From an optimization exercise on the open Yosys and OpenROAD flow, aimed at small area; shortcuts taken in it are not production practice. At most, simulation tests tie the RTL to the original design; equivalence was not proved. Not every run is shown, and edits may drop behaviour that the tests do not exercise. No functional check of the RTL was part of runs 2 to 5 and 14. Power and IR drop assume default switching activity.

[design/flow/run.sh]
#!/bin/bash
# synth_recipe.tcl (not shown) runs the flow's synth.tcl, then flattens the netlist and writes it again
# the make line also repeats each setting of config.mk as NAME=value (left out here)
make -C /OpenROAD-flow-scripts/flow DESIGN_CONFIG=/design/flow/config.mk WORK_HOME=/design/flow/orfs CLKGATE_MAP_FILE= SYNTH_SCRIPT=/design/flow/synth_recipe.tcl finish
[design/flow/design.v]
module ALU(
    input clk,  
  input [7:0] A,B,  
  input [3:0] opcode, 
  output reg [7:0] out 
);
  reg [7:0] acc;
always@(posedge clk)  
    begin
      case(opcode)
            4'b0000:   
                acc = A + B;
            4'b0001:   
                acc = A - B;
            4'b0010:   
                acc = B * A;
            4'b0011:   
                acc = (B == 8'd0) ? 8'hFF : A / B;
        	4'b0100:  
              	acc= acc + A;
        	4'b0101:  
              	acc= acc * A;
        	4'b0110:  
              	acc= acc + (A * B);
        	4'b0111:  
              	acc= A << 1;
        	4'b1000:  
              	acc= A >> 1;
        	4'b1001:  
              	acc= A & B;
        	4'b1010:  
              	acc= A | B;
        	4'b1011:  
              	acc= A ^ B;
        	4'b1100:  
              	acc= ~(A & B);
        	4'b1101:  
              begin
                if(A == B)
                  acc= 8'hFF;
                else
                  acc=0;
              end
        	4'b1110:  
              begin
                if(A>B)
                  acc=8'hFF;
                else
                  acc=0;
              end
        	4'b1111:  
              begin
                if (A<B)
                  acc=8'hFF;
                else
                  acc= 0;
              end
            default: acc = A;
        endcase
        out = acc;
    end    
endmodule 
[design/flow/constraint.sdc]
create_clock -name core_clock -period 15.0 [get_ports {clk}]
set_input_delay 3.0000 -clock core_clock [delete_from_list [all_inputs] [get_ports {clk}]]
set_output_delay 3.0000 -clock core_clock [all_outputs]
set_load 0.01 [all_outputs]
[design/flow/config.mk]
export PLATFORM = sky130hd
export DESIGN_NAME = ALU
export DESIGN_NICKNAME = ALU
export VERILOG_FILES = /design/flow/design.v
export SDC_FILE = /design/flow/constraint.sdc
export NUM_CORES = 4
export LEC_CHECK = 0
export CAP_MARGIN = 20
export CORE_MARGIN = 2
export CORE_UTILIZATION = 40
export SLEW_MARGIN = 20
**Run 1: the clock network**

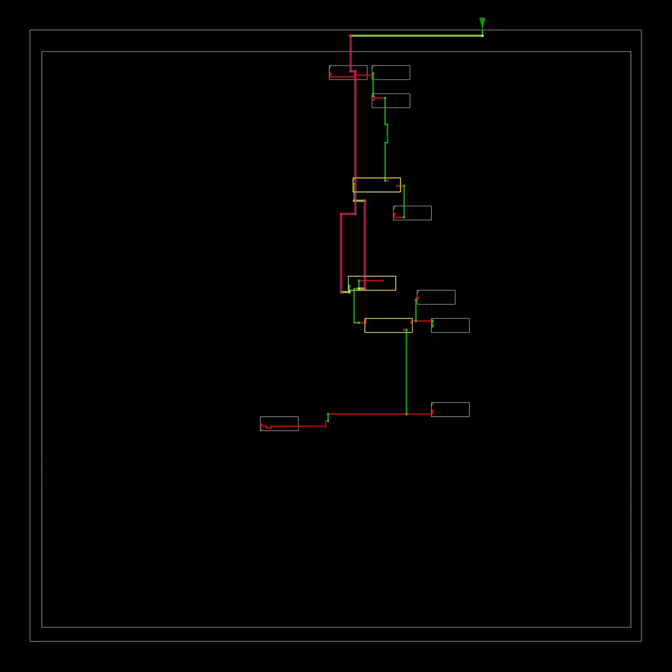
Clock Buffer Count: 3
clk sinks: 8
clk pwr: 0.0000468 W
Worst Skew: 0.006357 ns
Num CTS Buffers: 3

**Run 1: close-up of the layout**

Scale bar: 10 um. Window x 17 to 42, y 17 to 42 um. Cells in gray, sequential cells in the stronger gray; small squares are vias.
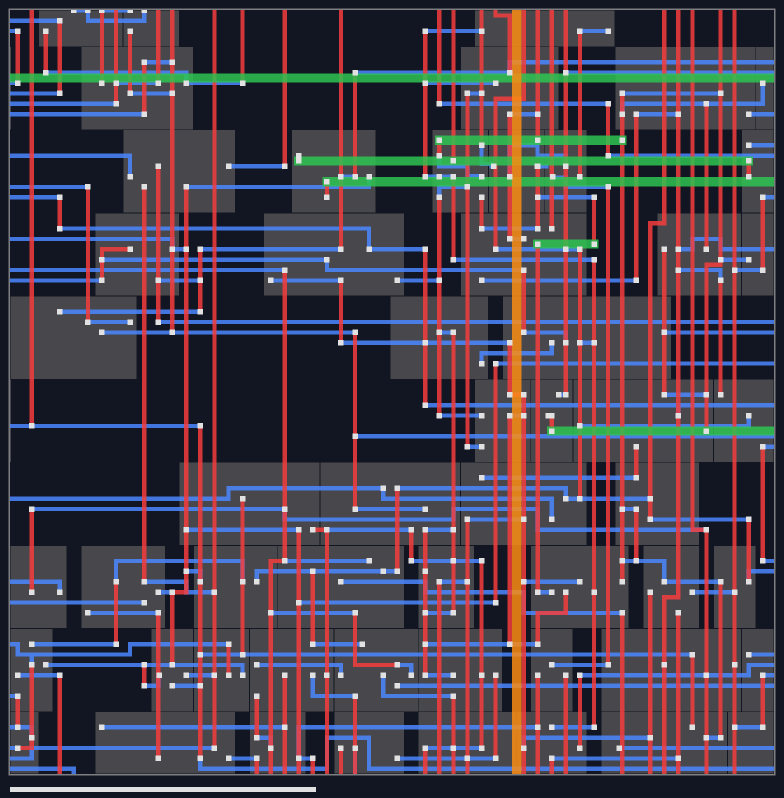
legend:
  orange:
    layer: metal 4
  green:
    layer: metal 3
  red:
    layer: metal 2
  blue:
    layer: metal 1
sequential cells in the window: 0
cells with their middle in the window: 46
most frequent: ha_1 (8)

**Run 1: routed clock nets over the placement**

Scale bar: 20 um.
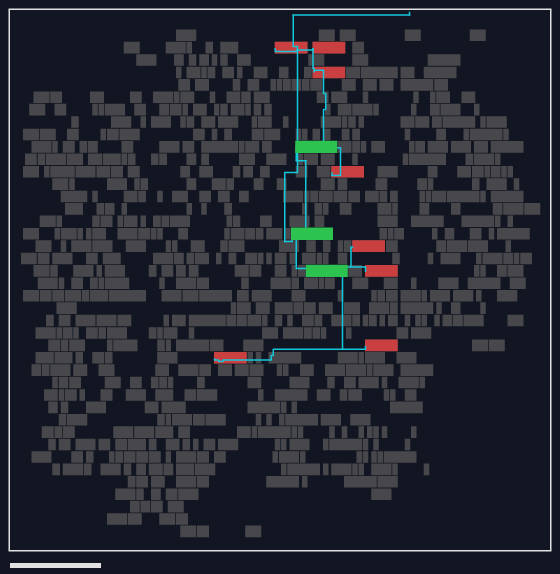
legend:
  red:
    item: flip-flops
    count: 8
  green:
    item: clock drivers
    count: 3
  cyan:
    item: clock wires
    length: 231 um
routed clock nets: 4

==> run_results.csv, run 1 <==
group,metric,value,unit
run_status,status,"finished clean",
routing,highest_layer,"met4",
sta,fin_crit_sh,94.09,%
routing,drtPass1Iterations,5,
global_routing,track_usage,24.48,%
global_routing,antenna_found_initial,0,
hold_path,hold_end,"out[7]$_DFF_P_",
worst_setup_path,r2r_start,"out[0]$_DFF_P_",
layout,seq_share,2.746,%
synth,yosys_register_bits,8,
worst_setup_path,crit_fanout,12,
layout,final_cell_count_no_fill,868,
pwr,peakVddDrop,0.03683,mV
worst_setup_path,cp-start-kind,"input port",
pwr,p_per_area,84.05,mW/mm^2
clock_network,htree_levels,1,
die,placeableCoreArea,0.01272,sq mm
layout,n_antenna_cell,0,
die,tap_cells,172,
sta,drv_slew,0,
sta,max_freq,70.85,MHz
layout,regArea,160.2,sq um
global_routing,met3_usage,2.365,%
routing,met3_length,1209,um
worst_setup_path,ff2ff_setup_slack,10.49,ns
synth,synth_compound_area_share,21.77,%
worst_setup_path,worst-path-buf-inv,1,
sta,tightest_slew,0.8569,ns
clock_network,root_buffer,"clkbuf_16",
clock_network,hold_buffers,0,
hold_path,min-delay-start,"out[7]$_DFF_P_",
synth,syn-num-nets,825,
routing,wl_met2,8158,um
run,maxCapViolations,0,
worst_setup_path,path_depth,51,
==> run 1: synthesized netlist by cell type, types with 5 or more instances <==
cell type  number  area [sq um]
a21o_1         14         105.1
a21oi_1        34         170.2
a221oi_1        5         43.79
a31oi_1         7         43.79
and2_1         19         118.9
clkbuf_1       24         90.09
dfxtp_1         8         160.2
fa_1           27         540.5
ha_1          102          1276
inv_1          67         251.5
mux2_2          9         101.4
mux2i_1         8         80.08
nand2_1        54         202.7
nand2b_1       10         62.56
nor2_1         57         214.0
nor2b_1         8         50.05
nor3_1         25         125.1
nor3b_1         5         37.54
o211ai_1        6         45.04
o21a_1         25         187.7
o21ai_0        33         165.2
xnor2_1        34         297.8
xor2_1         13         113.9
==> run 1: where the power goes <==
| group | internal (W) | switching [W] |
|---|---|---|
| Combinational | 0.000192 | 0.000214 |
| Clock | 0.0000346 | 0.0000123 |
| Sequential | 0.0000276 | 0.0000103 |
| Total | 0.000254 | 0.000236 |
==> run 1: through the flow <==
stage	hold WS, ns	instance area [sq um]
5_1_grt	0.7951	5833
3_3_place_gp	0.7162	5751
2_1_floorplan	0.7080	5236
3_5_place_dp	0.7034	5751
4_1_cts	0.7160	5826
6_report	0.7075	5833
**Run 1: signal metal coverage by tile**

Scale bar: 20 um. The die is cut into 24 by 24 equal tiles; black is low, pale yellow is high, scaled to the fullest tile. Values are wire area over tile area, all layers added.
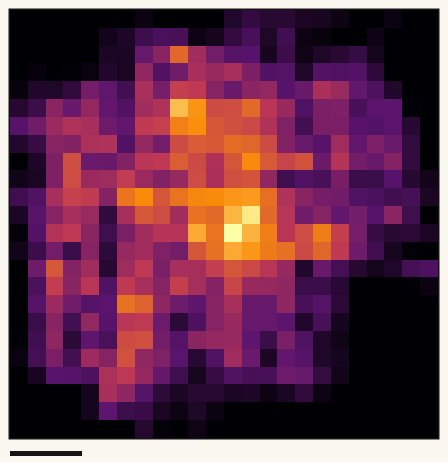

==> run 2: changes to the inputs <==
==> design/flow/design.v (replaced) <==
module ALU(
  input            clk,
  input      [7:0] A, B,
  input      [3:0] opcode,
  output reg [7:0] out
);
  wire op_add  = (opcode == 4'd0);
  wire op_sub  = (opcode == 4'd1);
  wire op_mul  = (opcode == 4'd2);
  wire op_div  = (opcode == 4'd3);
  wire op_adda = (opcode == 4'd4);
  wire op_mula = (opcode == 4'd5);
  wire op_mac  = (opcode == 4'd6);
  wire op_rol  = (opcode == 4'd7);
  wire op_cmp  = (opcode[3:2] == 2'b11) & (opcode[1:0] != 2'b00);
  reg [7:0] x, c;
  always @* begin
    x = 8'd0;
    c = 8'd0;
    if (op_add)  begin x = 8'd1; c = B;   end
    if (op_sub | op_cmp) begin x = 8'd1; c = ~B; end
    if (op_adda) begin x = 8'd1; c = out; end
    if (op_mul)  begin x = B;             end
    if (op_mula) begin x = out;           end
    if (op_mac)  begin x = B;    c = out; end
    if (op_rol)  begin x = 8'd2;          end
    if (op_div)  begin c = A;             end
  end
  wire [7:0] y    = op_div ? ~B : A;
  wire       cin0 = op_div | op_sub | op_cmp;
  wire [8:1] hz;
  genvar w;
  generate
    for (w = 1; w <= 8; w = w + 1) begin : g_hz
      if (w == 8) begin : g_top
        assign hz[w] = 1'b1;
      end else begin : g_mid
        assign hz[w] = ~|B[7:w];
      end
    end
  endgenerate
  wire [7:0] r7;  wire [7:0] q;
  wire [7:0] rr [0:8];
  assign rr[8] = 8'd0;
  wire       cout0;
  genvar k, j;
  generate
    for (k = 7; k >= 0; k = k - 1) begin : g_row
      localparam integer W = 8 - k;
      wire [W-1:0] xx, ss;
      wire [W:0]   cc;
      if (W == 1) begin : g_x1
        assign xx = c[k];
      end else begin : g_xn
        assign xx = {rr[k+1][W-2:0], c[k]};
      end
      assign cc[0] = (k == 0) ? cin0 : op_div;
      for (j = 0; j < W; j = j + 1) begin : g_bit
        assign ss[j]   = xx[j] ^ y[j] ^ cc[j];
        assign cc[j+1] = (xx[j] & y[j]) | (cc[j] & (xx[j] ^ y[j]));
      end
      wire sel = op_div ? (cc[W] & hz[W]) : x[k];
      assign q[k] = sel;
      assign rr[k] = {{(8-W){1'b0}}, (sel ? ss : xx)};
      if (k == 0) begin : g_c0
        assign cout0 = cc[W];
      end
    end
  endgenerate
  wire ge = cout0;             
  wire eq = (A == B);
  always @(posedge clk) begin
    case (opcode)
      4'd3:    out <= q;
      4'd8:    out <= {1'b0, A[7:1]};
      4'd9:    out <= A & B;
      4'd10:   out <= A | B;
      4'd11:   out <= A ^ B;
      4'd12:   out <= ~(A & B);
      4'd13:   out <= {8{eq}};
      4'd14:   out <= {8{ge & ~eq}};
      4'd15:   out <= {8{~ge}};
      default: out <= rr[0];
    endcase
  end
endmodule
**Run 2: signal metal coverage by tile**

Scale bar: 20 um. The die is cut into 18 by 18 equal tiles; black is low, pale yellow is high, scaled to the fullest tile. Values are wire area over tile area, all layers added.
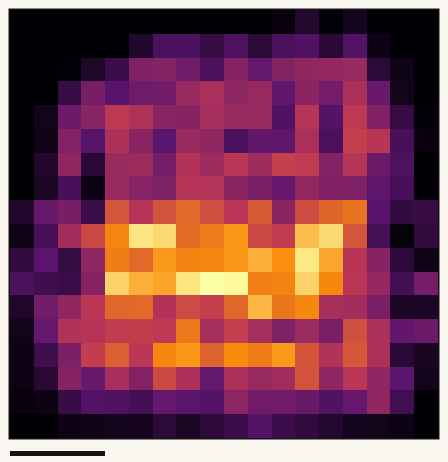
nearly empty tiles: 13%
tiles over half the peak: 22%
mean over tiles: 0.25
fullest tile: 0.75
densest ninth of the die: center

**Run 2: placed cells, one color a class**

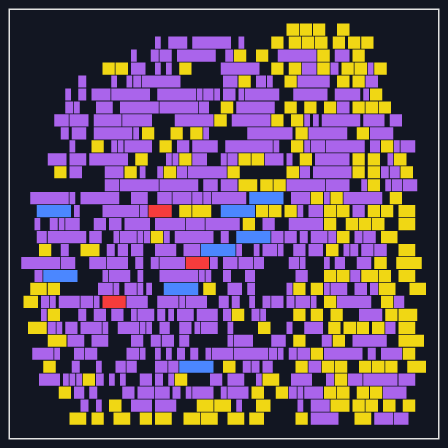
legend:
  purple:
    class: combinational and other logic
    cells: 350
    share_of_their_area: 66%
  blue:
    class: sequential cells
    cells: 8
    share_of_their_area: 3.4%
  red:
    class: clock drivers
    cells: 3
    share_of_their_area: 0.89%
  yellow:
    class: remaining buffers and delay cells
    cells: 171
    share_of_their_area: 30%

==> run 2 against run 1 <==
Combinational power decreased by 37%. Sequential power shrank 11%. Setup slack worse by 4.5 ns. First-iteration DRC count fell by 30%. Largest power group unchanged. Routed wire length decreased by 29%. Largest cell class unchanged. Now fails the layout checks on negative setup slack. Synthesized cell count decreased by 44%. Maximum frequency is 24% lower. Sequential cell count unchanged. Register-to-register slack worse by 11 ns. Clock-buffer cell count unchanged. Final cell count fell by 27%. Synthesized area decreased by 44%. Critical path type unchanged.
==> run_results.csv, run 2 <==
group,metric,value,unit
run_status,status,"complete, but fails checks",
run_status,failed_checks,"negative setup slack",
global_routing,met3_usage,7.376,%
synth,yosys_register_bits,8,
synth,synth_top_cell_by_area,"fa_1",
routing,highest_layer,"met4",
sta,tightest_slew,0.7789,ns
worst_setup_path,cp-start-kind,"input port",
clock_network,cts_made_buffers,3,
pwr,p_per_area,66.46,mW/mm^2
sta,max_freq,53.81,MHz
synth,syn-num-nets,454,
sta,setup_viol,8,
sta,setup_ws,-3.583,ns
worst_setup_path,crit_fanout,5,
clock_network,root_buffer,"clkbuf_8",
layout,n_antenna_cell,0,
placed_design,dpl_cell_area,0.004177,sq mm
synth,synth.top_cell.area_share,24.47,%
sta,finalClockSkew,0.002965,ns
run,maxCapViolations,0,
routing,met3_length,1101,um
hold_path,hold_end,"out[0]$_DFF_P_",
die,placeableCoreArea,0.007176,sq mm
sta,fin_crit_sh,123.9,%
worst_setup_path,ff2ff_setup_slack,-0.96,ns
global_routing,antenna_found_initial,0,
pwr,peakVddDrop,0.06142,mV
## run 2: cell count changes in the layout (fill, tap and decap cells not counted), moves of 13 or more
cell / delta
buf_4: +123
ha_1: -86
inv_1: -38
and2_1: -15
o21a_1: -23
nand2_1: -24
nor2_1: -32
xnor2_1: -34
fa_1: -20
fa_2: +29
nor3_1: -18
o21ai_0: -20
xor2_1: -13
## run 2: power breakdown
part	internal, W	switching [W]
Clock	0.0000177	0.0000118
Sequential	0.0000268	0.00000690
Combinational	0.000131	0.000123
## run 2: what timing repair did
action                     in CTS  in global routing
setup buffers                  38                  5
gates resized for setup        61                 27
cloned                          1                  0
pin swaps                      54                 18
setup endpoints to repair       8                  8
## run 2: critical path: cells and delay by family
| kind | cells | cell delay, ns |
|---|---|---|
| compound gates | 16 | 3.02 |
| mux | 4 | 0.97 |
| simple gates | 12 | 1.55 |
| buf+inv | 13 | 0.90 |
| fa+ha+maj | 29 | 9.23 |
## run 2: final cells by class
cell class	instances	area share (%)
Multi-Input combinational cell	308	60.95
Inverter	42	3.348
Timing Repair Buffer	171	28.90
Sequential cell	8	3.348
Tap cell	99	2.590
Clock buffer	3	0.8632
**Run 2: placement view**

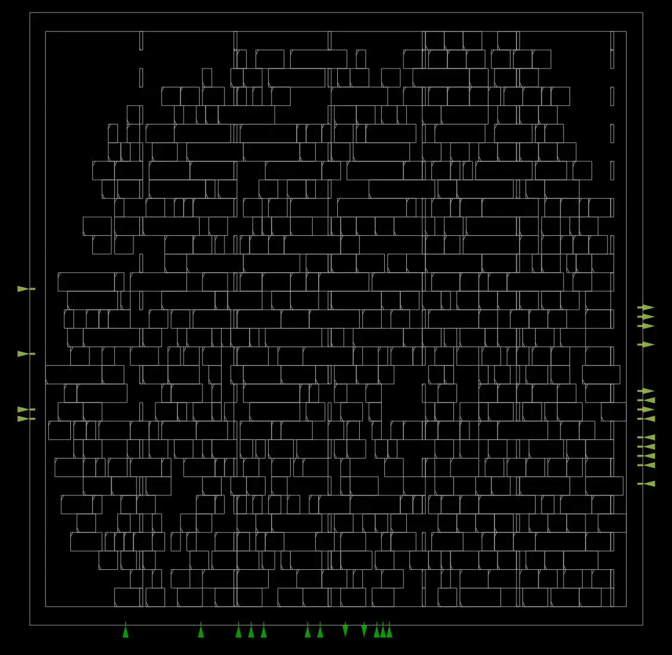

==> run 3: changes to the inputs <==
==> design/flow/design.v (replaced) <==
module ALU(
  input            clk,
  input      [7:0] A, B,
  input      [3:0] opcode,
  output reg [7:0] out
);
  wire op_div  = (opcode == 4'd3);
  wire op_cmp  = (opcode[3:2] == 2'b11) & (opcode[1:0] != 2'b00);
  reg [7:0] x;
  always @* begin
    case (opcode)
      4'd0, 4'd1, 4'd4,
      4'd13, 4'd14, 4'd15: x = 8'd1;
      4'd2, 4'd6:          x = B;
      4'd5:                x = out;
      4'd7:                x = 8'd2;
      default:             x = 8'd0;
    endcase
  end
  reg [3:0] t;       
  reg       use_acc, use_sr;
  always @* begin
    t = 4'b0000; use_acc = 1'b0; use_sr = 1'b0;
    case (opcode)
      4'd0:                t = 4'b1010;    
      4'd1, 4'd13,
      4'd14, 4'd15:        t = 4'b0101;    
      4'd3:                t = 4'b1100;    
      4'd4, 4'd6:          use_acc = 1'b1;
      4'd8:                use_sr = 1'b1;
      4'd9:                t = 4'b1000;    
      4'd10:               t = 4'b1110;    
      4'd11:               t = 4'b0110;    
      4'd12:               t = 4'b0111;    
      default:             t = 4'b0000;
    endcase
  end
  wire [7:0] asr = {1'b0, A[7:1]};
  reg  [7:0] c;
  integer i;
  always @* begin
    for (i = 0; i < 8; i = i + 1)
      c[i] = t[{A[i], B[i]}] | (use_acc & out[i]) | (use_sr & asr[i]);
  end
  wire [7:0] y    = op_div ? ~B : A;
  wire       cin0 = op_div | op_cmp | (opcode == 4'd1);
  wire [7:0] q;
  wire [7:0] rr [0:8];
  assign rr[8] = 8'd0;
  wire       cout0;
  genvar k, j;
  generate
    for (k = 7; k >= 0; k = k - 1) begin : g_row
      localparam integer W = 8 - k;
      wire [W-1:0] xx, ss;
      wire [W:0]   cc;
      if (W == 1) begin : g_x1
        assign xx = c[k];
      end else begin : g_xn
        assign xx = {rr[k+1][W-2:0], c[k]};
      end
      assign cc[0] = (k == 0) ? cin0 : op_div;
      for (j = 0; j < W; j = j + 1) begin : g_bit
        assign ss[j]   = xx[j] ^ y[j] ^ cc[j];
        if (W <= 5) begin : g_fa assign cc[j+1] = (xx[j] & y[j]) | (cc[j] & (xx[j] ^ y[j])); end else begin : g_mx assign cc[j+1] = y[j] ? (xx[j] | cc[j]) : (xx[j] & cc[j]); end
      end
      wire hz;
      if (W == 8) begin : g8
        assign hz = 1'b1;
      end else begin : gn
        assign hz = ~|B[7:W];
      end
      wire sel = op_div ? (cc[W] & hz) : x[k];
      assign q[k] = sel;
      assign rr[k] = {{(8-W){1'b0}}, (sel ? ss : xx)};
      if (k == 0) begin : g_c0
        assign cout0 = cc[W];
      end
    end
  endgenerate
  wire eq = ~|rr[0];
  reg  flag;
  always @* begin
    case (opcode[1:0])
      2'd1:    flag = eq;
      2'd2:    flag = cout0 & ~eq;
      default: flag = ~cout0;
    endcase
  end
  always @(posedge clk) begin
    if (op_div)      out <= q;
    else if (op_cmp) out <= {8{flag}};
    else             out <= rr[0];
  end
endmodule
**Run 3: placement view**

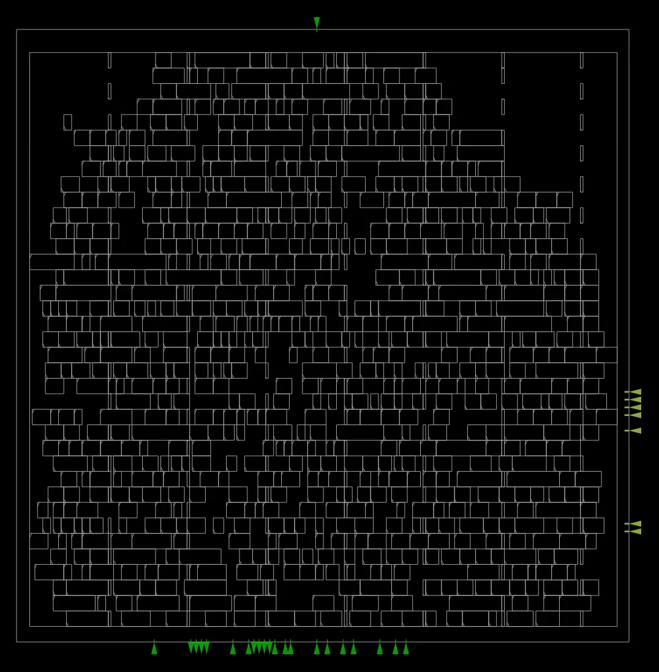
final core utilization: 64.96%
tap cells: 136
area of the core: 0.01037 sq mm

**Run 3: signal metal coverage by tile**

Scale bar: 20 um. The die is cut into 21 by 21 equal tiles; black is low, pale yellow is high, scaled to the fullest tile. Values are wire area over tile area, all layers added.
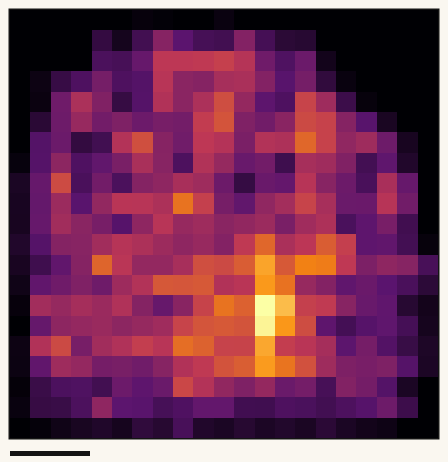
emptiest ninth of the die: north-east
fullest tile: 0.94
mean over tiles: 0.27

==> run 3 against run 2 <==
The layout still fails its checks (negative setup slack). Synthesized cell count up 57%. Non-clock buffer count rose by 64. First-iteration DRC count rose by 84%. Hold slack improved by 0.15 ns. Routed wire length up 59%. Maximum frequency increased by 15%. Combinational power increased by 110%. Sequential cell count did not move. Critical endpoint is now out[3]$_DFF_P_. Highest routed layer unchanged.
==> run_results.csv, run 3 <==
group,metric,value,unit
synth,syn-num-nets,640,
synth,yosys_register_bits,8,
sta,slew_headroom,32.11,%
routing,wl_met2,8915,um
synth,syn_avg_cell_area,7.130,sq um
clock_network,cts_made_buffers,3,
synth,synth_simple_gate_area_share,30.16,%
clock_network,root_buffer,"clkbuf_8",
layout,mostFrequentLayoutCells,"buf_4, nand2_1, nor2_1",
worst_setup_path,critPathArrivalTime,16.29,ns
die,die_w,107.4,um
synth,synth_cells,600,
global_routing,grt_overflow,0,
layout,drive_above_1_share,42.38,%
routing,met3_length,1576,um
sta,setup_ws,-1.178,ns
worst_setup_path,cp-start-kind,"input port",
clock_network,cts_tree,"yes",
sta,fin_crit_sh,107.9,%
layout,n_antenna_cell,0,
run_status,status,"complete, but fails checks",
routing,drt_iter0_markers,603,
sta,finalClockSkew,0.001970,ns
clock_network,cts.sinks,8,
sta,max_freq,61.81,MHz
global_routing,antenna_found_initial,0,
global_routing,busiest_layer,"met2",
pwr,p_per_area,89.30,mW/mm^2
sta,setup_viol,8,
run_status,failed_checks,"negative setup slack",
sta,whs,1.091,ns
worst_setup_path,crit_fanout,5,
worst_setup_path,critPathRequiredTime,15.11,ns
routing,wirelength,19030,um
pwr,peakVddDrop,0.1089,mV
pwr,p_leak,2.850,nW
die,io_pins,29,
layout,multiInputGateArea,0.004412,sq mm
synth,synth.top_cell.area_share,6.318,%
hold_path,hold_end,"out[0]$_DFF_P_",
sta,drv_slew,0,
global_routing,grt_first_pass_wirelength,29140,um
run,maxCapViolations,0,
global_routing,met3_usage,3.692,%
synth,synth_edf_count,0,
routing,highest_layer,"met4",
synth,synth_warnings,1,
worst_setup_path,ff2ff_setup_slack,1.91,ns
synth,synth_top_cell_by_area,"nand2_1",
sta,tightest_slew,1.015,ns
run 3: critical path: cells and delay by family:
family	cells	cell delay, ns
XOR/XNOR	3	0.44
AND/OR/NAND/NOR	15	2.96
AO/OA/AOI/OAI	23	4.41
adder cells (fa/ha/maj)	12	3.62
multiplexers	3	0.87
buffers and inverters	9	0.94
run 3: per-stage QoR:
stage                     TNS (ns)  instances  cell area (sq um)
after floorplan             -7.114        600               4599
after global placement      -10.89        902               6161
after detailed placement    -13.85        902               6161
after CTS                   -9.345        923               6454
after global routing        -11.23        936               6736
final                       -8.415        936               6736
run 3: repair_timing:
item                                    CTS  global route
endpoints found under the setup margin    8             8
setup buffers                            18            14
pin swaps                                39            31
hold endpoints to repair                  0             0
resized for setup                        27            46
run 3: report_power, final:
part | switching [W] | total, W | internal (W)
Clock | 0.00000835 | 0.0000257 | 0.0000174
Sequential | 0.0000148 | 0.0000464 | 0.0000316
Combinational | 0.000270 | 0.000529 | 0.000260
run 3: final cells by class:
class | instances | share of cell area [%]
multi-input combinational | 527 | 65.49
timing repair buffer | 235 | 27.43
tap | 136 | 2.526
sequential | 8 | 2.377
inverter | 27 | 1.560
clock buffer | 3 | 0.6129
**Run 3: routed clock nets over the placement**

Scale bar: 20 um.
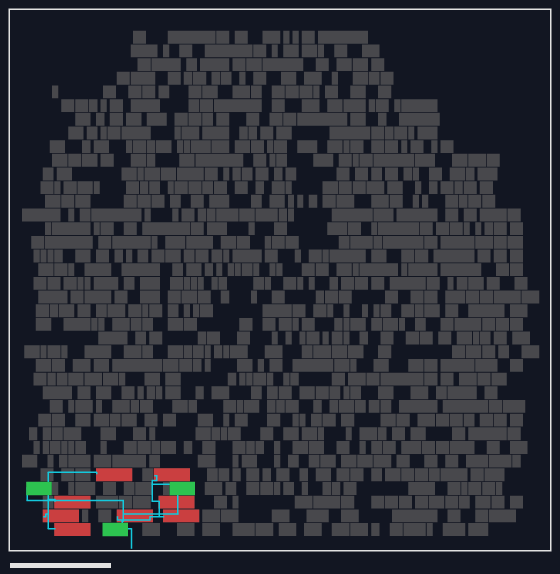

==> run 4: changes to the inputs <==
--- a/design/flow/config.mk
+++ b/design/flow/config.mk
@@ -5,6 +5,7 @@
 export SDC_FILE = /design/flow/constraint.sdc
 export NUM_CORES = 4
 export LEC_CHECK = 0
+export ABC_AREA = 1
 export CAP_MARGIN = 20
 export CORE_MARGIN = 2
 export CORE_UTILIZATION = 40
**Run 4: routed clock nets over the placement**

Scale bar: 20 um.
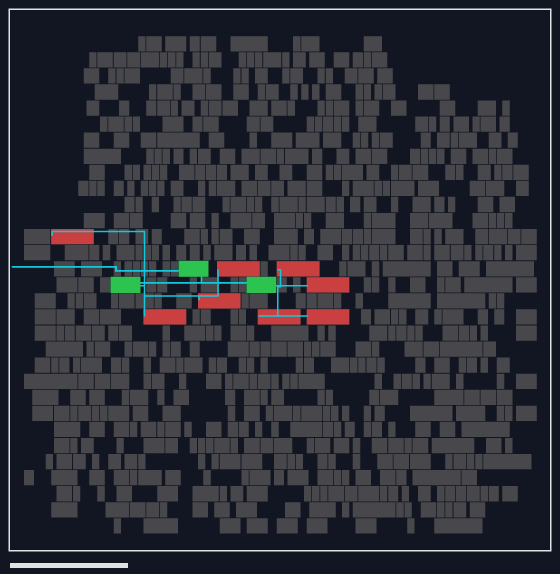
legend:
  red:
    item: flip-flops
    count: 8
  cyan:
    item: clock wires
    length: 133 um
  green:
    item: clock drivers
    count: 3
routed clock nets: 4
flops lie: center

**Run 4: placement view**

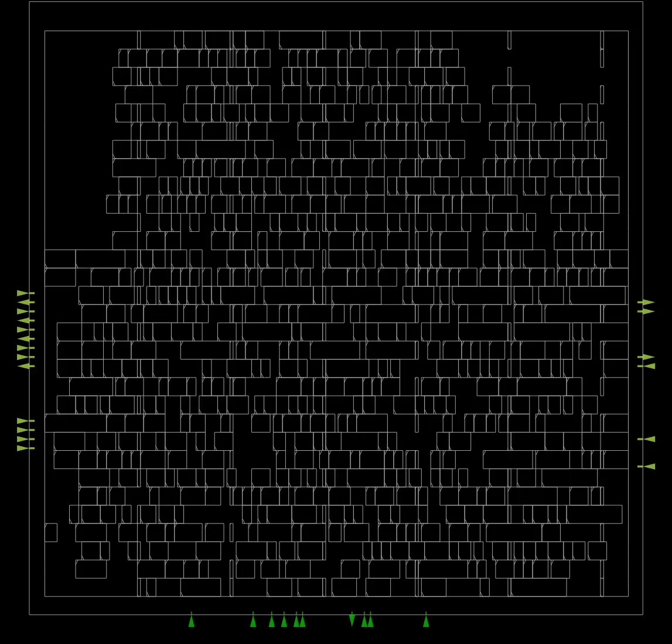
tap cells: 99
area of the core: 0.007331 sq mm
flip-flop and latch count: 8
Rows: 31
Seq/total area: 3.445%

==> run 4 against run 3 <==
Now clean on timing, DRC and antenna. Sequential power down 19%. Power decreased by 35%. Die area is 28% lower. Largest cell class unchanged.
==> run_results.csv, run 4 <==
group,metric,value,unit
pwr,p_comb,0.000325,W
routing,drt_iter0_markers,224,
pwr,combPwrFrac,83.6,%
sta,slew_headroom,31.21,%
routing,wirelength,10600,um
clock_network,root_buffer,"clkbuf_8",
synth,synth_simple_gate_area_share,49.43,%
synth,syn_avg_cell_area,5.669,sq um
pwr,p_int,0.0002015,W
sta,fin_crit_sh,93.64,%
run_status,status,"finished clean",
pwr,pg_seq,0.0000374,W
pwr,power_frac_seq,9.6,%
synth,synth_top_cell_by_area,"nand2_1",
layout,drive_above_1_share,38.03,%
die,die_w,91.40,um
layout,n_antenna_cell,0,
pwr,clk-power,0.0000264,W
layout,multiInputGateArea,0.002770,sq mm
worst_setup_path,critPathArrivalTime,14.16,ns
layout,multi_input_area_share,59.58,%
sta,setup_ws,0.9542,ns
worst_setup_path,ff2ff_setup_slack,4.11,ns
clock_network,cts_resized,12,
run,maxCapViolations,0,
synth,synth_edf_count,0,
sta,drv_slew,0,
layout,final_util,63.42,%
synth,yosys_register_bits,8,
synth,synth_warnings,1,
synth,synth_cells,539,
-- run 4: cell types whose count changed after synthesis, moves of 15 or more --
cell	change
nand2_1	+116
inv_1	+51
nand3_1	+38
nor2_1	-29
xnor2_1	-26
nand2_2	+21
clkbuf_1	-16
a21oi_1	-15
-- run 4: metal layers --
| metal | share of wire, % | wire length, um |
|---|---|---|
| met1 | 45 | 4737 |
| met2 | 48 | 5124 |
| met3 | 4.2 | 444 |
| met4 | 2.8 | 294 |
| met5 | 0 | 0 |
-- run 4: critical path: cells and delay by family --
family                     cells  cell delay [ns]
and+or+nand+nor               66             5.50
adders and majority gates     11             3.25
buffers and inverters         14             1.54
muxes                          2             0.56
AOI/OAI and AO/OA              4             0.32
-- run 4: how the worst min path moves through the flow --
stage	end	cells after the start	start	slack (ns)
after floorplan	out[0]$_DFF_P_	6	out[0]$_DFF_P_	0.77
after global placement	out[0]$_DFF_P_	6	out[0]$_DFF_P_	0.85
after detailed placement	out[0]$_DFF_P_	6	out[0]$_DFF_P_	0.83
after CTS	out[0]$_DFF_P_	6	out[0]$_DFF_P_	0.85
after global routing	out[0]$_DFF_P_	6	out[0]$_DFF_P_	0.92
final	out[0]$_DFF_P_	6	out[0]$_DFF_P_	0.85
**Run 4: signal metal coverage by tile**

Scale bar: 20 um. The die is cut into 18 by 18 equal tiles; black is low, pale yellow is high, scaled to the fullest tile. Values are wire area over tile area, all layers added.
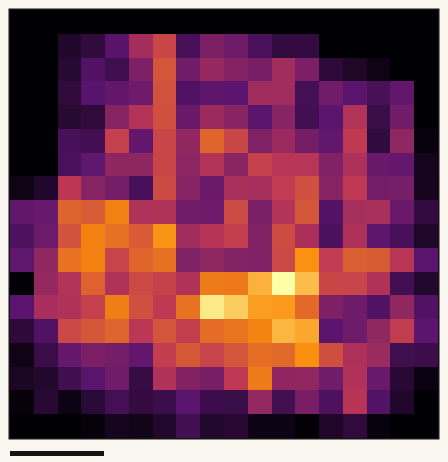

==> run 5: changes to the inputs <==
--- a/design/flow/config.mk
+++ b/design/flow/config.mk
@@ -9,4 +9,5 @@
 export CAP_MARGIN = 20
 export CORE_MARGIN = 2
 export CORE_UTILIZATION = 40
+export GPL_TIMING_DRIVEN = 0
 export SLEW_MARGIN = 20
**Run 5: signal metal coverage by tile**

Scale bar: 20 um. The die is cut into 18 by 18 equal tiles; black is low, pale yellow is high, scaled to the fullest tile. Values are wire area over tile area, all layers added.
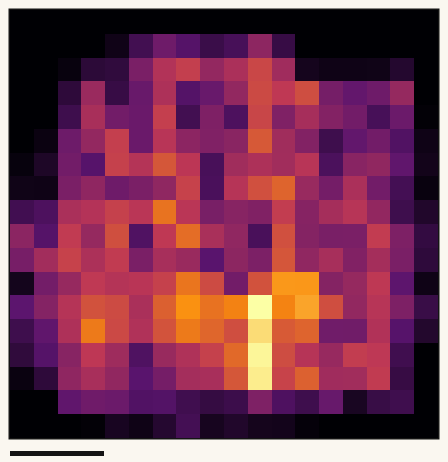
nearly empty tiles: 16%
emptiest ninth of the die: north-west
tiles over half the peak: 20%
fullest tile: 0.66
mean over tiles: 0.20

**Run 5: routed clock nets over the placement**

Scale bar: 20 um.
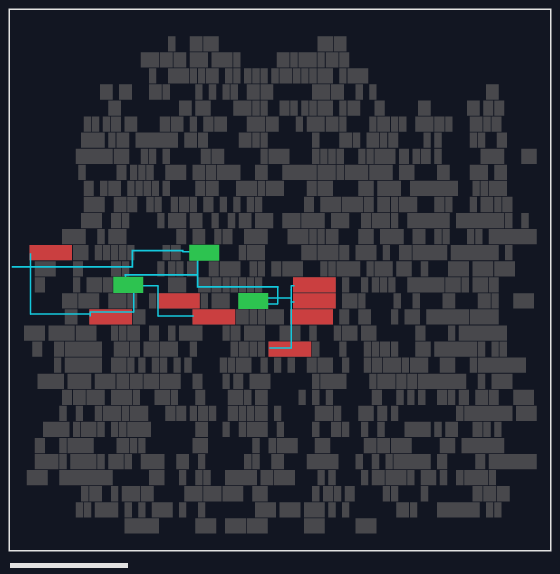
legend:
  green:
    item: clock drivers
    count: 3
  red:
    item: flip-flops
    count: 8
  cyan:
    item: clock wires
    length: 148 um
routed clock nets: 4

==> run 5 against run 4 <==
Still clean. Synthesized cell count did not move. Maximum frequency fell by 1.9%. Register-to-register slack got worse by 0.26 ns. Sequential power fell by 2%. Sequential share of layout area rose by 0.46 points. Non-clock buffer count fell by 85. Die area did not move. Clock skew fell by 0.0031 ns. Critical path depth rose by 6. Power fell by 12%. Critical endpoint is now out[2]$_DFF_P_.
==> run_results.csv, run 5 <==
group,metric,value,unit
worst_setup_path,worst-path-buf-inv,15,
routing,drt_iter0_markers,168,
sta,fin_crit_sh,95.45,%
synth,synth_edf_count,0,
pwr,power_frac_seq,10.7,%
routing,drt-met1-wl,4841,um
synth,yosys_register_bits,8,
routing,wirelength,10780,um
layout,drive_above_1_share,32.95,%
layout,final_util,55.97,%
worst_setup_path,path_depth,103,
clock_network,cts_resized,33,
routing,highest_layer,"met4",
run_status,status,"finished clean",
sta,slew_headroom,35.48,%
die,rows,31,
hold_path,min-delay-start,"out[0]$_DFF_P_",
sta,setup_ws,0.6826,ns
clock_network,root_buffer,"clkbuf_8",
sta,drv_slew,0,
synth,synth_cells,539,
worst_setup_path,critPathArrivalTime,14.43,ns
routing,wl_met2,5305,um
die,placeableCoreArea,0.007331,sq mm
routing,met3_length,464,um
layout,n_antenna_cell,0,
worst_setup_path,ff2ff_setup_slack,3.85,ns
==> run 5: power by group through the flow <==
stage | logic, W | registers (W) | clock network [W]
6_report | 0.000280 | 0.0000367 | 0.0000263
4_1_cts | 0.000242 | 0.0000362 | 0.0000262
3_3_place_gp | 0.000226 | 0.0000369 | 0
3_5_place_dp | 0.000230 | 0.0000364 | 0
2_1_floorplan | 0.000165 | 0.0000374 | 0
5_1_grt | 0.000311 | 0.0000371 | 0.0000275
==> run 5: cell type report <==
class                   instances  area (sq um)  share of cell area (%)
multi-input cells             437          2869                   69.93
repair buffers                 61         523.0                   12.75
inverters                      89         336.6                   8.204
flip-flops and latches          8         160.2                   3.904
well taps                      99         123.9                   3.019
plain buffers                   6         48.80                   1.189
clock buffers                   3         41.29                   1.006
==> run 5: cell families (layout without fill, tap and decap cells) <==
group / Yosys count / count (layout)
simple gates: 321 / 322
buf+inv: 95 / 159
compound gates: 74 / 74
fa+ha+maj: 19 / 19
xor+xnor: 18 / 18
flops: 8 / 8
mux: 4 / 4
==> run 5: tightest hold or removal path, delay by kind of cell, from the launching register on <==
| kind | cells | cell delay [ns] |
|---|---|---|
| simple gates | 4 | 0.32 |
| compound gates | 2 | 0.17 |
| flops | 1 | 0.39 |
**Run 5: placement view**

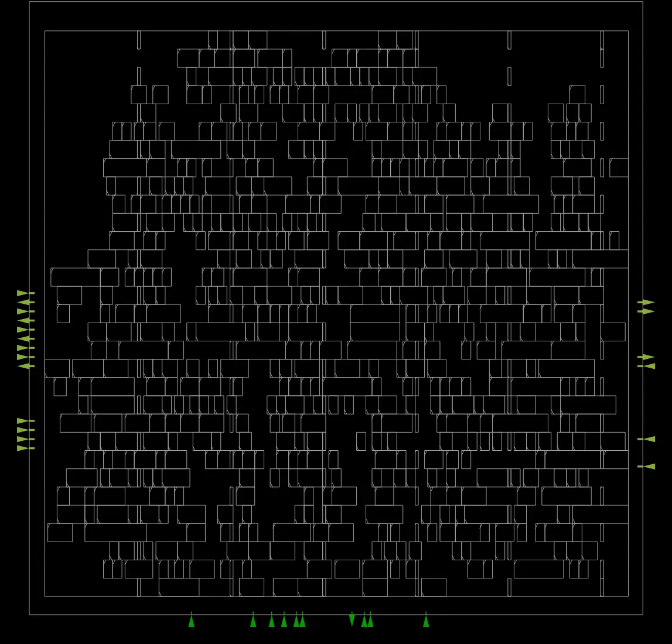

==> run 6: changes to the inputs <==
--- a/design/flow/design.v
+++ b/design/flow/design.v
@@ -62,7 +62,7 @@
       assign cc[0] = (k == 0) ? cin0 : op_div;
       for (j = 0; j < W; j = j + 1) begin : g_bit
         assign ss[j]   = xx[j] ^ y[j] ^ cc[j];
-        if (W <= 5) begin : g_fa assign cc[j+1] = (xx[j] & y[j]) | (cc[j] & (xx[j] ^ y[j])); end else begin : g_mx assign cc[j+1] = y[j] ? (xx[j] | cc[j]) : (xx[j] & cc[j]); end
+        assign cc[j+1] = y[j] ? (xx[j] | cc[j]) : (xx[j] & cc[j]);
       end
       wire hz;
       if (W == 8) begin : g8
==> design/flow/config.mk (replaced) <==
export PLATFORM = sky130hd
export DESIGN_NAME = ALU
export DESIGN_NICKNAME = ALU
export VERILOG_FILES = /design/flow/design.v
export SDC_FILE = /design/flow/constraint.sdc
export NUM_CORES = 4
export LEC_CHECK = 0
export CAP_MARGIN = 20
export CORE_MARGIN = 2
export CORE_UTILIZATION = 40
export SLEW_MARGIN = 20
**Run 6: placement view**

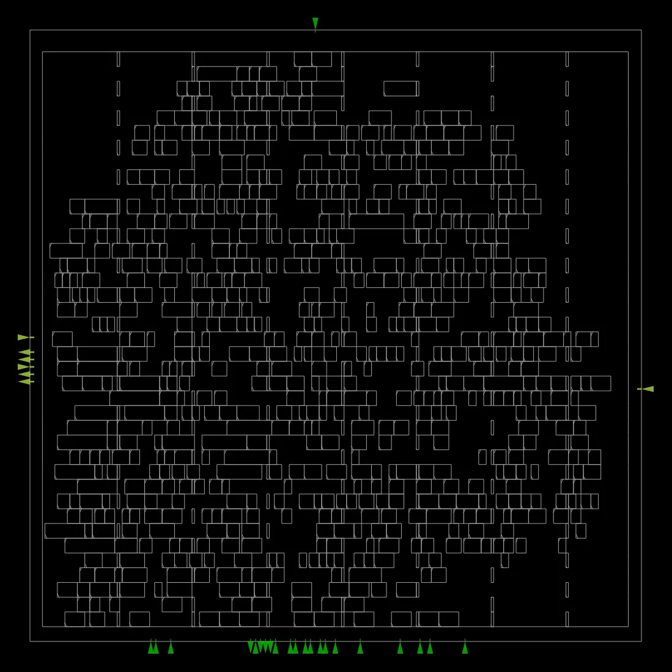
final core utilization: 45.15%
area of the core: 0.01147 sq mm
Seq/total area: 3.093%
Layout Cells excl Fill: 838

**Run 6: placed cells, one color a class**

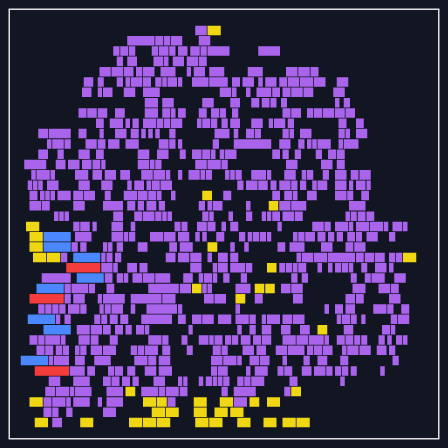
legend:
  purple:
    class: combinational and other logic
    cells: 643
    share_of_their_area: 88%
  blue:
    class: sequential cells
    cells: 8
    share_of_their_area: 3.2%
  yellow:
    class: remaining buffers and delay cells
    cells: 41
    share_of_their_area: 7.6%
  red:
    class: clock drivers
    cells: 3
    share_of_their_area: 1.5%

==> run 6 against run 5 <==
Still clean on timing, DRC and antenna. Die area increased by 52%. Final cell count increased by 19%. Synthesized cell count rose by 29%. Global-route usage up 2.7 points. Utilization fell by 11 points. Highest routed layer unchanged.
==> run_results.csv, run 6 <==
group,metric,value,unit
placed_design,place.gp.congestion,0.9587,
pwr,p_per_area,87.81,mW/mm^2
hold_path,hold_end,"out[7]$_DFF_P_",
sta,slew_headroom,34.04,%
layout,mostFrequentLayoutCell,"nand2_1",
routing,drt_iter0_markers,549,
routing,ant_nets,0,
worst_setup_path,cp-endpoint,"out[6]$_DFF_P_",
synth,synth.most_common_cell,"nand2_1",
clock_network,cts_resized,0,
clock_network,cts.sinks,8,
run_status,status,"finished clean",
layout,bufAreaShareNonClock,7.298,%
layout,inv_count,13,
sta,tightest_slew,0.9790,ns
synth,syn-num-nets,720,
worst_setup_path,slowest_stage,"clkdlybuf4s50_1",
clock_network,clock_latency,0.23,ns
worst_setup_path,worst-path-buf-inv,2,
synth,synth_edf_count,0,
sta,fin_crit_sh,94.53,%
synth,synth_cells,694,
worst_setup_path,ff2ff_setup_slack,4.54,ns
layout,multi_input_area_share,83.76,%
layout,areaGrowthSynthToFinish,9.298,%
worst_setup_path,critPathArrivalTime,14.28,ns
layout,num-clock-buffers,3,
layout,drive_above_1_share,9.784,%
global_routing,grt_overflow,0,
layout,design.seq.count,8,
routing,drtPass1Iterations,6,
routing,wirelength,17710,um
layout,n_antenna_cell,0,
layout,multi_input_cells,630,
layout,final-clk-cell-share,1.450,%
worst_setup_path,cp-start-kind,"input port",
clock_network,hold_buffers,0,
die,tap_cells,143,
sta,drv_slew,0,
worst_setup_path,r2r_start,"out[6]$_DFF_P_",
layout,buffers_excl_clock,41,
die,initial_core_util,41.31,%
global_routing,grt_max_degree,36,
worst_setup_path,reg2reg_to,"out[6]$_DFF_P_",
sta,setup_ws,0.8205,ns
layout,largest_cell_class,"multi-input gates",
layout,regArea,160.2,sq um
clock_network,root_buffer,"clkbuf_16",
layout,multiInputGateArea,0.004337,sq mm
synth,synth_top_cells_by_area,"xnor2_1, a21oi_1, nand2_1, o21ai_0, nor2_1",
hold_path,min-delay-start,"out[7]$_DFF_P_",
worst_setup_path,path_depth,38,
die,rows,39,
global_routing,grt_pass1_vias,5234,
synth,yosys_register_bits,8,
==> run 6: changes by cell type after synthesis, sizes merged, moves of 26 or more <==
cell,change
xnor2,+31
clkbuf,+29
nand3,-40
nor2,+26
a21oi,+30
inv,-75
nand2,-147
==> run 6: routing by layer <==
layer,track usage [%],share of wire (%)
met1,37.94,44
met2,43.43,44
met3,2.892,8.7
met4,8.211,2.9
met5,0,0
==> run 6: stage by stage <==
stage	std cells	power [W]
after floorplan	694	0.0003046
after detailed placement	835	0.0004002
final	838	0.0004547
after global placement	835	0.0003950
after global routing	838	0.0004863
after CTS	838	0.0004472
==> run 6: power breakdown <==
part	switching [W]	leakage (nW)	total, W	internal, W
Sequential	0.0000131	0.0673	0.0000442	0.0000312
Clock	0.00000978	0.0370	0.0000441	0.0000343
Combinational	0.000222	1.73	0.000366	0.000144
==> run 6: worst reg2reg max path: cells and delay by family (launching register included) <==
kind	cells	cell delay (ns)
AO/OA/AOI/OAI	24	7.20
flip-flops	1	0.34
multiplexers	1	0.21
AND/OR/NAND/NOR	10	2.58
==> run 6: logic make-up after synthesis <==
kind of cell    count (synthesis)
xor+xnor                       40
compound gates                285
simple gates                  269
flops                           8
buf+inv                        56
fa+ha+maj                      10
mux                            26
**Run 6: close-up of the layout**

Scale bar: 10 um. Window x 16 to 41, y 16 to 41 um. Cells in gray, sequential cells in the stronger gray; small squares are vias.
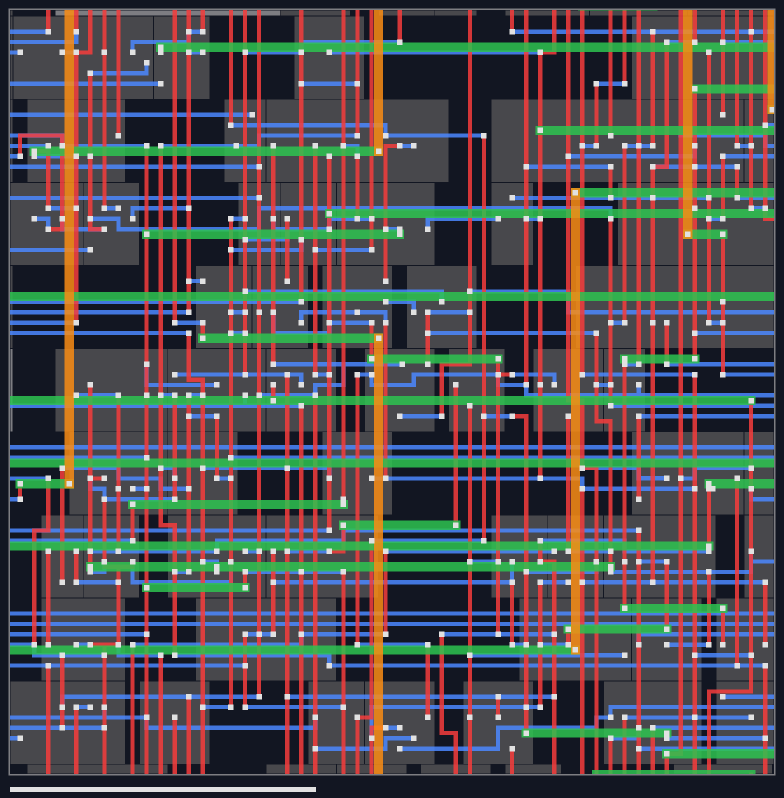

==> run 7: changes to the inputs <==
--- a/design/flow/config.mk
+++ b/design/flow/config.mk
@@ -5,7 +5,9 @@
 export SDC_FILE = /design/flow/constraint.sdc
 export NUM_CORES = 4
 export LEC_CHECK = 0
+export ABC_AREA = 1
 export CAP_MARGIN = 20
 export CORE_MARGIN = 2
 export CORE_UTILIZATION = 40
+export GPL_TIMING_DRIVEN = 0
 export SLEW_MARGIN = 20
**Run 7: close-up of the layout**

Scale bar: 10 um. Window x 11 to 36, y 11 to 36 um. Cells in gray, sequential cells in the stronger gray; small squares are vias.
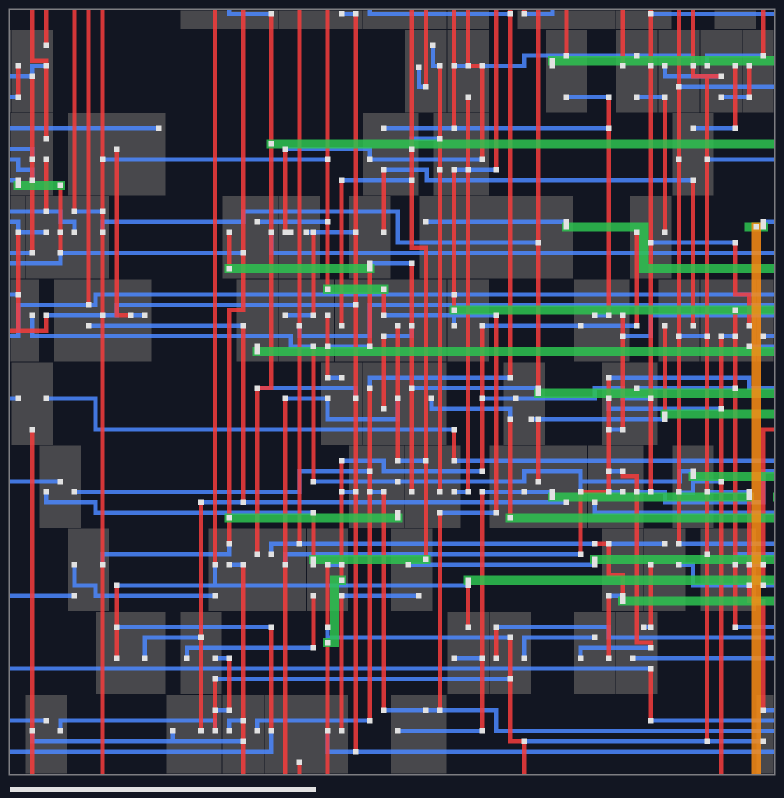
legend:
  red:
    layer: metal 2
  blue:
    layer: metal 1
  orange:
    layer: metal 4
  green:
    layer: metal 3
most frequent: nand2_1 (18), nand3_1 (8), inv_1 (5)
sequential cells in the window: 0
cells with their middle in the window: 57

**Run 7: signal metal coverage by tile**

Scale bar: 20 um. The die is cut into 19 by 19 equal tiles; black is low, pale yellow is high, scaled to the fullest tile. Values are wire area over tile area, all layers added.
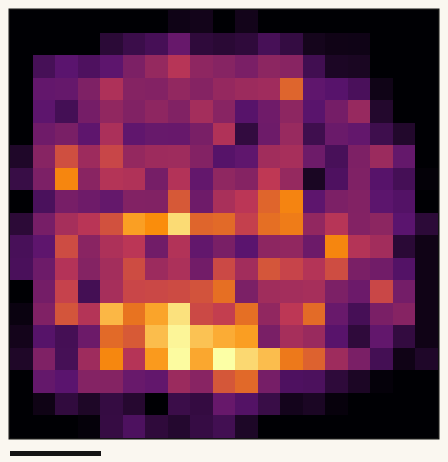
nearly empty tiles: 18%
tiles over half the peak: 16%
mean over tiles: 0.20
fullest tile: 0.66
emptiest ninth of the die: north-east

==> run 7 against run 6 <==
Maximum frequency grew 21%. Still clean on timing, DRC and antenna. Power is 30% lower. Via count shrank 32%. Routed wire length down 39%.
==> run_results.csv, run 7 <==
group,metric,value,unit
run_status,status,"finished clean",
global_routing,grt_max_degree,11,
routing,drt-met1-wl,4935,um
clock_network,clock_latency,0.24,ns
global_routing,met3_usage,3.050,%
worst_setup_path,cp-start-kind,"input port",
pwr,p_per_area,87.59,mW/mm^2
global_routing,busiest_layer,"met2",
global_routing,met1_usage,34.35,%
sta,setup_ws,3.301,ns
hold_path,min-delay-start,"out[7]$_DFF_P_",
synth,synth_edf_count,0,
layout,drive_above_1_share,13.46,%
sta,tightest_slew,0.8304,ns
synth,syn-num-nets,621,
worst_setup_path,critPathArrivalTime,11.83,ns
worst_setup_path,r2r_start,"out[7]$_DFF_P_",
layout,inv_count,71,
routing,drt_iter0_markers,303,
clock_network,cts_resized,0,
layout,design.seq.count,8,
layout,bufAreaShareNonClock,7.999,%
routing,wl_met2,5003,um
synth,synth.most_common_cell,"nand2_1",
clock_network,cts.sinks,8,
placed_design,place.gp.congestion,0.9437,
clock_network,root_buffer,"clkbuf_8",
routing,drtPass1Iterations,6,
layout,seq_share,4.394,%
routing,highest_layer,"met4",
worst_setup_path,reg2reg_to,"out[6]$_DFF_P_",
## run 7: cell count changes after synthesis, sizes merged, moves of 29 or more
| cell | delta |
|---|---|
| nand2 | +199 |
| nand3 | +65 |
| inv | +57 |
| nor2 | -34 |
| o21ai | -31 |
| xor2 | +31 |
| clkbuf | -29 |
## run 7: worst max-delay path by stage
stage	cells past startpoint	slack, ns	end
3_5_place_dp	86	3.13	out[6]$_DFF_P_
4_1_cts	86	3.36	out[6]$_DFF_P_
2_1_floorplan	90	5.24	out[6]$_DFF_P_
6_report	82	3.30	out[6]$_DFF_P_
5_1_grt	87	2.41	out[6]$_DFF_P_
3_3_place_gp	78	3.23	out[6]$_DFF_P_
## run 7: power breakdown
part,internal (W),switching (W)
sequential,0.0000294,0.00000785
clock,0.0000177,0.0000114
combinational,0.0000961,0.000157
total,0.000143,0.000176
## run 7: per-stage QoR
stage          power (W)  instances  utilization [%]
5_1_grt        0.0003506        726            46.92
4_1_cts        0.0003183        726            46.92
2_1_floorplan  0.0002225        595                -
3_3_place_gp   0.0002854        723            46.39
6_report       0.0003192        726            46.92
3_5_place_dp   0.0002878        723            46.39
**Run 7: placement view**

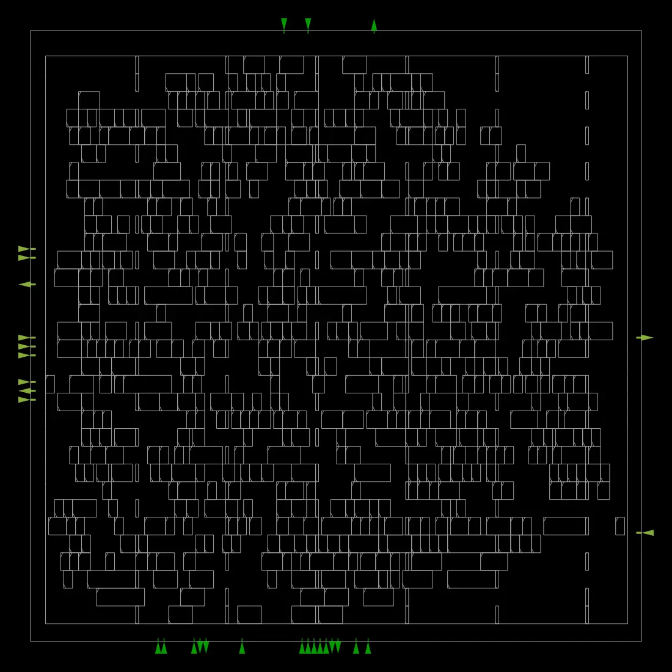

==> run 8: changes to the inputs <==
--- a/design/flow/config.mk
+++ b/design/flow/config.mk
@@ -9,5 +9,4 @@
 export CAP_MARGIN = 20
 export CORE_MARGIN = 2
 export CORE_UTILIZATION = 40
-export GPL_TIMING_DRIVEN = 0
 export SLEW_MARGIN = 20
**Run 8: placement view**

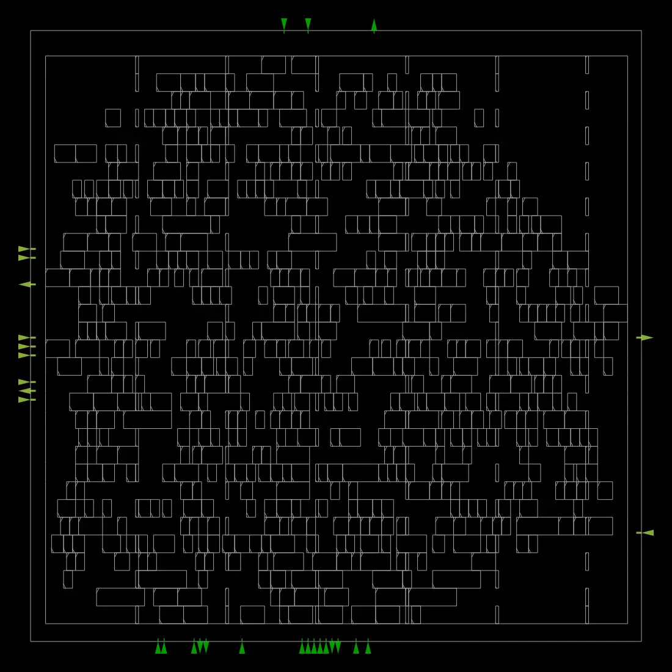
final core utilization: 46.97%
Layout Cells excl Fill: 723
tap cells: 102
number of fill cells: 860
area of the core: 0.007767 sq mm

==> run 8 against run 7 <==
Setup slack got worse by 0.47 ns. Final cell count decreased by 0.41%. Design area increased by 0.10%. Maximum frequency decreased by 3.9%. Sequential share of layout area about the same. Synthesized area unchanged. Die area unchanged. Register-to-register slack improved by 0.15 ns. Critical path depth increased by 7. Largest power group unchanged. Highest routed layer unchanged.
==> run_results.csv, run 8 <==
group,metric,value,unit
synth,synth_edf_count,0,
placed_design,place.gp.congestion,0.8946,
worst_setup_path,slowest_stage,"clkdlybuf4s50_1",
synth,synth.most_common_cell,"nand2_1",
sta,tns,0,ns
synth,syn_avg_cell_area,5.404,sq um
run_status,status,"finished clean",
global_routing,grt_max_degree,41,
routing,drc,0,
sta,max_freq,82.18,MHz
pwr,p_comb,0.000256,W
clock_network,root_buffer,"clkbuf_8",
pwr,clk-power,0.0000303,W
clock_network,cts.sinks,8,
routing,wirelength,10910,um
pwr,power_frac_seq,11.4,%
layout,drive_above_1_share,13.20,%
pwr,pg_seq,0.0000368,W
pwr,p_int,0.0001438,W
worst_setup_path,reg2reg_to,"out[3]$_DFF_P_",
clock_network,cts_tree,"yes",
routing,drt_iter0_markers,231,
clock_network,cts_made_buffers,3,
worst_setup_path,critPathArrivalTime,12.30,ns
worst_setup_path,r2r_start,"out[7]$_DFF_P_",
placed_design,port_buffers,28,
sta,fin_crit_sh,81.12,%
pwr,p_per_area,88.45,mW/mm^2
routing,drt-vias-per-instance,5.378,
worst_setup_path,cp-start-kind,"input port",
hold_path,min-delay-start,"out[7]$_DFF_P_",
sta,setup_ws,2.832,ns
worst_setup_path,cp-endpoint,"out[3]$_DFF_P_",
pwr,power,0.0003227,W
pwr,p_switching,0.0001789,W
placed_design,dp.cells,720,
routing,drtPass1Iterations,5,
pwr,combPwrFrac,79.2,%
synth,syn-num-nets,621,
synth,synth_top_cell_by_area,"nand2_1",
synth,synth_cells,595,
worst_setup_path,slowest_delay,0.65,ns
sta,tightest_slew,0.8153,ns
pwr,clkPwrFrac,9.4,%
synth,ys_async_sr_fraction,0,%
pwr,netSwitchingFraction,55.44,%
clock_network,postCtsSetupRepairBufs,0,
global_routing,grt_first_pass_wirelength,17880,um
pwr,power-top-group,"combinational logic",
worst_setup_path,worstSetupPathType,"in2reg",
clock_network,cts_resized,0,
**Run 8: routed clock nets over the placement**

Scale bar: 20 um.
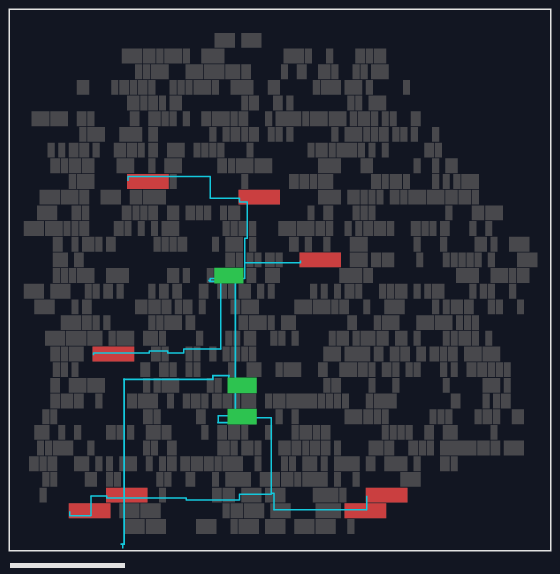
legend:
  cyan:
    item: clock wires
    length: 258 um
  green:
    item: clock drivers
    count: 3
  red:
    item: flip-flops
    count: 8
routed clock nets: 4

run 8: area by class of cell:
class,instances,share of cell area (%)
multi-input combinational,509,75.58
timing repair buffer,30,8.093
inverter,71,7.305
sequential,8,4.390
tap,102,3.498
clock buffer,3,1.132
run 8: cell families after synthesis:
| group | count (synthesis) |
|---|---|
| xor gates and xnor gates | 44 |
| buffers and inverters | 78 |
| and+or+nand+nor | 391 |
| DFF | 8 |
| adders and majority gates | 5 |
| AOI/OAI and AO/OA | 69 |
run 8: through the flow:
| stage | cell area, sq um | utilization [%] |
|---|---|---|
| 2_1_floorplan | 3216 | - |
| 3_3_place_gp | 3607 | 46.44 |
| 3_5_place_dp | 3607 | 46.44 |
| 4_1_cts | 3649 | 46.97 |
| 5_1_grt | 3649 | 46.97 |
| 6_report | 3649 | 46.97 |
run 8: layer usage:
layer | GRT usage (%) | part of all wire, %
met2 | 44.30 | 46
met1 | 33.01 | 46
met5 | 0 | 0
met4 | 6.884 | 1.9
met3 | 3.772 | 5.4
run 8: critical path: cells and delay by family:
kind                   cells  cell delay, ns
AOI/OAI and AO/OA          1            0.25
buffers and inverters      2            0.71
and+or+nand+nor           86            8.29
**Run 8: close-up of the layout**

Scale bar: 10 um. Window x 11 to 36, y 11 to 36 um. Cells in gray, sequential cells in the stronger gray; small squares are vias.
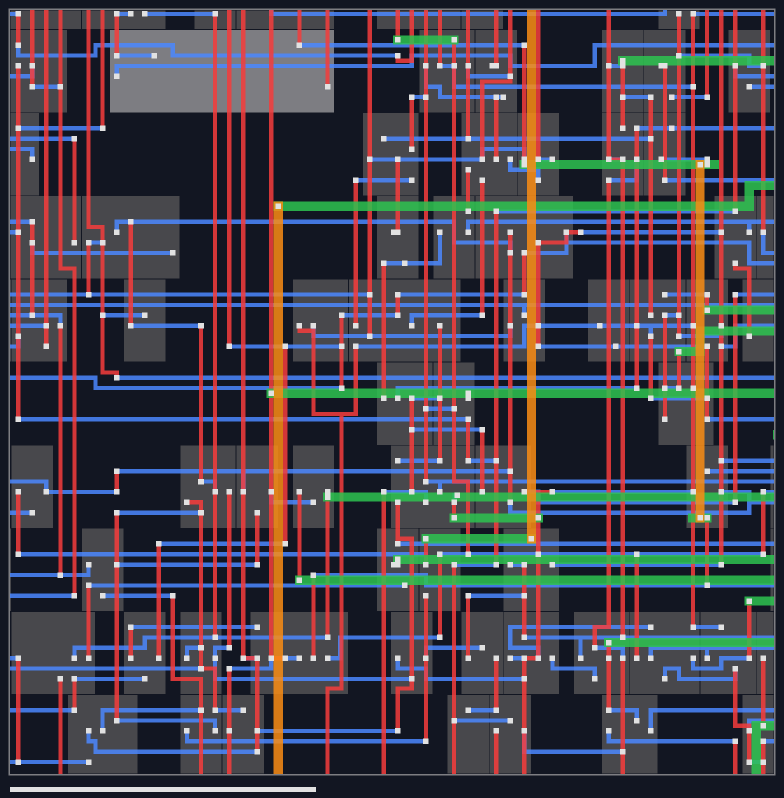

==> run 9: changes to the inputs <==
==> design/flow/flow/run.sh (new file) <==
#!/bin/bash
# Own layout flow: the standard flow (standard.sh) with two changes:
#  - synthesis maps with an area-oriented ABC script (flow/abc.script),
#    otherwise the same as synth_recipe.tcl (same registers, flatten, renames);
#  - port buffers are sky130_fd_sc_hd__buf_1 instead of the resizer's default.
set -euo pipefail
here=$(pwd)
export MY_ABC_SCRIPT=$here/flow/abc.script
bash standard.sh "SYNTH_SCRIPT=$here/flow/synth.tcl" \
  "BUFFER_PORTS_ARGS=-buffer_cell sky130_fd_sc_hd__buf_1" finish > $here/flow.log 2>&1
==> design/flow/flow/abc.script (new file) <==
strash
dch
map -a
topo
stime -c
==> design/flow/flow/synth.tcl (new file) <==
proc synth {args} { yosys synth -nofsm -noshare {*}$args }
proc abc {args} {
  if {[info exists ::env(MY_ABC_SCRIPT)] && $::env(MY_ABC_SCRIPT) ne ""} {
    set i [lsearch -exact $args -script]
    if {$i >= 0} { set args [lreplace $args [expr {$i+1}] [expr {$i+1}] $::env(MY_ABC_SCRIPT)] }
  }
  yosys abc {*}$args
}
source $::env(SCRIPTS_DIR)/synth.tcl
# left out here: clear keep_hierarchy, flatten, clean up, hide names made inside functions, write 1_2_yosys.v
==> design/flow/standard.sh (new file) <==
#!/bin/bash
# synth_recipe.tcl (not shown) runs the flow's synth.tcl, then flattens the netlist and writes it again
# the make line also repeats each setting of config.mk as NAME=value (left out here)
make -C /OpenROAD-flow-scripts/flow DESIGN_CONFIG=/design/flow/config.mk WORK_HOME=/design/flow/orfs CLKGATE_MAP_FILE= SYNTH_SCRIPT=/design/flow/synth_recipe.tcl "${@:-finish}"
--- a/design/flow/config.mk
+++ b/design/flow/config.mk
@@ -9,4 +9,5 @@
 export CAP_MARGIN = 20
 export CORE_MARGIN = 2
 export CORE_UTILIZATION = 40
+export GPL_TIMING_DRIVEN = 0
 export SLEW_MARGIN = 20
removed: design/flow/run.sh
**Run 9: close-up of the layout**

Scale bar: 10 um. Window x 8 to 33, y 8 to 33 um. Cells in gray, sequential cells in the stronger gray; small squares are vias.
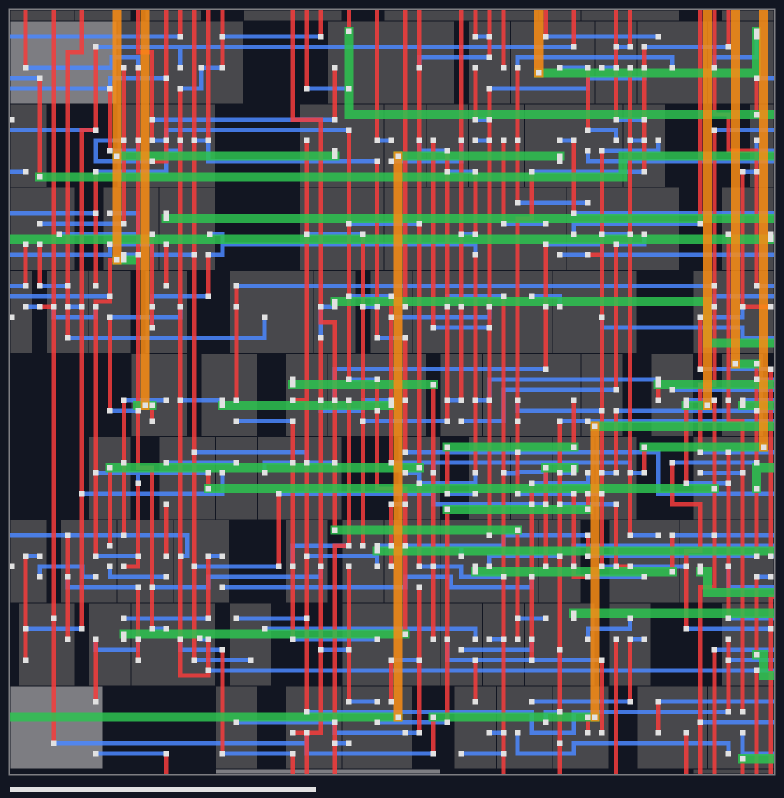
legend:
  green:
    layer: metal 3
  blue:
    layer: metal 1
  red:
    layer: metal 2
  orange:
    layer: metal 4
most frequent: nand2_1 (13), nor2_1 (11), clkinv_1 (11)
sequential cells in the window: 0
cells with their middle in the window: 79

==> run 9 against run 8 <==
Still clean on timing, DRC and antenna. Final cell count decreased by 9.7%. Sequential cell count unchanged. Via count decreased by 5.3%. Sequential power about the same. Synthesized area decreased by 22%. Clock power about the same. Largest cell class unchanged. Largest power group unchanged.
==> run_results.csv, run 9 <==
group,metric,value,unit
run_status,status,"finished clean",
routing,drc,0,
routing,drt-vias-per-instance,5.637,
pwr,p_comb,0.000267,W
worst_setup_path,cp-endpoint,"out[6]$_DFF_P_",
pwr,power_frac_seq,11.1,%
synth,syn-num-nets,519,
clock_network,postCtsSetupRepairBufs,32,
synth,synth_cells,493,
sta,tightest_slew,1.112,ns
worst_setup_path,worstSetupPathType,"in2reg",
worst_setup_path,cp-start-kind,"input port",
worst_setup_path,path_depth,99,
placed_design,place.gp.congestion,0.9139,
synth,syn_avg_cell_area,5.101,sq um
clock_network,root_buffer,"clkbuf_8",
sta,fin_crit_sh,95.02,%
routing,drt_iter0_markers,306,
worst_setup_path,worst-path-buf-inv,22,
pwr,clkPwrFrac,9.1,%
synth,synth_top_cell_by_area,"nand2_1",
clock_network,cts_resized,58,
layout,final_cell_count_no_fill,653,
pwr,p_switching,0.0001810,W
synth,ys_async_sr_fraction,0,%
clock_network,cts.sinks,8,
global_routing,grt_first_pass_wirelength,15270,um
**Run 9: signal metal coverage by tile**

Scale bar: 20 um. The die is cut into 17 by 17 equal tiles; black is low, pale yellow is high, scaled to the fullest tile. Values are wire area over tile area, all layers added.
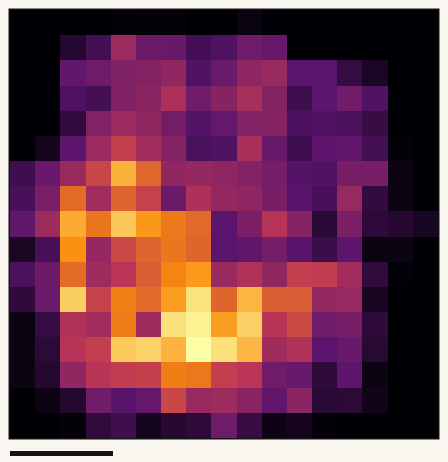
emptiest ninth of the die: north-east
fullest tile: 0.83
tiles over half the peak: 18%
densest ninth of the die: south
nearly empty tiles: 22%

-- run 9: cell count changes in the layout (fill, tap and decap cells not counted), moves of 43 or more --
cell      change
nor2_1       +43
inv_1        -60
nand2_1     -103
clkinv_1     +61
buf_4        +50
nand3_1      -59
-- run 9: per-layer routing --
layer	track usage, %	share of wire, %
met5	3.030	0
met4	9.687	3.6
met3	4.672	8.3
met2	44.87	47
met1	33.85	41
-- run 9: cell families (layout without fill, tap and decap cells) --
| family | Yosys count | count (layout) | share of synthesized area, % |
|---|---|---|---|
| XOR/XNOR | 41 | 41 | 14.28 |
| AO/OA/AOI/OAI | 125 | 125 | 27.91 |
| buffers and inverters | 76 | 160 | 11.34 |
| flip-flops | 8 | 8 | 6.368 |
| multiplexers | 1 | 1 | 0.3980 |
| adder cells (fa/ha/maj) | 5 | 5 | 2.488 |
| AND/OR/NAND/NOR | 237 | 238 | 37.21 |
-- run 9: cell type report --
type / instances / area, sq um / area share (%)
clock buffers: 3 / 41.29 / 1.139
multi-input cells: 410 / 2510 / 69.22
flip-flops and latches: 8 / 160.2 / 4.417
inverters: 76 / 305.3 / 8.420
repair buffers: 81 / 515.5 / 14.22
well taps: 75 / 93.84 / 2.588
**Run 9: placement view**

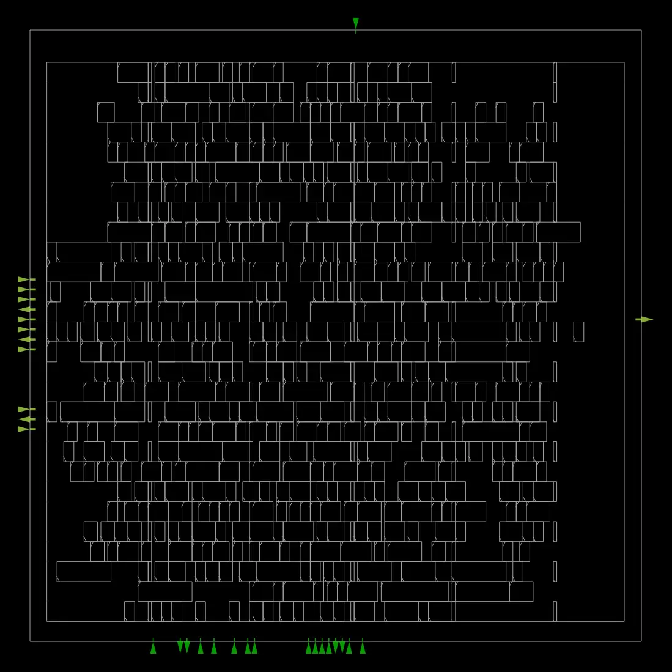

==> run 10: changes to the inputs <==
==> design/flow/flow/abc.script (replaced) <==
strash
dch
map -B 0.9
topo
stime -c
**Run 10: placement view**

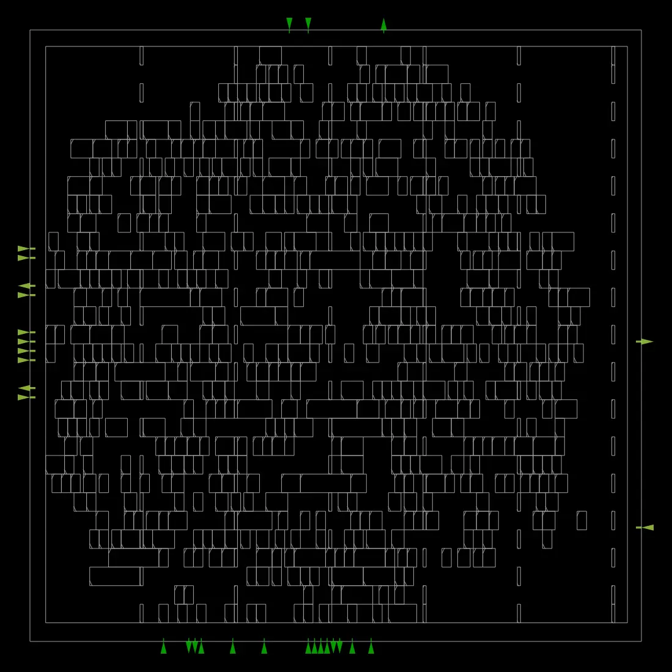
Layout Cells excl Fill: 719
number of fill cells: 829

==> run 10 against run 9 <==
Sequential power down 1%. Highest routed layer unchanged. Via count up 5.8%. Sequential share of layout area rose by 0.57 points. Critical endpoint is now out[4]$_DFF_P_.
==> run_results.csv, run 10 <==
group,metric,value,unit
synth,synth_top_family_by_area,"simple AND/OR/NAND/NOR gates",
placed_design,place.gp.congestion,1.009,
synth,syn-num-nets,614,
clock_network,cts.sinks,8,
pwr,p_switching,0.0001621,W
synth,synthXorXnorAreaFrac,13.20,%
routing,drt-vias-per-instance,5.416,
worst_setup_path,path_depth,88,
global_routing,met3_usage,2.124,%
routing,drt-met1-wl,4459,um
die,die-area,0.008000,sq mm
worst_setup_path,worst-path-buf-inv,2,
pwr,p_int,0.0001232,W
worst_setup_path,worstSetupPathType,"in2reg",
sta,fin_crit_sh,88.96,%
pwr,netSwitchingFraction,56.81,%
global_routing,grt_first_pass_wirelength,16410,um
synth,ys_async_sr_fraction,0,%
sta,setup_viol,0,
synth,synthMuxAreaShare,0,%
clock_network,postCtsSetupRepairBufs,0,
routing,met3_length,677,um
worst_setup_path,cp-endpoint,"out[4]$_DFF_P_",
clock_network,clock_latency,0.24,ns
global_routing,busiest_layer,"met2",
routing,drt_iter0_markers,258,
hold_path,hold_end,"out[7]$_DFF_P_",
routing,wl_met2,4652,um
routing,drc,0,
synth,synth_cells,588,
global_routing,met1_usage,35.10,%
pwr,power_frac_seq,12.8,%
synth,synth_compound_area_share,14.05,%
run_status,status,"finished clean",
synth,synthAdderAreaFrac,2.142,%
synth,syn_avg_cell_area,4.966,sq um
global_routing,grt.met2_usage,44.31,%
sta,tightest_slew,0.9931,ns
**Run 10: signal metal coverage by tile**

Scale bar: 20 um. The die is cut into 18 by 18 equal tiles; black is low, pale yellow is high, scaled to the fullest tile. Values are wire area over tile area, all layers added.
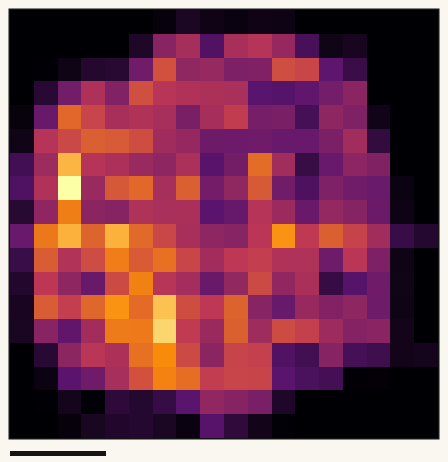
densest ninth of the die: west
tiles over half the peak: 20%
mean over tiles: 0.20
fullest tile: 0.67
nearly empty tiles: 21%

## run 10: cell count changes in the layout (fill, tap and decap cells not counted), sizes merged, moves of 5 or more
cell / before / now
nand4: 1 / 9
a22oi: 11 / 4
inv: 11 / 0
buf: 81 / 29
clkinv: 64 / 71
o21ai: 43 / 23
nand3: 15 / 85
nor2: 81 / 20
xor2: 31 / 37
a21oi: 55 / 23
nand3b: 1 / 6
nand2: 129 / 265
## run 10: power groups by stage
stage / sequential [W] / combinational (W) / clock, W
detailed placement: 0.0000367 / 0.000217 / 0
finish: 0.0000366 / 0.000220 / 0.0000290
CTS: 0.0000364 / 0.000218 / 0.0000285
global placement: 0.0000367 / 0.000213 / 0
floorplan: 0.0000388 / 0.000164 / 0
global route: 0.0000375 / 0.000250 / 0.0000297
## run 10: repair_timing
item | in CTS | in global routing
setup endpoints to repair | 0 | 8
hold buffers | 0 | 0
endpoints found under the hold margin | 0 | 0
resized for setup | 0 | 2
## run 10: area by class of cell
cell class	count	area (sq um)
Clock buffer	3	41.29
Inverter	71	266.5
Timing Repair Buffer	29	112.6
Tap cell	99	123.9
Sequential cell	8	160.2
Multi-Input combinational cell	509	2505
Fill cell	829	3966
**Run 10: routed clock nets over the placement**

Scale bar: 20 um.
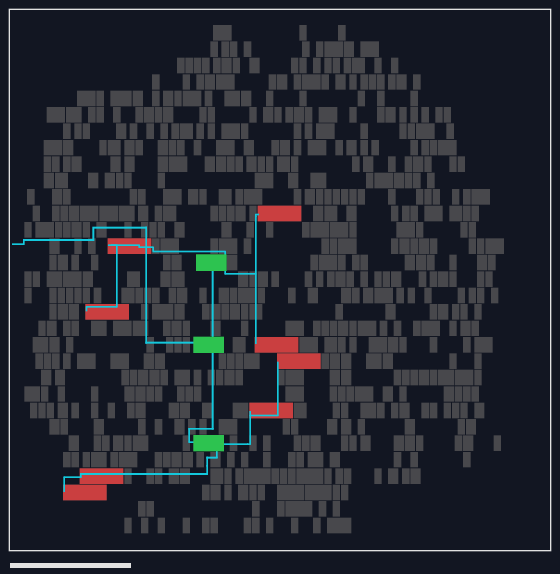

==> run 11: changes to the inputs <==
==> design/flow/flow/abc.script (replaced) <==
strash
balance
rewrite
refactor
balance
rewrite
rewrite -z
balance
refactor -z
rewrite -z
balance
dch
map -B 0.9
topo
stime -c
--- a/design/flow/config.mk
+++ b/design/flow/config.mk
@@ -9,5 +9,6 @@
 export CAP_MARGIN = 20
 export CORE_MARGIN = 2
 export CORE_UTILIZATION = 40
+export CTS_BUF_LIST = sky130_fd_sc_hd__clkbuf_1 sky130_fd_sc_hd__clkbuf_2
 export GPL_TIMING_DRIVEN = 0
 export SLEW_MARGIN = 20
**Run 11: routed clock nets over the placement**

Scale bar: 20 um.
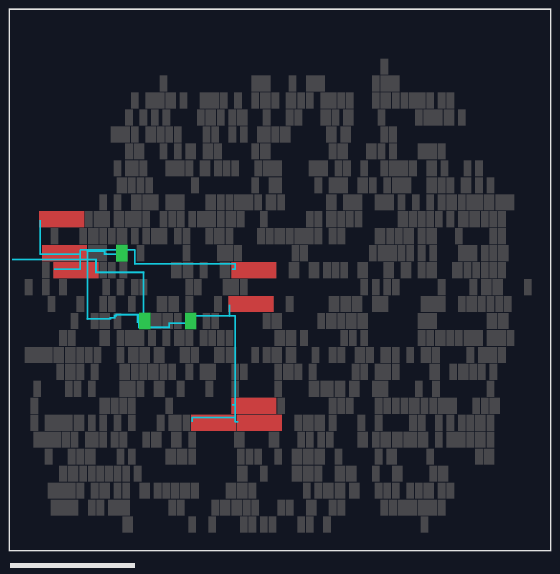
legend:
  cyan:
    item: clock wires
    length: 154 um
  green:
    item: clock drivers
    count: 3
  red:
    item: flip-flops
    count: 8
routed clock nets: 4

==> run 11 against run 10 <==
Largest power group unchanged. Via count fell by 6.8%. Critical endpoint is now out[5]$_DFF_P_. Non-clock buffer count rose by 1. Clock-buffer cell count did not move. Sequential power fell by 3%. Routed wire length fell by 11%. Highest routed layer unchanged. Still clean on timing, DRC and antenna. Setup slack got worse by 0.14 ns. Largest cell class unchanged.
==> run_results.csv, run 11 <==
group,metric,value,unit
clock_network,cts.sinks,8,
layout,final-clk-cell-share,0.5053,%
worst_setup_path,worstSetupPathType,"in2reg",
layout,regArea,160.2,sq um
routing,drc,0,
clock_network,cts_resized,0,
synth,synth_compound_area_share,13.34,%
synth,synthXorXnorAreaFrac,10.27,%
clock_network,postCtsSetupRepairBufs,0,
clock_network,clock_latency,0.26,ns
synth,syn-num-nets,596,
routing,drt_iter0_markers,271,
global_routing,met1_usage,32.97,%
layout,bufAreaShareNonClock,3.958,%
layout,multi_input_cells,479,
layout,nFillCells,772,
sta,tightest_slew,1.144,ns
layout,design.seq.count,8,
pwr,power_frac_seq,15.5,%
synth,synthAdderAreaFrac,2.293,%
run_status,status,"finished clean",
routing,wl_met2,4161,um
clock_network,hold_buffers,0,
pwr,netSwitchingFraction,58.34,%
worst_setup_path,slowest_stage,"o21ai_1",
die,tap_cells,80,
routing,drt-met1-wl,4015,um
layout,inv_count,83,
layout,buffers_excl_clock,30,
synth,ys_async_sr_fraction,0,%
layout,final_cell_count_no_fill,683,
routing,drt-vias-per-instance,5.316,
routing,met3_length,597,um
global_routing,met3_usage,2.476,%
worst_setup_path,worst-path-buf-inv,6,
global_routing,busiest_layer,"met2",
layout,seq_share,5.389,%
global_routing,grt_first_pass_wirelength,14600,um
sta,fin_crit_sh,89.89,%
layout,largest_cell_class,"multi-input gates",
layout,multiInputGateArea,0.002267,sq mm
layout,multi_input_area_share,76.29,%
synth,syn_avg_cell_area,4.787,sq um
worst_setup_path,crit_fanout,18,
global_routing,grt.met2_usage,41.05,%
sta,setup_viol,0,
synth,synthMuxAreaShare,0.4127,%
synth,synth_cells,570,
pwr,p_int,0.00009553,W
**Run 11: close-up of the layout**

Scale bar: 10 um. Window x 9 to 34, y 9 to 34 um. Cells in gray, sequential cells in the stronger gray; small squares are vias.
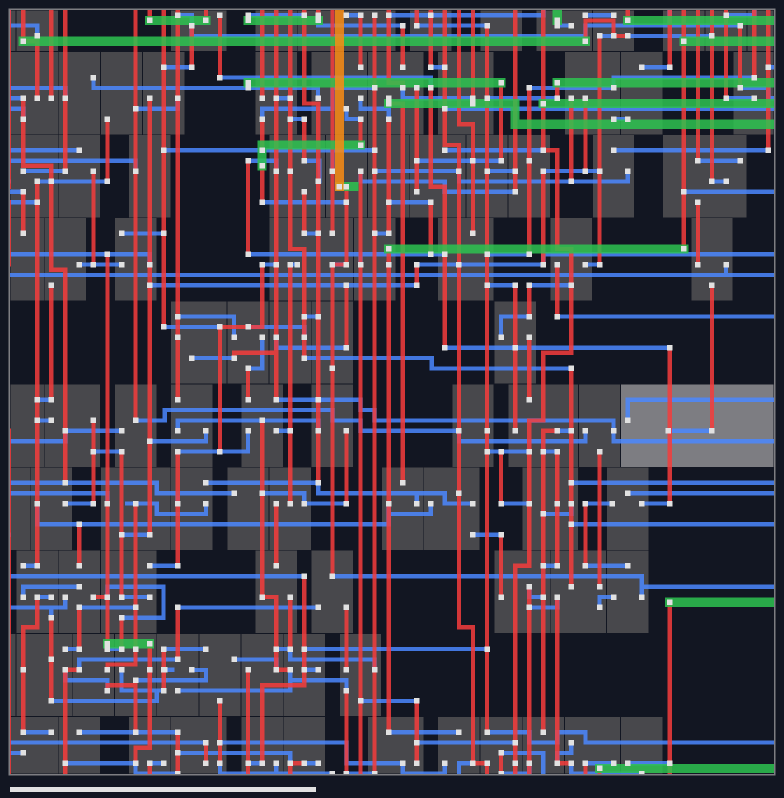
legend:
  orange:
    layer: metal 4
  blue:
    layer: metal 1
  red:
    layer: metal 2
  green:
    layer: metal 3
cells with their middle in the window: 80
most frequent: nand2_1 (27), clkinv_1 (14), nor2_1 (11)
netlist names of flops here include: `out` (1)
sequential cells in the window: 1

-- run 11: changes by cell type after synthesis, moves of 3 or more --
cell / change
nand2_1: -14
a31oi_1: -5
nand3b_1: -4
nand4_1: -6
o311ai_0: -3
nor2_1: +6
xor2_1: -11
o21ai_0: +9
a22oi_1: -4
clkinv_1: +12
-- run 11: worst paths after layout --
path / from / to / cells after the start
worst max-delay path: opcode[0] / out[5]$_DFF_P_ / 83
worst max register to register: out[7]$_DFF_P_ / out[5]$_DFF_P_ / 83
worst min register to register: out[7]$_DFF_P_ / out[7]$_DFF_P_ / 6
worst min-delay path: out[7]$_DFF_P_ / out[7]$_DFF_P_ / 6
-- run 11: power by group through the flow --
| stage | logic [W] | clock network [W] | registers (W) |
|---|---|---|---|
| 2_1_floorplan | 0.000134 | 0 | 0.0000367 |
| 3_3_place_gp | 0.000173 | 0 | 0.0000355 |
| 3_5_place_dp | 0.000176 | 0 | 0.0000359 |
| 4_1_cts | 0.000178 | 0.0000136 | 0.0000354 |
| 5_1_grt | 0.000205 | 0.0000149 | 0.0000364 |
| 6_report | 0.000180 | 0.0000142 | 0.0000355 |
**Run 11: signal metal coverage by tile**

Scale bar: 20 um. The die is cut into 17 by 17 equal tiles; black is low, pale yellow is high, scaled to the fullest tile. Values are wire area over tile area, all layers added.
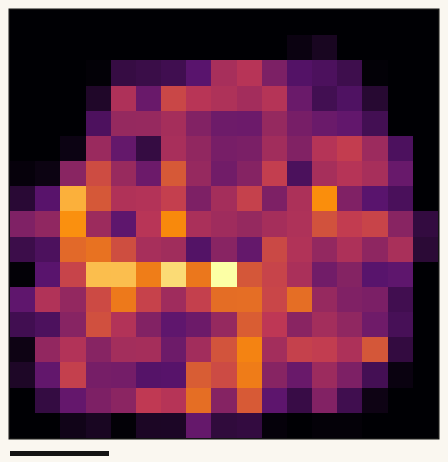

==> run 12: changes to the inputs <==
--- a/design/flow/design.v
+++ b/design/flow/design.v
@@ -52,7 +52,7 @@
   generate
     for (k = 7; k >= 0; k = k - 1) begin : g_row
       localparam integer W = 8 - k;
-      wire [W-1:0] xx, ss;
+      wire [W-1:0] xx;
       wire [W:0]   cc;
       if (W == 1) begin : g_x1
         assign xx = c[k];
@@ -60,8 +60,9 @@
         assign xx = {rr[k+1][W-2:0], c[k]};
       end
       assign cc[0] = (k == 0) ? cin0 : op_div;
+      wire [W-1:0] tt;
       for (j = 0; j < W; j = j + 1) begin : g_bit
-        assign ss[j]   = xx[j] ^ y[j] ^ cc[j];
+        assign tt[j]   = y[j] ^ cc[j];
         assign cc[j+1] = y[j] ? (xx[j] | cc[j]) : (xx[j] & cc[j]);
       end
       wire hz;
@@ -72,7 +73,7 @@
       end
       wire sel = op_div ? (cc[W] & hz) : x[k];
       assign q[k] = sel;
-      assign rr[k] = {{(8-W){1'b0}}, (sel ? ss : xx)};
+      assign rr[k] = {{(8-W){1'b0}}, xx ^ (tt & {W{sel}})};
       if (k == 0) begin : g_c0
         assign cout0 = cc[W];
       end
==> design/flow/flow/abc.script (replaced) <==
strash
dc2
dch
map -a
topo
stime -c
**Run 12: signal metal coverage by tile**

Scale bar: 20 um. The die is cut into 16 by 16 equal tiles; black is low, pale yellow is high, scaled to the fullest tile. Values are wire area over tile area, all layers added.
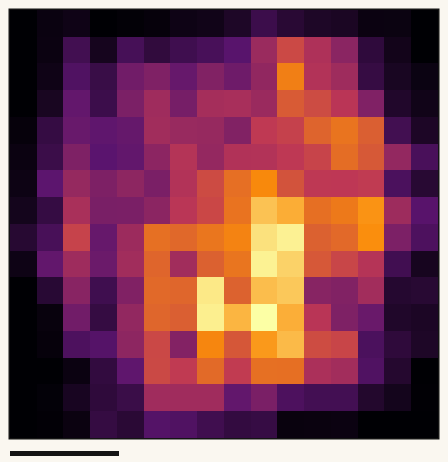
fullest tile: 0.97
densest ninth of the die: center
mean over tiles: 0.32
tiles over half the peak: 27%
nearly empty tiles: 9.8%

**Run 12: placed cells, one color a class**

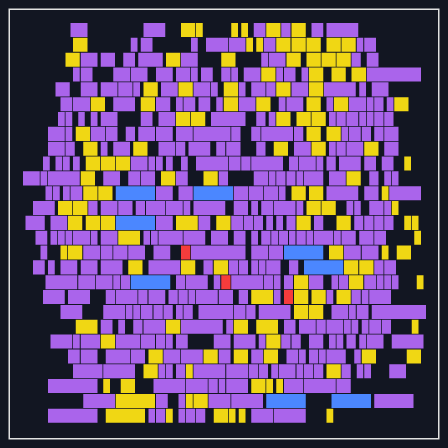
legend:
  purple:
    class: combinational and other logic
    cells: 397
    share_of_their_area: 72%
  blue:
    class: sequential cells
    cells: 8
    share_of_their_area: 4.0%
  yellow:
    class: remaining buffers and delay cells
    cells: 128
    share_of_their_area: 23%
  red:
    class: clock drivers
    cells: 3
    share_of_their_area: 0.38%

==> run 12 against run 11 <==
Setup slack lost 1.7 ns. Largest cell class unchanged. The layout now fails its checks (negative setup slack). Non-clock buffer count grew 98. Clock power grew 4%. First-iteration DRC count grew 100%. Clock skew shrank 0.0033 ns. Global-route usage grew 11 points. Hold slack gained 0.14 ns. Critical path type unchanged. Highest routed layer unchanged. Clock-buffer cell count is the same. Sequential cell count is the same. Sequential share of layout area shrank 1.4 points. Power grew 39%.
==> run_results.csv, run 12 <==
group,metric,value,unit
worst_setup_path,worstSetupPathType,"in2reg",
layout,final_cell_count_no_fill,608,
sta,setup_viol,8,
routing,drt_iter0_markers,553,
pwr,power-top-group,"combinational logic",
placed_design,dp_hpwl,5857,um
routing,wirelength,11530,um
routing,drt-vias-per-instance,6.081,
clock_network,hold_buffers,0,
clock_network,postCtsSetupRepairBufs,87,
pwr,p_int,0.0001529,W
pwr,combPwrFrac,83.7,%
pwr,netSwitchingFraction,52.13,%
worst_setup_path,crit_fanout,11,
sta,max_freq,66.02,MHz
pwr,p_comb,0.000267,W
sta,tns,-0.8606,ns
sta,post-route-min-period,15.15,ns
clock_network,clock_latency,0.26,ns
global_routing,grt_first_pass_wirelength,16980,um
sta,rsz0062_at_grt,"yes",
clock_network,cts_resized,163,
die,die_h,78.47,um
layout,regArea,160.2,sq um
pwr,clk-power,0.0000147,W
pwr,power,0.0003193,W
layout,nFillCells,396,
run_status,status,"complete, but fails checks",
sta,fin_crit_sh,101.0,%
pwr,power_frac_seq,11.7,%
routing,drc,0,
sta,tightest_slew,1.279,ns
clock_network,cts.sinks,8,
run_status,failed_checks,"negative setup slack",
synth,syn-num-nets,430,
worst_setup_path,slowest_stage,"a21oi_1",
layout,largest_reg_flops,8,
global_routing,grt_overflow,0,
synth,ys_async_sr_fraction,0,%
sta,setup_ws,-0.1469,ns
clock_network,cts_made_buffers,3,
synth,synth.top_cell.area_share,13.54,%
synth,synth_cells,404,
synth,syn_avg_cell_area,5.491,sq um
worst_setup_path,worst-path-buf-inv,32,
sta,finalClockSkew,0.002922,ns
synth,synthTopCellsByCount,"nand2_1, clkinv_1, nor2_1, a21oi_1",
pwr,pg_seq,0.0000373,W
clock_network,root_buffer,"clkbuf_2",
layout,multiInputGateArea,0.002604,sq mm
sta,slew_headroom,13.82,%
[run 12: worst paths after layout]
kind	slack, ns	end	start	cells past startpoint
max	-0.15	out[4]$_DFF_P_	opcode[3]	94
min	1.01	out[7]$_DFF_P_	out[7]$_DFF_P_	6
max reg2reg	2.98	out[4]$_DFF_P_	out[7]$_DFF_P_	96
min reg2reg	1.01	out[7]$_DFF_P_	out[7]$_DFF_P_	6
[run 12: cells by family (layout without fill, tap and decap cells)]
group	Yosys count	after routing	synth area share, %
AND/OR/NAND/NOR	192	193	37.85
AO/OA/AOI/OAI	107	107	27.75
buffers and inverters	53	184	8.968
XOR/XNOR	39	39	15.40
flip-flops	8	8	7.219
adder cells (fa/ha/maj)	5	5	2.820
[run 12: cell type report]
class	count	area share, %
Clock buffer	3	0.3707
Inverter	53	6.580
Multi-Input combinational cell	344	64.29
Sequential cell	8	3.954
Tap cell	72	2.224
Timing Repair Buffer	128	22.58
[run 12: layer usage]
metal	track usage (%)	vias to the layer above	share of wire [%]
met4	18.07	0	6.3
met3	4.368	102	8.7
li1	-	1632	-
met2	58.97	282	47
met5	0	-	0
met1	42.70	1681	38
**Run 12: routed clock nets over the placement**

Scale bar: 20 um.
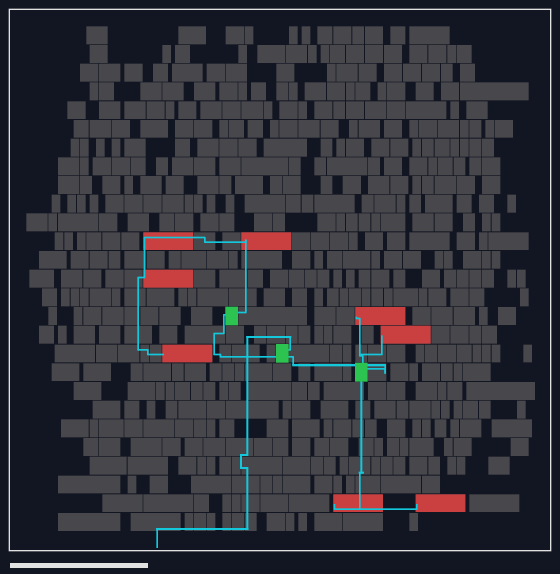

==> run 13: changes to the inputs <==
==> design/flow/flow/abc.script (replaced) <==
strash
dc2
dch
map -B 0.7
topo
stime -c
**Run 13: routed clock nets over the placement**

Scale bar: 20 um.
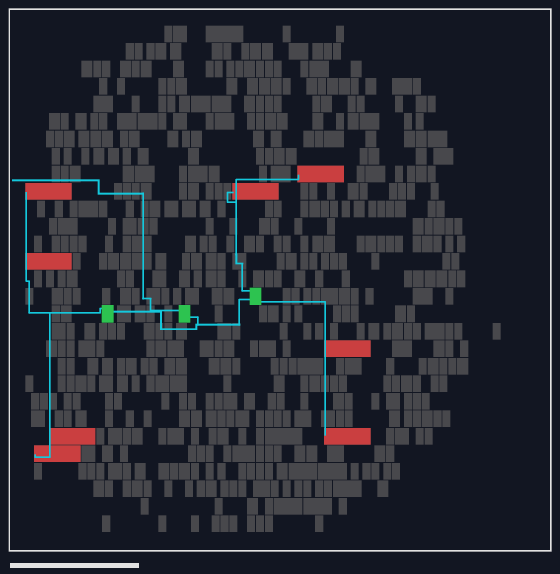
legend:
  green:
    item: clock drivers
    count: 3
  red:
    item: flip-flops
    count: 8
  cyan:
    item: clock wires
    length: 205 um
routed clock nets: 4

**Run 13: placed cells, one color a class**

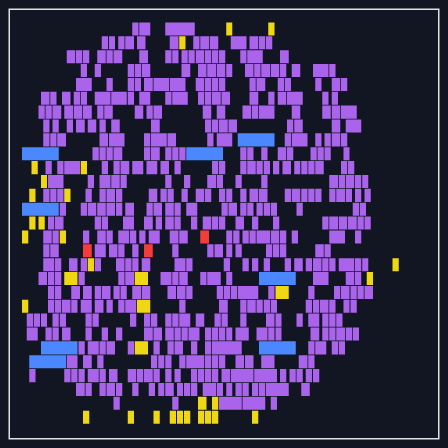
legend:
  red:
    class: clock drivers
    cells: 3
    share_of_their_area: 0.55%
  yellow:
    class: remaining buffers and delay cells
    cells: 33
    share_of_their_area: 5.2%
  blue:
    class: sequential cells
    cells: 8
    share_of_their_area: 5.8%
  purple:
    class: combinational and other logic
    cells: 528
    share_of_their_area: 88%

==> run 13 against run 12 <==
Now clean on timing, DRC and antenna. Sequential share of layout area increased by 1.7 points. Power decreased by 37%. Critical path depth decreased by 18. Register-to-register slack improved by 2.4 ns. Clock skew increased by 0.013 ns. Via count decreased by 4.0%. Synthesized area increased by 15%. Design area decreased by 30%. Largest cell class unchanged.
==> run_results.csv, run 13 <==
group,metric,value,unit
synth,syn_avg_cell_area,4.771,sq um
sta,post-route-min-period,13.33,ns
run_status,status,"finished clean",
routing,drt-met1-wl,3921,um
routing,wl_met2,4009,um
clock_network,hold_buffers,0,
layout,multiInputGateArea,0.002156,sq mm
worst_setup_path,ff2ff_setup_slack,5.34,ns
clock_network,root_buffer,"clkbuf_2",
global_routing,grt_overflow,0,
worst_setup_path,worstRegToRegCells,80,
global_routing,met1_usage,33.29,%
clock_network,clock_latency,0.26,ns
hold_path,hold_depth,4,
global_routing,grt_first_pass_wirelength,14500,um
synth,synth_cells,536,
routing,drt_iter0_markers,261,
layout,regArea,160.2,sq um
die,die_h,83.96,um
clock_network,cts.sinks,8,
sta,rsz0062_at_grt,"no",
sta,setup_viol,0,
synth,syn-num-nets,562,
layout,largest_reg_flops,8,
placed_design,dp_hpwl,6824,um
worst_setup_path,path_depth,76,
synth,synth.top_cell.area_share,34.93,%
worst_setup_path,worstSetupPathType,"in2reg",
worst_setup_path,worst-path-buf-inv,5,
sta,max_freq,75.01,MHz
sta,slew_headroom,43.94,%
layout,nFillCells,731,
global_routing,grt.met2_usage,41.82,%
hold_path,min-delay-start,"out[7]$_DFF_P_",
worst_setup_path,slowest_stage,"o21ai_0",
routing,drc,0,
synth,ys_async_sr_fraction,0,%
synth,synthTopCellsByCount,"nand2_1, nand3_1, clkinv_1, o21ai_0, nor2_1",
worst_setup_path,worstSetupStartpoint,"opcode[0]",
routing,met3_length,686,um
sta,tightest_slew,0.8321,ns
routing,drt-vias-per-instance,5.468,
worst_setup_path,crit_fanout,16,
sta,fin_crit_sh,88.88,%
pwr,power,0.0002025,W
worst_setup_path,reg2reg_to,"out[6]$_DFF_P_",
layout,final_cell_count_no_fill,649,
routing,highest_layer,"met4",
sta,finalClockSkew,0.01603,ns
routing,wirelength,8759,um
run 13: cell types whose count changed after synthesis, sizes merged, moves of 12 or more:
cell    before  now
a21oi       46   14
a22oi       12    0
clkinv      53   73
nand2       80  238
nand3       30  106
nor2        52   17
run 13: cell type report:
cell class	count	share of cell area [%]
Multi-Input combinational cell	455	75.67
Clock buffer	3	0.5270
Sequential cell	8	5.621
Inverter	73	9.750
Timing Repair Buffer	33	5.051
Tap cell	77	3.382
run 13: cell families after synthesis:
logic type               share of synthesized area (%)
AND/OR/NAND/NOR                                  63.26
buffers and inverters                            10.71
AO/OA/AOI/OAI                                    9.442
XOR/XNOR                                         7.877
flip-flops                                       6.262
adder cells (fa/ha/maj)                          2.446
run 13: power by group:
part	total (W)	internal [W]	switching (W)
clock	0.0000151	0.00000545	0.00000968
combinational	0.000153	0.0000486	0.000104
sequential	0.0000342	0.0000280	0.00000627
run 13: worst reg2reg max path, delay by kind of cell, from the launching register on:
family          cells  cell delay, ns
xor+xnor            3            0.74
compound gates      2            0.24
simple gates       73            8.00
buf+inv             2            0.23
flops               1            0.37
run 13: what timing repair did:
action | CTS | global route
setup buffers | 0 | 5
endpoints found under the setup margin | 0 | 8
gates resized for setup | 0 | 10
**Run 13: the clock network**

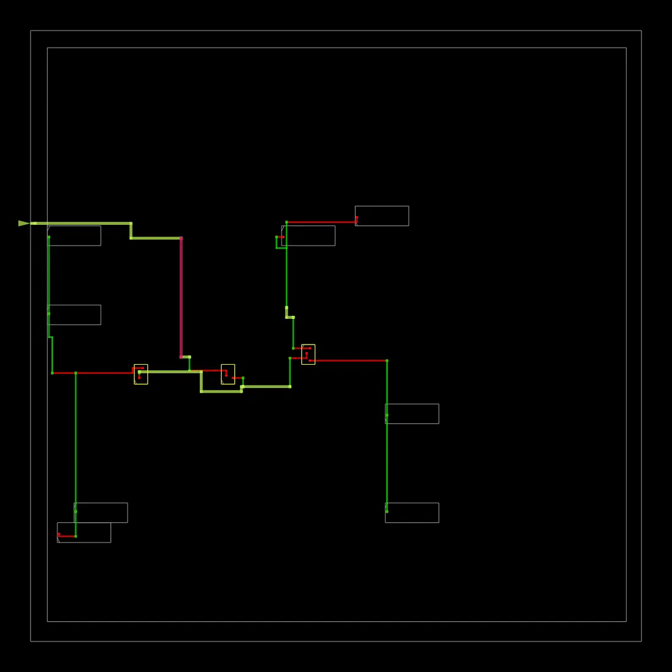

==> run 14: changes to the inputs <==
--- a/design/flow/design.v
+++ b/design/flow/design.v
@@ -63,7 +63,7 @@
       wire [W-1:0] tt;
       for (j = 0; j < W; j = j + 1) begin : g_bit
         assign tt[j]   = y[j] ^ cc[j];
-        assign cc[j+1] = y[j] ? (xx[j] | cc[j]) : (xx[j] & cc[j]);
+        assign cc[j+1] = tt[j] ? xx[j] : y[j];
       end
       wire hz;
       if (W == 8) begin : g8
==> design/flow/flow/abc.script (replaced) <==
strash
balance
rewrite
refactor
balance
rewrite
rewrite -z
balance
refactor -z
rewrite -z
balance
dch
map -B 0.9
topo
stime -c
**Run 14: the clock network**

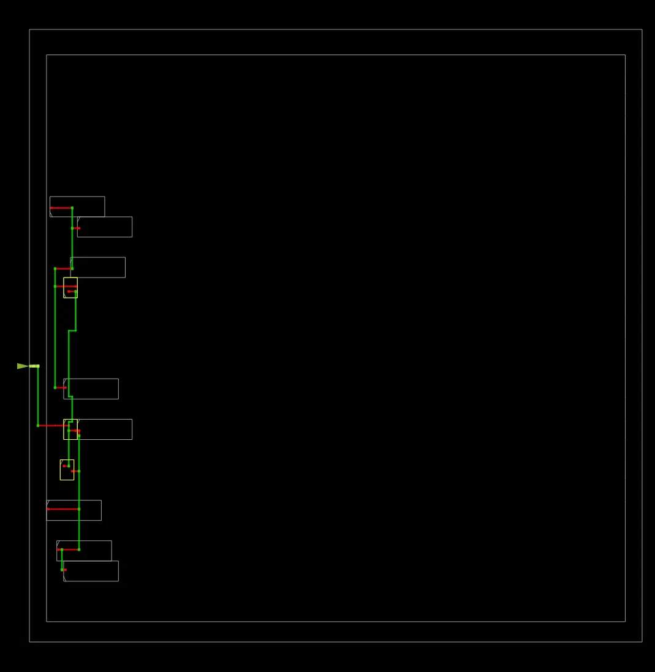
worst-skew pair later-pin latency: 0.22 ns
clk pwr: 0.0000121 W
Worst Skew: 0.004372 ns

==> run 14 against run 13 <==
Still clean. Clock-buffer cell count unchanged. Combinational power decreased by 5%. Routed wire length decreased by 7.2%. Critical path depth increased by 9. Sequential cell count unchanged. Sequential share of layout area increased by 0.25 points. Clock skew decreased by 0.012 ns. Register-to-register slack improved by 0.06 ns. Utilization increased by 0.66 points. Power decreased by 5.0%. Non-clock buffer count decreased by 1. Synthesized area decreased by 4.1%. Critical path type unchanged. Largest power group unchanged. Highest routed layer unchanged.
==> run_results.csv, run 14 <==
group,metric,value,unit
synth,syn-num-nets,535,
layout,largest_reg_flops,8,
synth,synthXorXnorAreaFrac,7.500,%
routing,wirelength,8132,um
global_routing,grt_overflow,0,
global_routing,met1_usage,36.14,%
worst_setup_path,ff2ff_setup_slack,5.40,ns
worst_setup_path,slowest_stage,"o21ai_0",
synth,synth_top_family_by_area,"simple AND/OR/NAND/NOR gates",
worst_setup_path,worstSetupPathType,"in2reg",
synth,ys_async_sr_fraction,0,%
global_routing,grt.met2_usage,40.65,%
synth,syn_avg_cell_area,4.818,sq um
worst_setup_path,path_depth,85,
worst_setup_path,crit_fanout,16,
sta,tightest_slew,1.034,ns
layout,mostFrequentLayoutCell,"nand2_1",
hold_path,hold_depth,6,
global_routing,track_usage,25.22,%
worst_setup_path,worstSetupStartpoint,"opcode[3]",
worst_setup_path,worst-path-buf-inv,6,
routing,drt_iter0_markers,272,
placed_design,dp_hpwl,6623,um
layout,drive_above_1_share,3.493,%
worst_setup_path,reg2reg_to,"out[3]$_DFF_P_",
clock_network,cts.sinks,8,
run_status,status,"finished clean",
sta,max_freq,74.82,MHz
sta,slew_headroom,30.35,%
sta,rsz0062_at_grt,"no",
synth,synthMuxAreaShare,0,%
clock_network,hold_buffers,0,
layout,multiInputGateArea,0.001999,sq mm
routing,met3_length,524,um
synth,synthTopCellsByCount,"nand2_1, nand3_1, clkinv_1, o21ai_0, nor2_1",
sta,fin_crit_sh,89.10,%
global_routing,grt_pass1_vias,2843,
synth,yosys_register_bits,8,
routing,drt-vias-per-instance,5.372,
pwr,p_per_area,70.56,mW/mm^2
routing,highest_layer,"met4",
routing,wl_met2,3670,um
clock_network,root_buffer,"clkbuf_2",
routing,drc,0,
placed_design,pre_cts_ws,-0.01960,ns
synth,synth_compound_area_share,15.41,%
worst_setup_path,worstRegToRegCells,82,
synth,synth_simple_gate_area_share,55.15,%
synth,synthAdderAreaFrac,2.551,%
global_routing,grt_first_pass_wirelength,13300,um
sta,post-route-min-period,13.36,ns
placed_design,place.gp.congestion,0.9242,
synth,synth_cells,509,
sta,hold_violations,0,
synth,synth.top_cell.area_share,30.77,%
layout,regArea,160.2,sq um
sta,setup_viol,0,
routing,drt-met1-wl,3849,um
**Run 14: placement view**

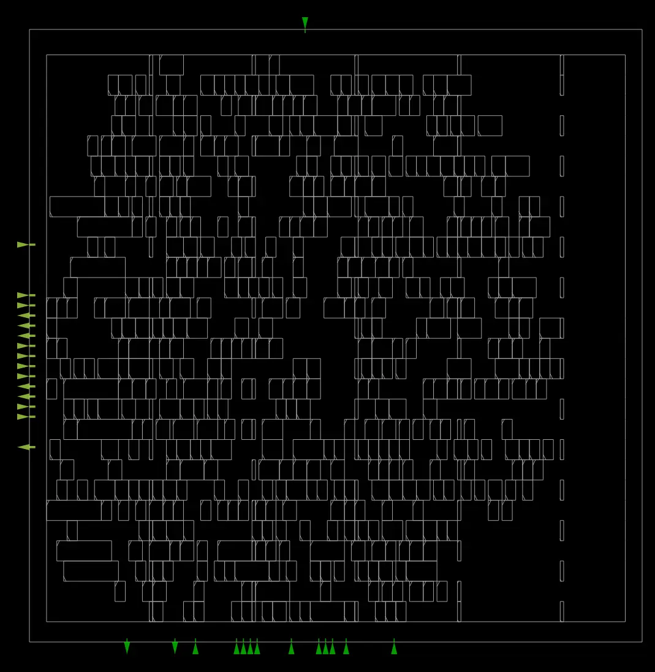
number of fill cells: 657
tap cells: 75

run 14: cell count changes after synthesis, moves of 7 or more:
cell and change:
nand3_1 -19, nand2_1 -37, o21ai_0 +11, a22oi_1 +7, nor2_1 +9, clkinv_1 +11, nand4_1 -10
run 14: final cells by class:
type / instances / area share (%)
Inverter: 84 / 11.84
Timing Repair Buffer: 32 / 4.956
Multi-Input combinational cell: 417 / 73.34
Tap cell: 75 / 3.442
Sequential cell: 8 / 5.874
Clock buffer: 3 / 0.5507
run 14: timing repair:
item / in CTS / in global routing
setup endpoints to repair: 0 / 8
buffers inserted: 0 / 4
resized for setup: 0 / 9
run 14: through the flow:
stage,total power [W],cells,hold WS (ns)
finish,0.0001924,619,0.9139
global route,0.0002153,619,1.018
CTS,0.0001897,615,0.9063
detailed placement,0.0001766,612,0.8838
global placement,0.0001744,612,0.8800
floorplan,0.0001392,509,0.8102
run 14: power breakdown:
part           leakage, nW  switching [W]   total, W  internal (W)
logic                 1.14       0.000100   0.000146     0.0000462
clock network       0.0125     0.00000663  0.0000121    0.00000545
registers           0.0674     0.00000588  0.0000340     0.0000281
**Run 14: close-up of the layout**

Scale bar: 10 um. Window x 8 to 33, y 8 to 33 um. Cells in gray, sequential cells in the stronger gray; small squares are vias.
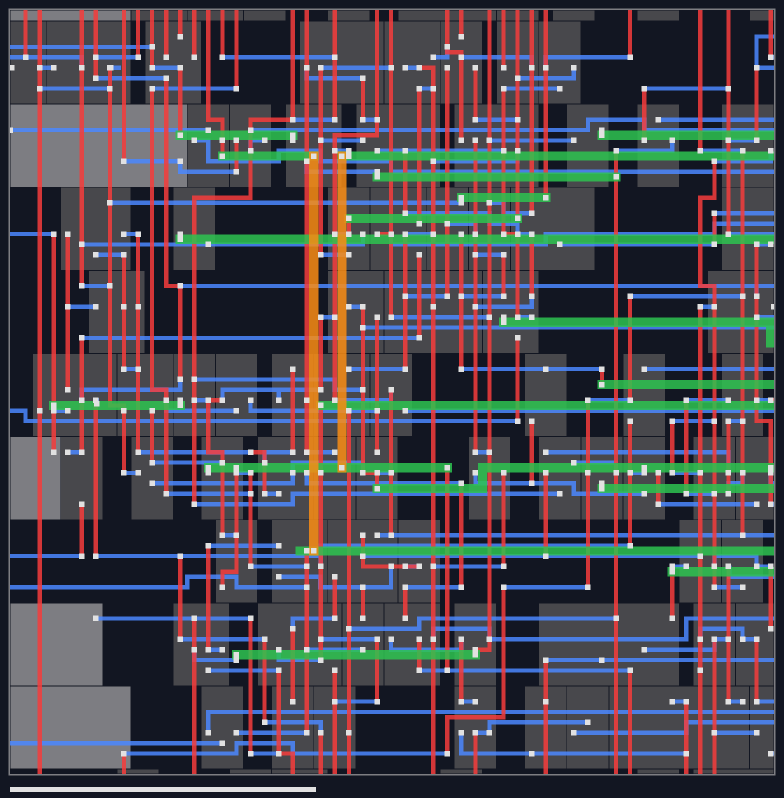

==> run 15: changes to the inputs <==
--- a/design/flow/design.v
+++ b/design/flow/design.v
@@ -63,7 +63,7 @@
       wire [W-1:0] tt;
       for (j = 0; j < W; j = j + 1) begin : g_bit
         assign tt[j]   = y[j] ^ cc[j];
-        assign cc[j+1] = tt[j] ? xx[j] : y[j];
+        assign cc[j+1] = (xx[j] & y[j]) | (cc[j] & (xx[j] | y[j]));
       end
       wire hz;
       if (W == 8) begin : g8
==> design/flow/flow/abc.script (replaced) <==
strash
dc2
dch
map -B 0.7
topo
stime -c
--- a/design/flow/config.mk
+++ b/design/flow/config.mk
@@ -8,7 +8,7 @@
 export ABC_AREA = 1
 export CAP_MARGIN = 20
 export CORE_MARGIN = 2
-export CORE_UTILIZATION = 40
+export CORE_UTILIZATION = 75
 export CTS_BUF_LIST = sky130_fd_sc_hd__clkbuf_1 sky130_fd_sc_hd__clkbuf_2
 export GPL_TIMING_DRIVEN = 0
 export SLEW_MARGIN = 20
**Run 15: close-up of the layout**

Scale bar: 10 um. Window x 3 to 28, y 3 to 28 um. Cells in gray, sequential cells in the stronger gray; small squares are vias.
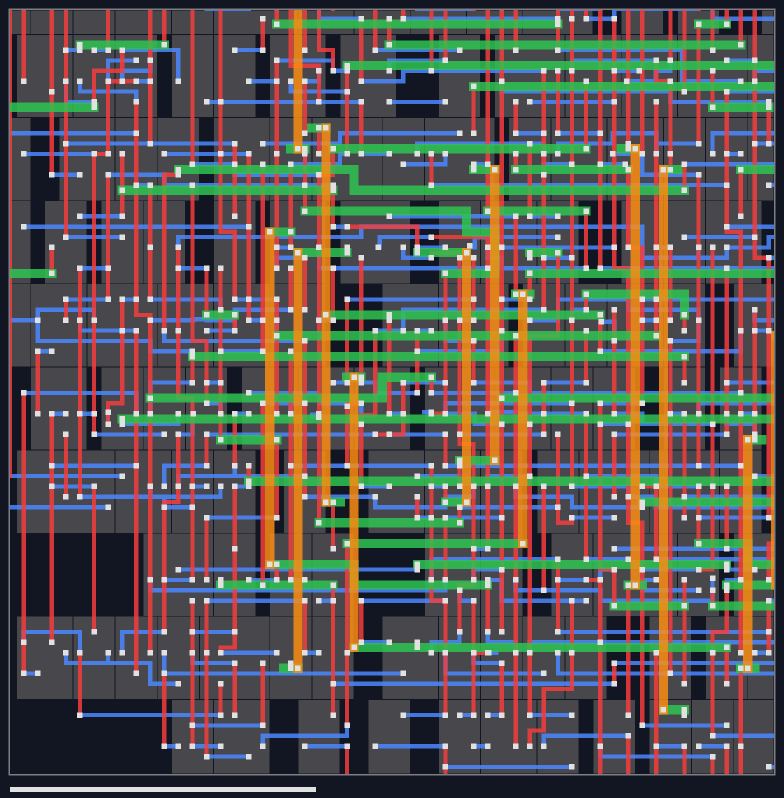
legend:
  green:
    layer: metal 3
  red:
    layer: metal 2
  orange:
    layer: metal 4
  blue:
    layer: metal 1
most frequent: nand2_1 (33), clkinv_1 (21), nand3_1 (12)
sequential cells in the window: 0
cells with their middle in the window: 111

==> run 15 against run 14 <==
Global-route usage is 18 points higher. Synthesized area shrank 1.2%. Via count is 4.9% higher. Maximum frequency down 2.6%. Power about the same. First-iteration DRC count is 81% higher. Still clean. Critical endpoint is now out[0]$_DFF_P_. Largest cell class unchanged. Design area fell by 4.1%. Combinational power about the same. Highest routed layer unchanged. Critical path depth rose by 3.
==> run_results.csv, run 15 <==
group,metric,value,unit
run_status,status,"finished clean",
pwr,pg_seq,0.0000339,W
pwr,combPwrFrac,75.3,%
pwr,p_comb,0.000145,W
clock_network,root_buffer,"clkbuf_2",
routing,drt-met1-wl,2999,um
global_routing,met1_usage,52.53,%
layout,drive_above_1_share,1.890,%
synth,syn-num-nets,523,
synth,synthTopCellsByCount,"nand2_1, nand3_1, clkinv_1, o21ai_0, nor2_1",
global_routing,track_usage,43.35,%
placed_design,dp.cells,570,
routing,drt_iter0_markers,493,
global_routing,grt.met2_usage,70.81,%
sta,max_freq,72.87,MHz
layout,final_cell_count_no_fill,573,
global_routing,grt_pass1_vias,2818,
pwr,netSwitchingFraction,58.83,%
sta,finalClockSkew,0.001309,ns
global_routing,grt_overflow,0,
sta,rsz0062_at_grt,"no",
pwr,p_per_area,73.55,mW/mm^2
placed_design,pre_cts_ws,0.7424,ns
routing,drc,0,
pwr,p_switching,0.0001131,W
worst_setup_path,worst-path-buf-inv,4,
synth,ys_async_sr_fraction,0,%
worst_setup_path,crit_fanout,16,
sta,tightest_slew,0.8019,ns
sta,post-route-min-period,13.72,ns
routing,wl_met2,3520,um
worst_setup_path,worstSetupPathType,"in2reg",
synth,yosys_register_bits,8,
pwr,power-top-group,"combinational logic",
sta,whs,0.9060,ns
layout,largest_reg_flops,8,
placed_design,dp_hpwl,6353,um
clock_network,hold_buffers,0,
pwr,clkPwrFrac,7.1,%
clock_network,cts.sinks,8,
worst_setup_path,ff2ff_setup_slack,4.78,ns
sta,slew_headroom,45.98,%
worst_setup_path,worstRegToRegCells,83,
routing,met3_length,1051,um
clock_network,postCtsSetupRepairBufs,0,
sta,hold_violations,0,
routing,wirelength,7846,um
**Run 15: placement view**

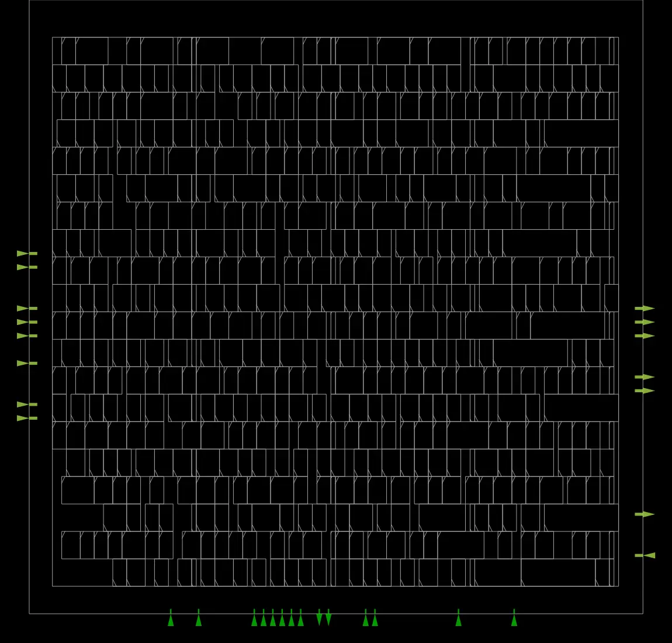
area of the core: 0.003053 sq mm
tap cells: 44
Rows: 20

==> run 15: changes by cell type in the layout (fill, tap and decap cells not counted), moves of 4 or more <==
cell / change
or2_2: -4
nand4_1: +5
nor3_1: +5
nand2_1: -15
a22oi_1: -7
a31oi_1: +4
o21ai_0: -13
nor2_1: -4
clkinv_1: +4
buf_4: -4
o22ai_1: +7
==> run 15: worst max-delay path by stage <==
stage,slack (ns),cells after the start,from,endpoint
floorplan,3.46,87,opcode[0],out[0]$_DFF_P_
global placement,1.17,78,opcode[0],out[0]$_DFF_P_
detailed placement,0.74,78,opcode[0],out[0]$_DFF_P_
CTS,0.97,78,opcode[0],out[0]$_DFF_P_
global route,0.03,88,opcode[3],out[0]$_DFF_P_
finish,1.28,88,opcode[0],out[0]$_DFF_P_
==> run 15: final cells by class <==
class / instances / area, sq um
inverters: 87 / 330.3
flip-flops and latches: 8 / 160.2
multi-input cells: 403 / 1948
fillers: 228 / 439.2
clock buffers: 3 / 15.01
repair buffers: 28 / 105.1
well taps: 44 / 55.05
==> run 15: cells by family after synthesis <==
group	after synthesis	synth area share [%]
simple gates	314	55.17
buf+inv	87	13.48
fa+ha+maj	4	2.066
xor+xnor	21	7.593
compound gates	64	15.08
flops	8	6.611

## Gallery

Routed clock nets over the placement.
Scale bar: 20 um.
shot_01.png
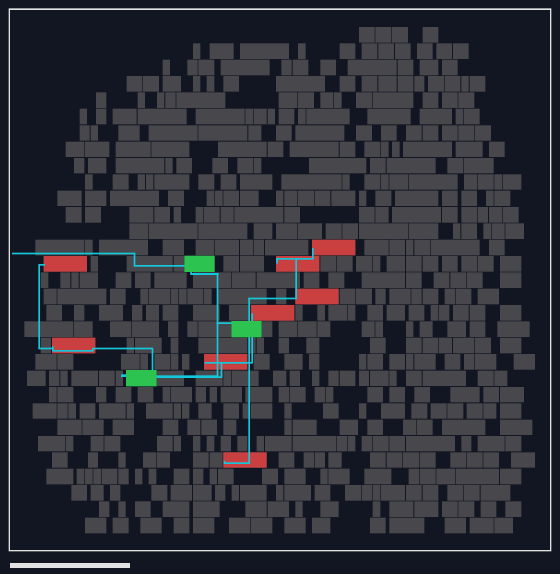
shot_02.png
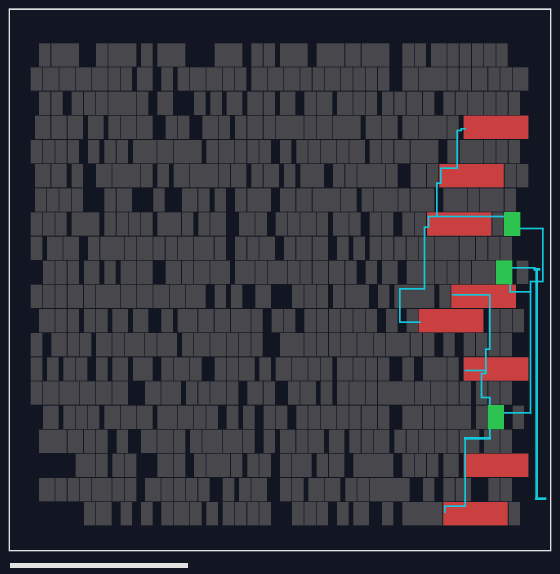
shot_03.png
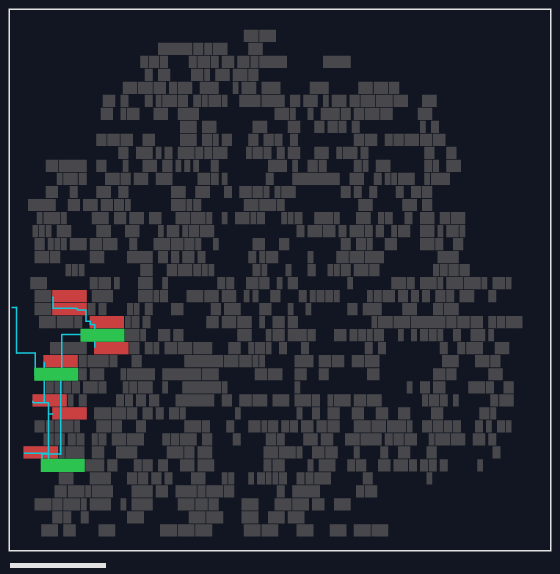
shot_04.png
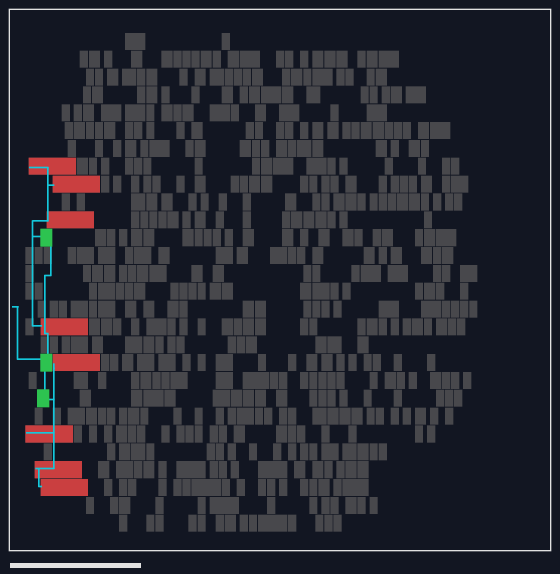
shot_05.png
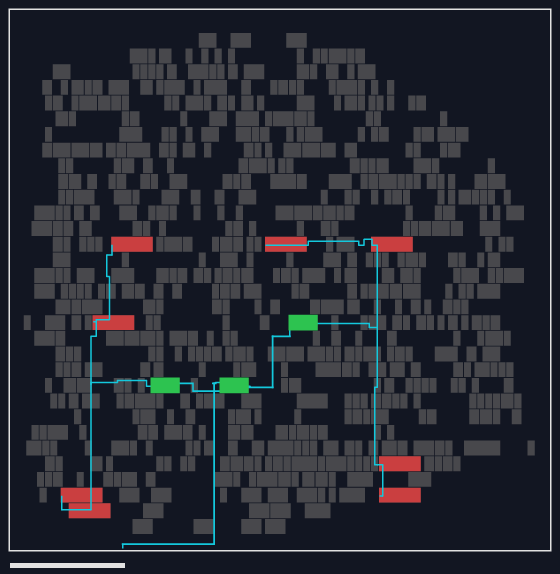
- shot_02.png = run 15
- shot_04.png = run 14
- shot_01.png = run 2
- shot_03.png = run 6
- shot_05.png = run 7


==> gallery <==
The clock network.
panel A
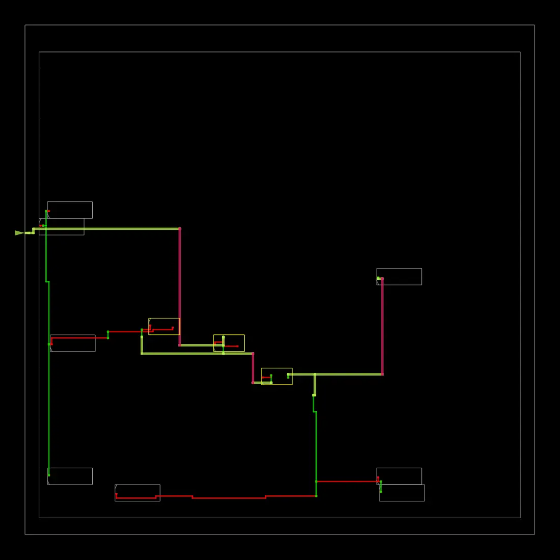
panel B
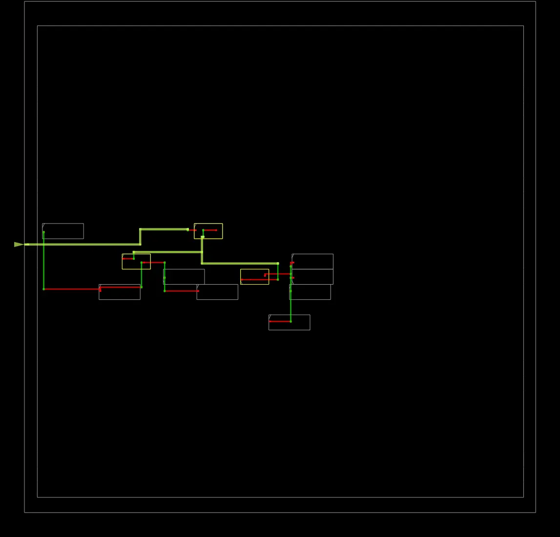
panel C
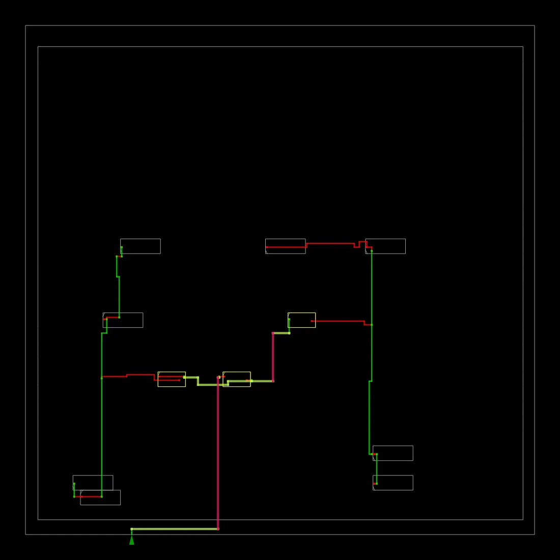
panel D
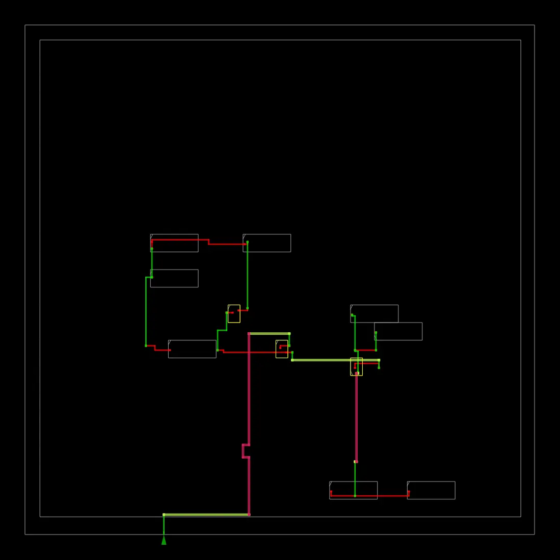
panel E
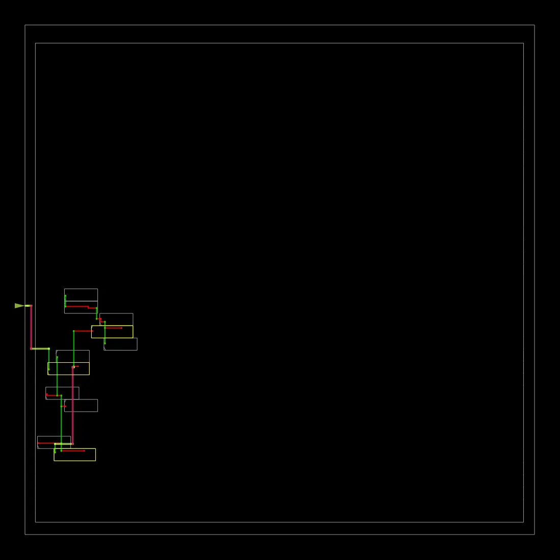
panel F
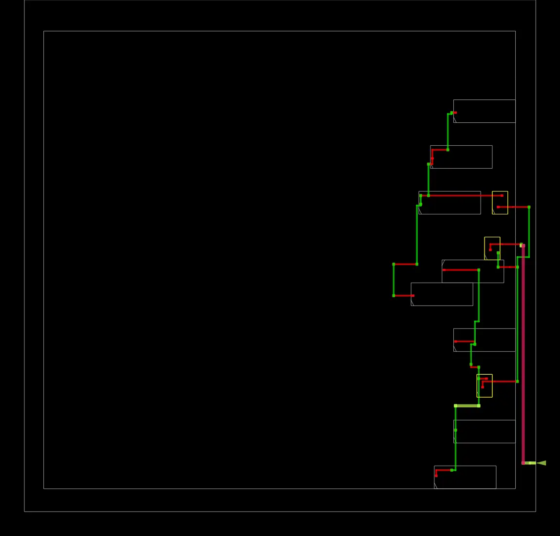
run 15 -> panel F
run 9 -> panel A
run 12 -> panel D
run 5 -> panel B
run 6 -> panel E
run 7 -> panel C

-- port drivers added, routing unchanged --
How much do the figures lean on ideal ports? The routed layouts below were timed once more, with nothing changed but the port constraints.
Step 1 assumes that a clkbuf_16 drives the clock port and a buf_2 every other input.
Step 2 times the ports against the registers' clock, not the clock port: input delays grow and output delays shrink by t, the midpoint of the rising clock arrivals with the driver on.
a / b / c = ideal ports / drivers / drivers and shift; a / b = the first two.
| run | t (ns) | setup WS [ns] | worst setup path after step 2 |
|---|---|---|---|
| run 1 | 0.271 | 0.886 / 0.902 / 0.631 | input to register |
| run 2 | 0.266 | -3.583 / -3.605 / -3.870 | input to register |
| run 3 | 0.245 | -1.178 / -1.229 / -1.474 | input to register |
| run 4 | 0.251 | 0.954 / 0.944 / 0.693 | input to register |
| run 5 | 0.254 | 0.683 / 0.678 / 0.424 | input to register |
| run 6 | 0.252 | 0.820 / 0.810 / 0.558 | input to register |
| run 7 | 0.264 | 3.301 / 3.300 / 3.037 | input to register |
| run 8 | 0.270 | 2.832 / 2.834 / 2.564 | input to register |
| run 9 | 0.272 | 0.747 / 0.753 / 0.482 | input to register |
| run 10 | 0.266 | 1.656 / 1.662 / 1.396 | input to register |
| run 11 | 0.275 | 1.516 / 1.515 / 1.240 | input to register |
| run 12 | 0.282 | -0.147 / -0.180 / -0.462 | input to register |
| run 13 | 0.280 | 1.668 / 1.672 / 1.392 | input to register |
| run 14 | 0.236 | 1.635 / 1.629 / 1.392 | input to register |
| run 15 | 0.260 | 1.277 / 1.273 / 1.014 | input to register |
For run 12, which loses most, drivers alone change the setup slack by -0.033 ns; drivers and shift together by -0.315 ns.
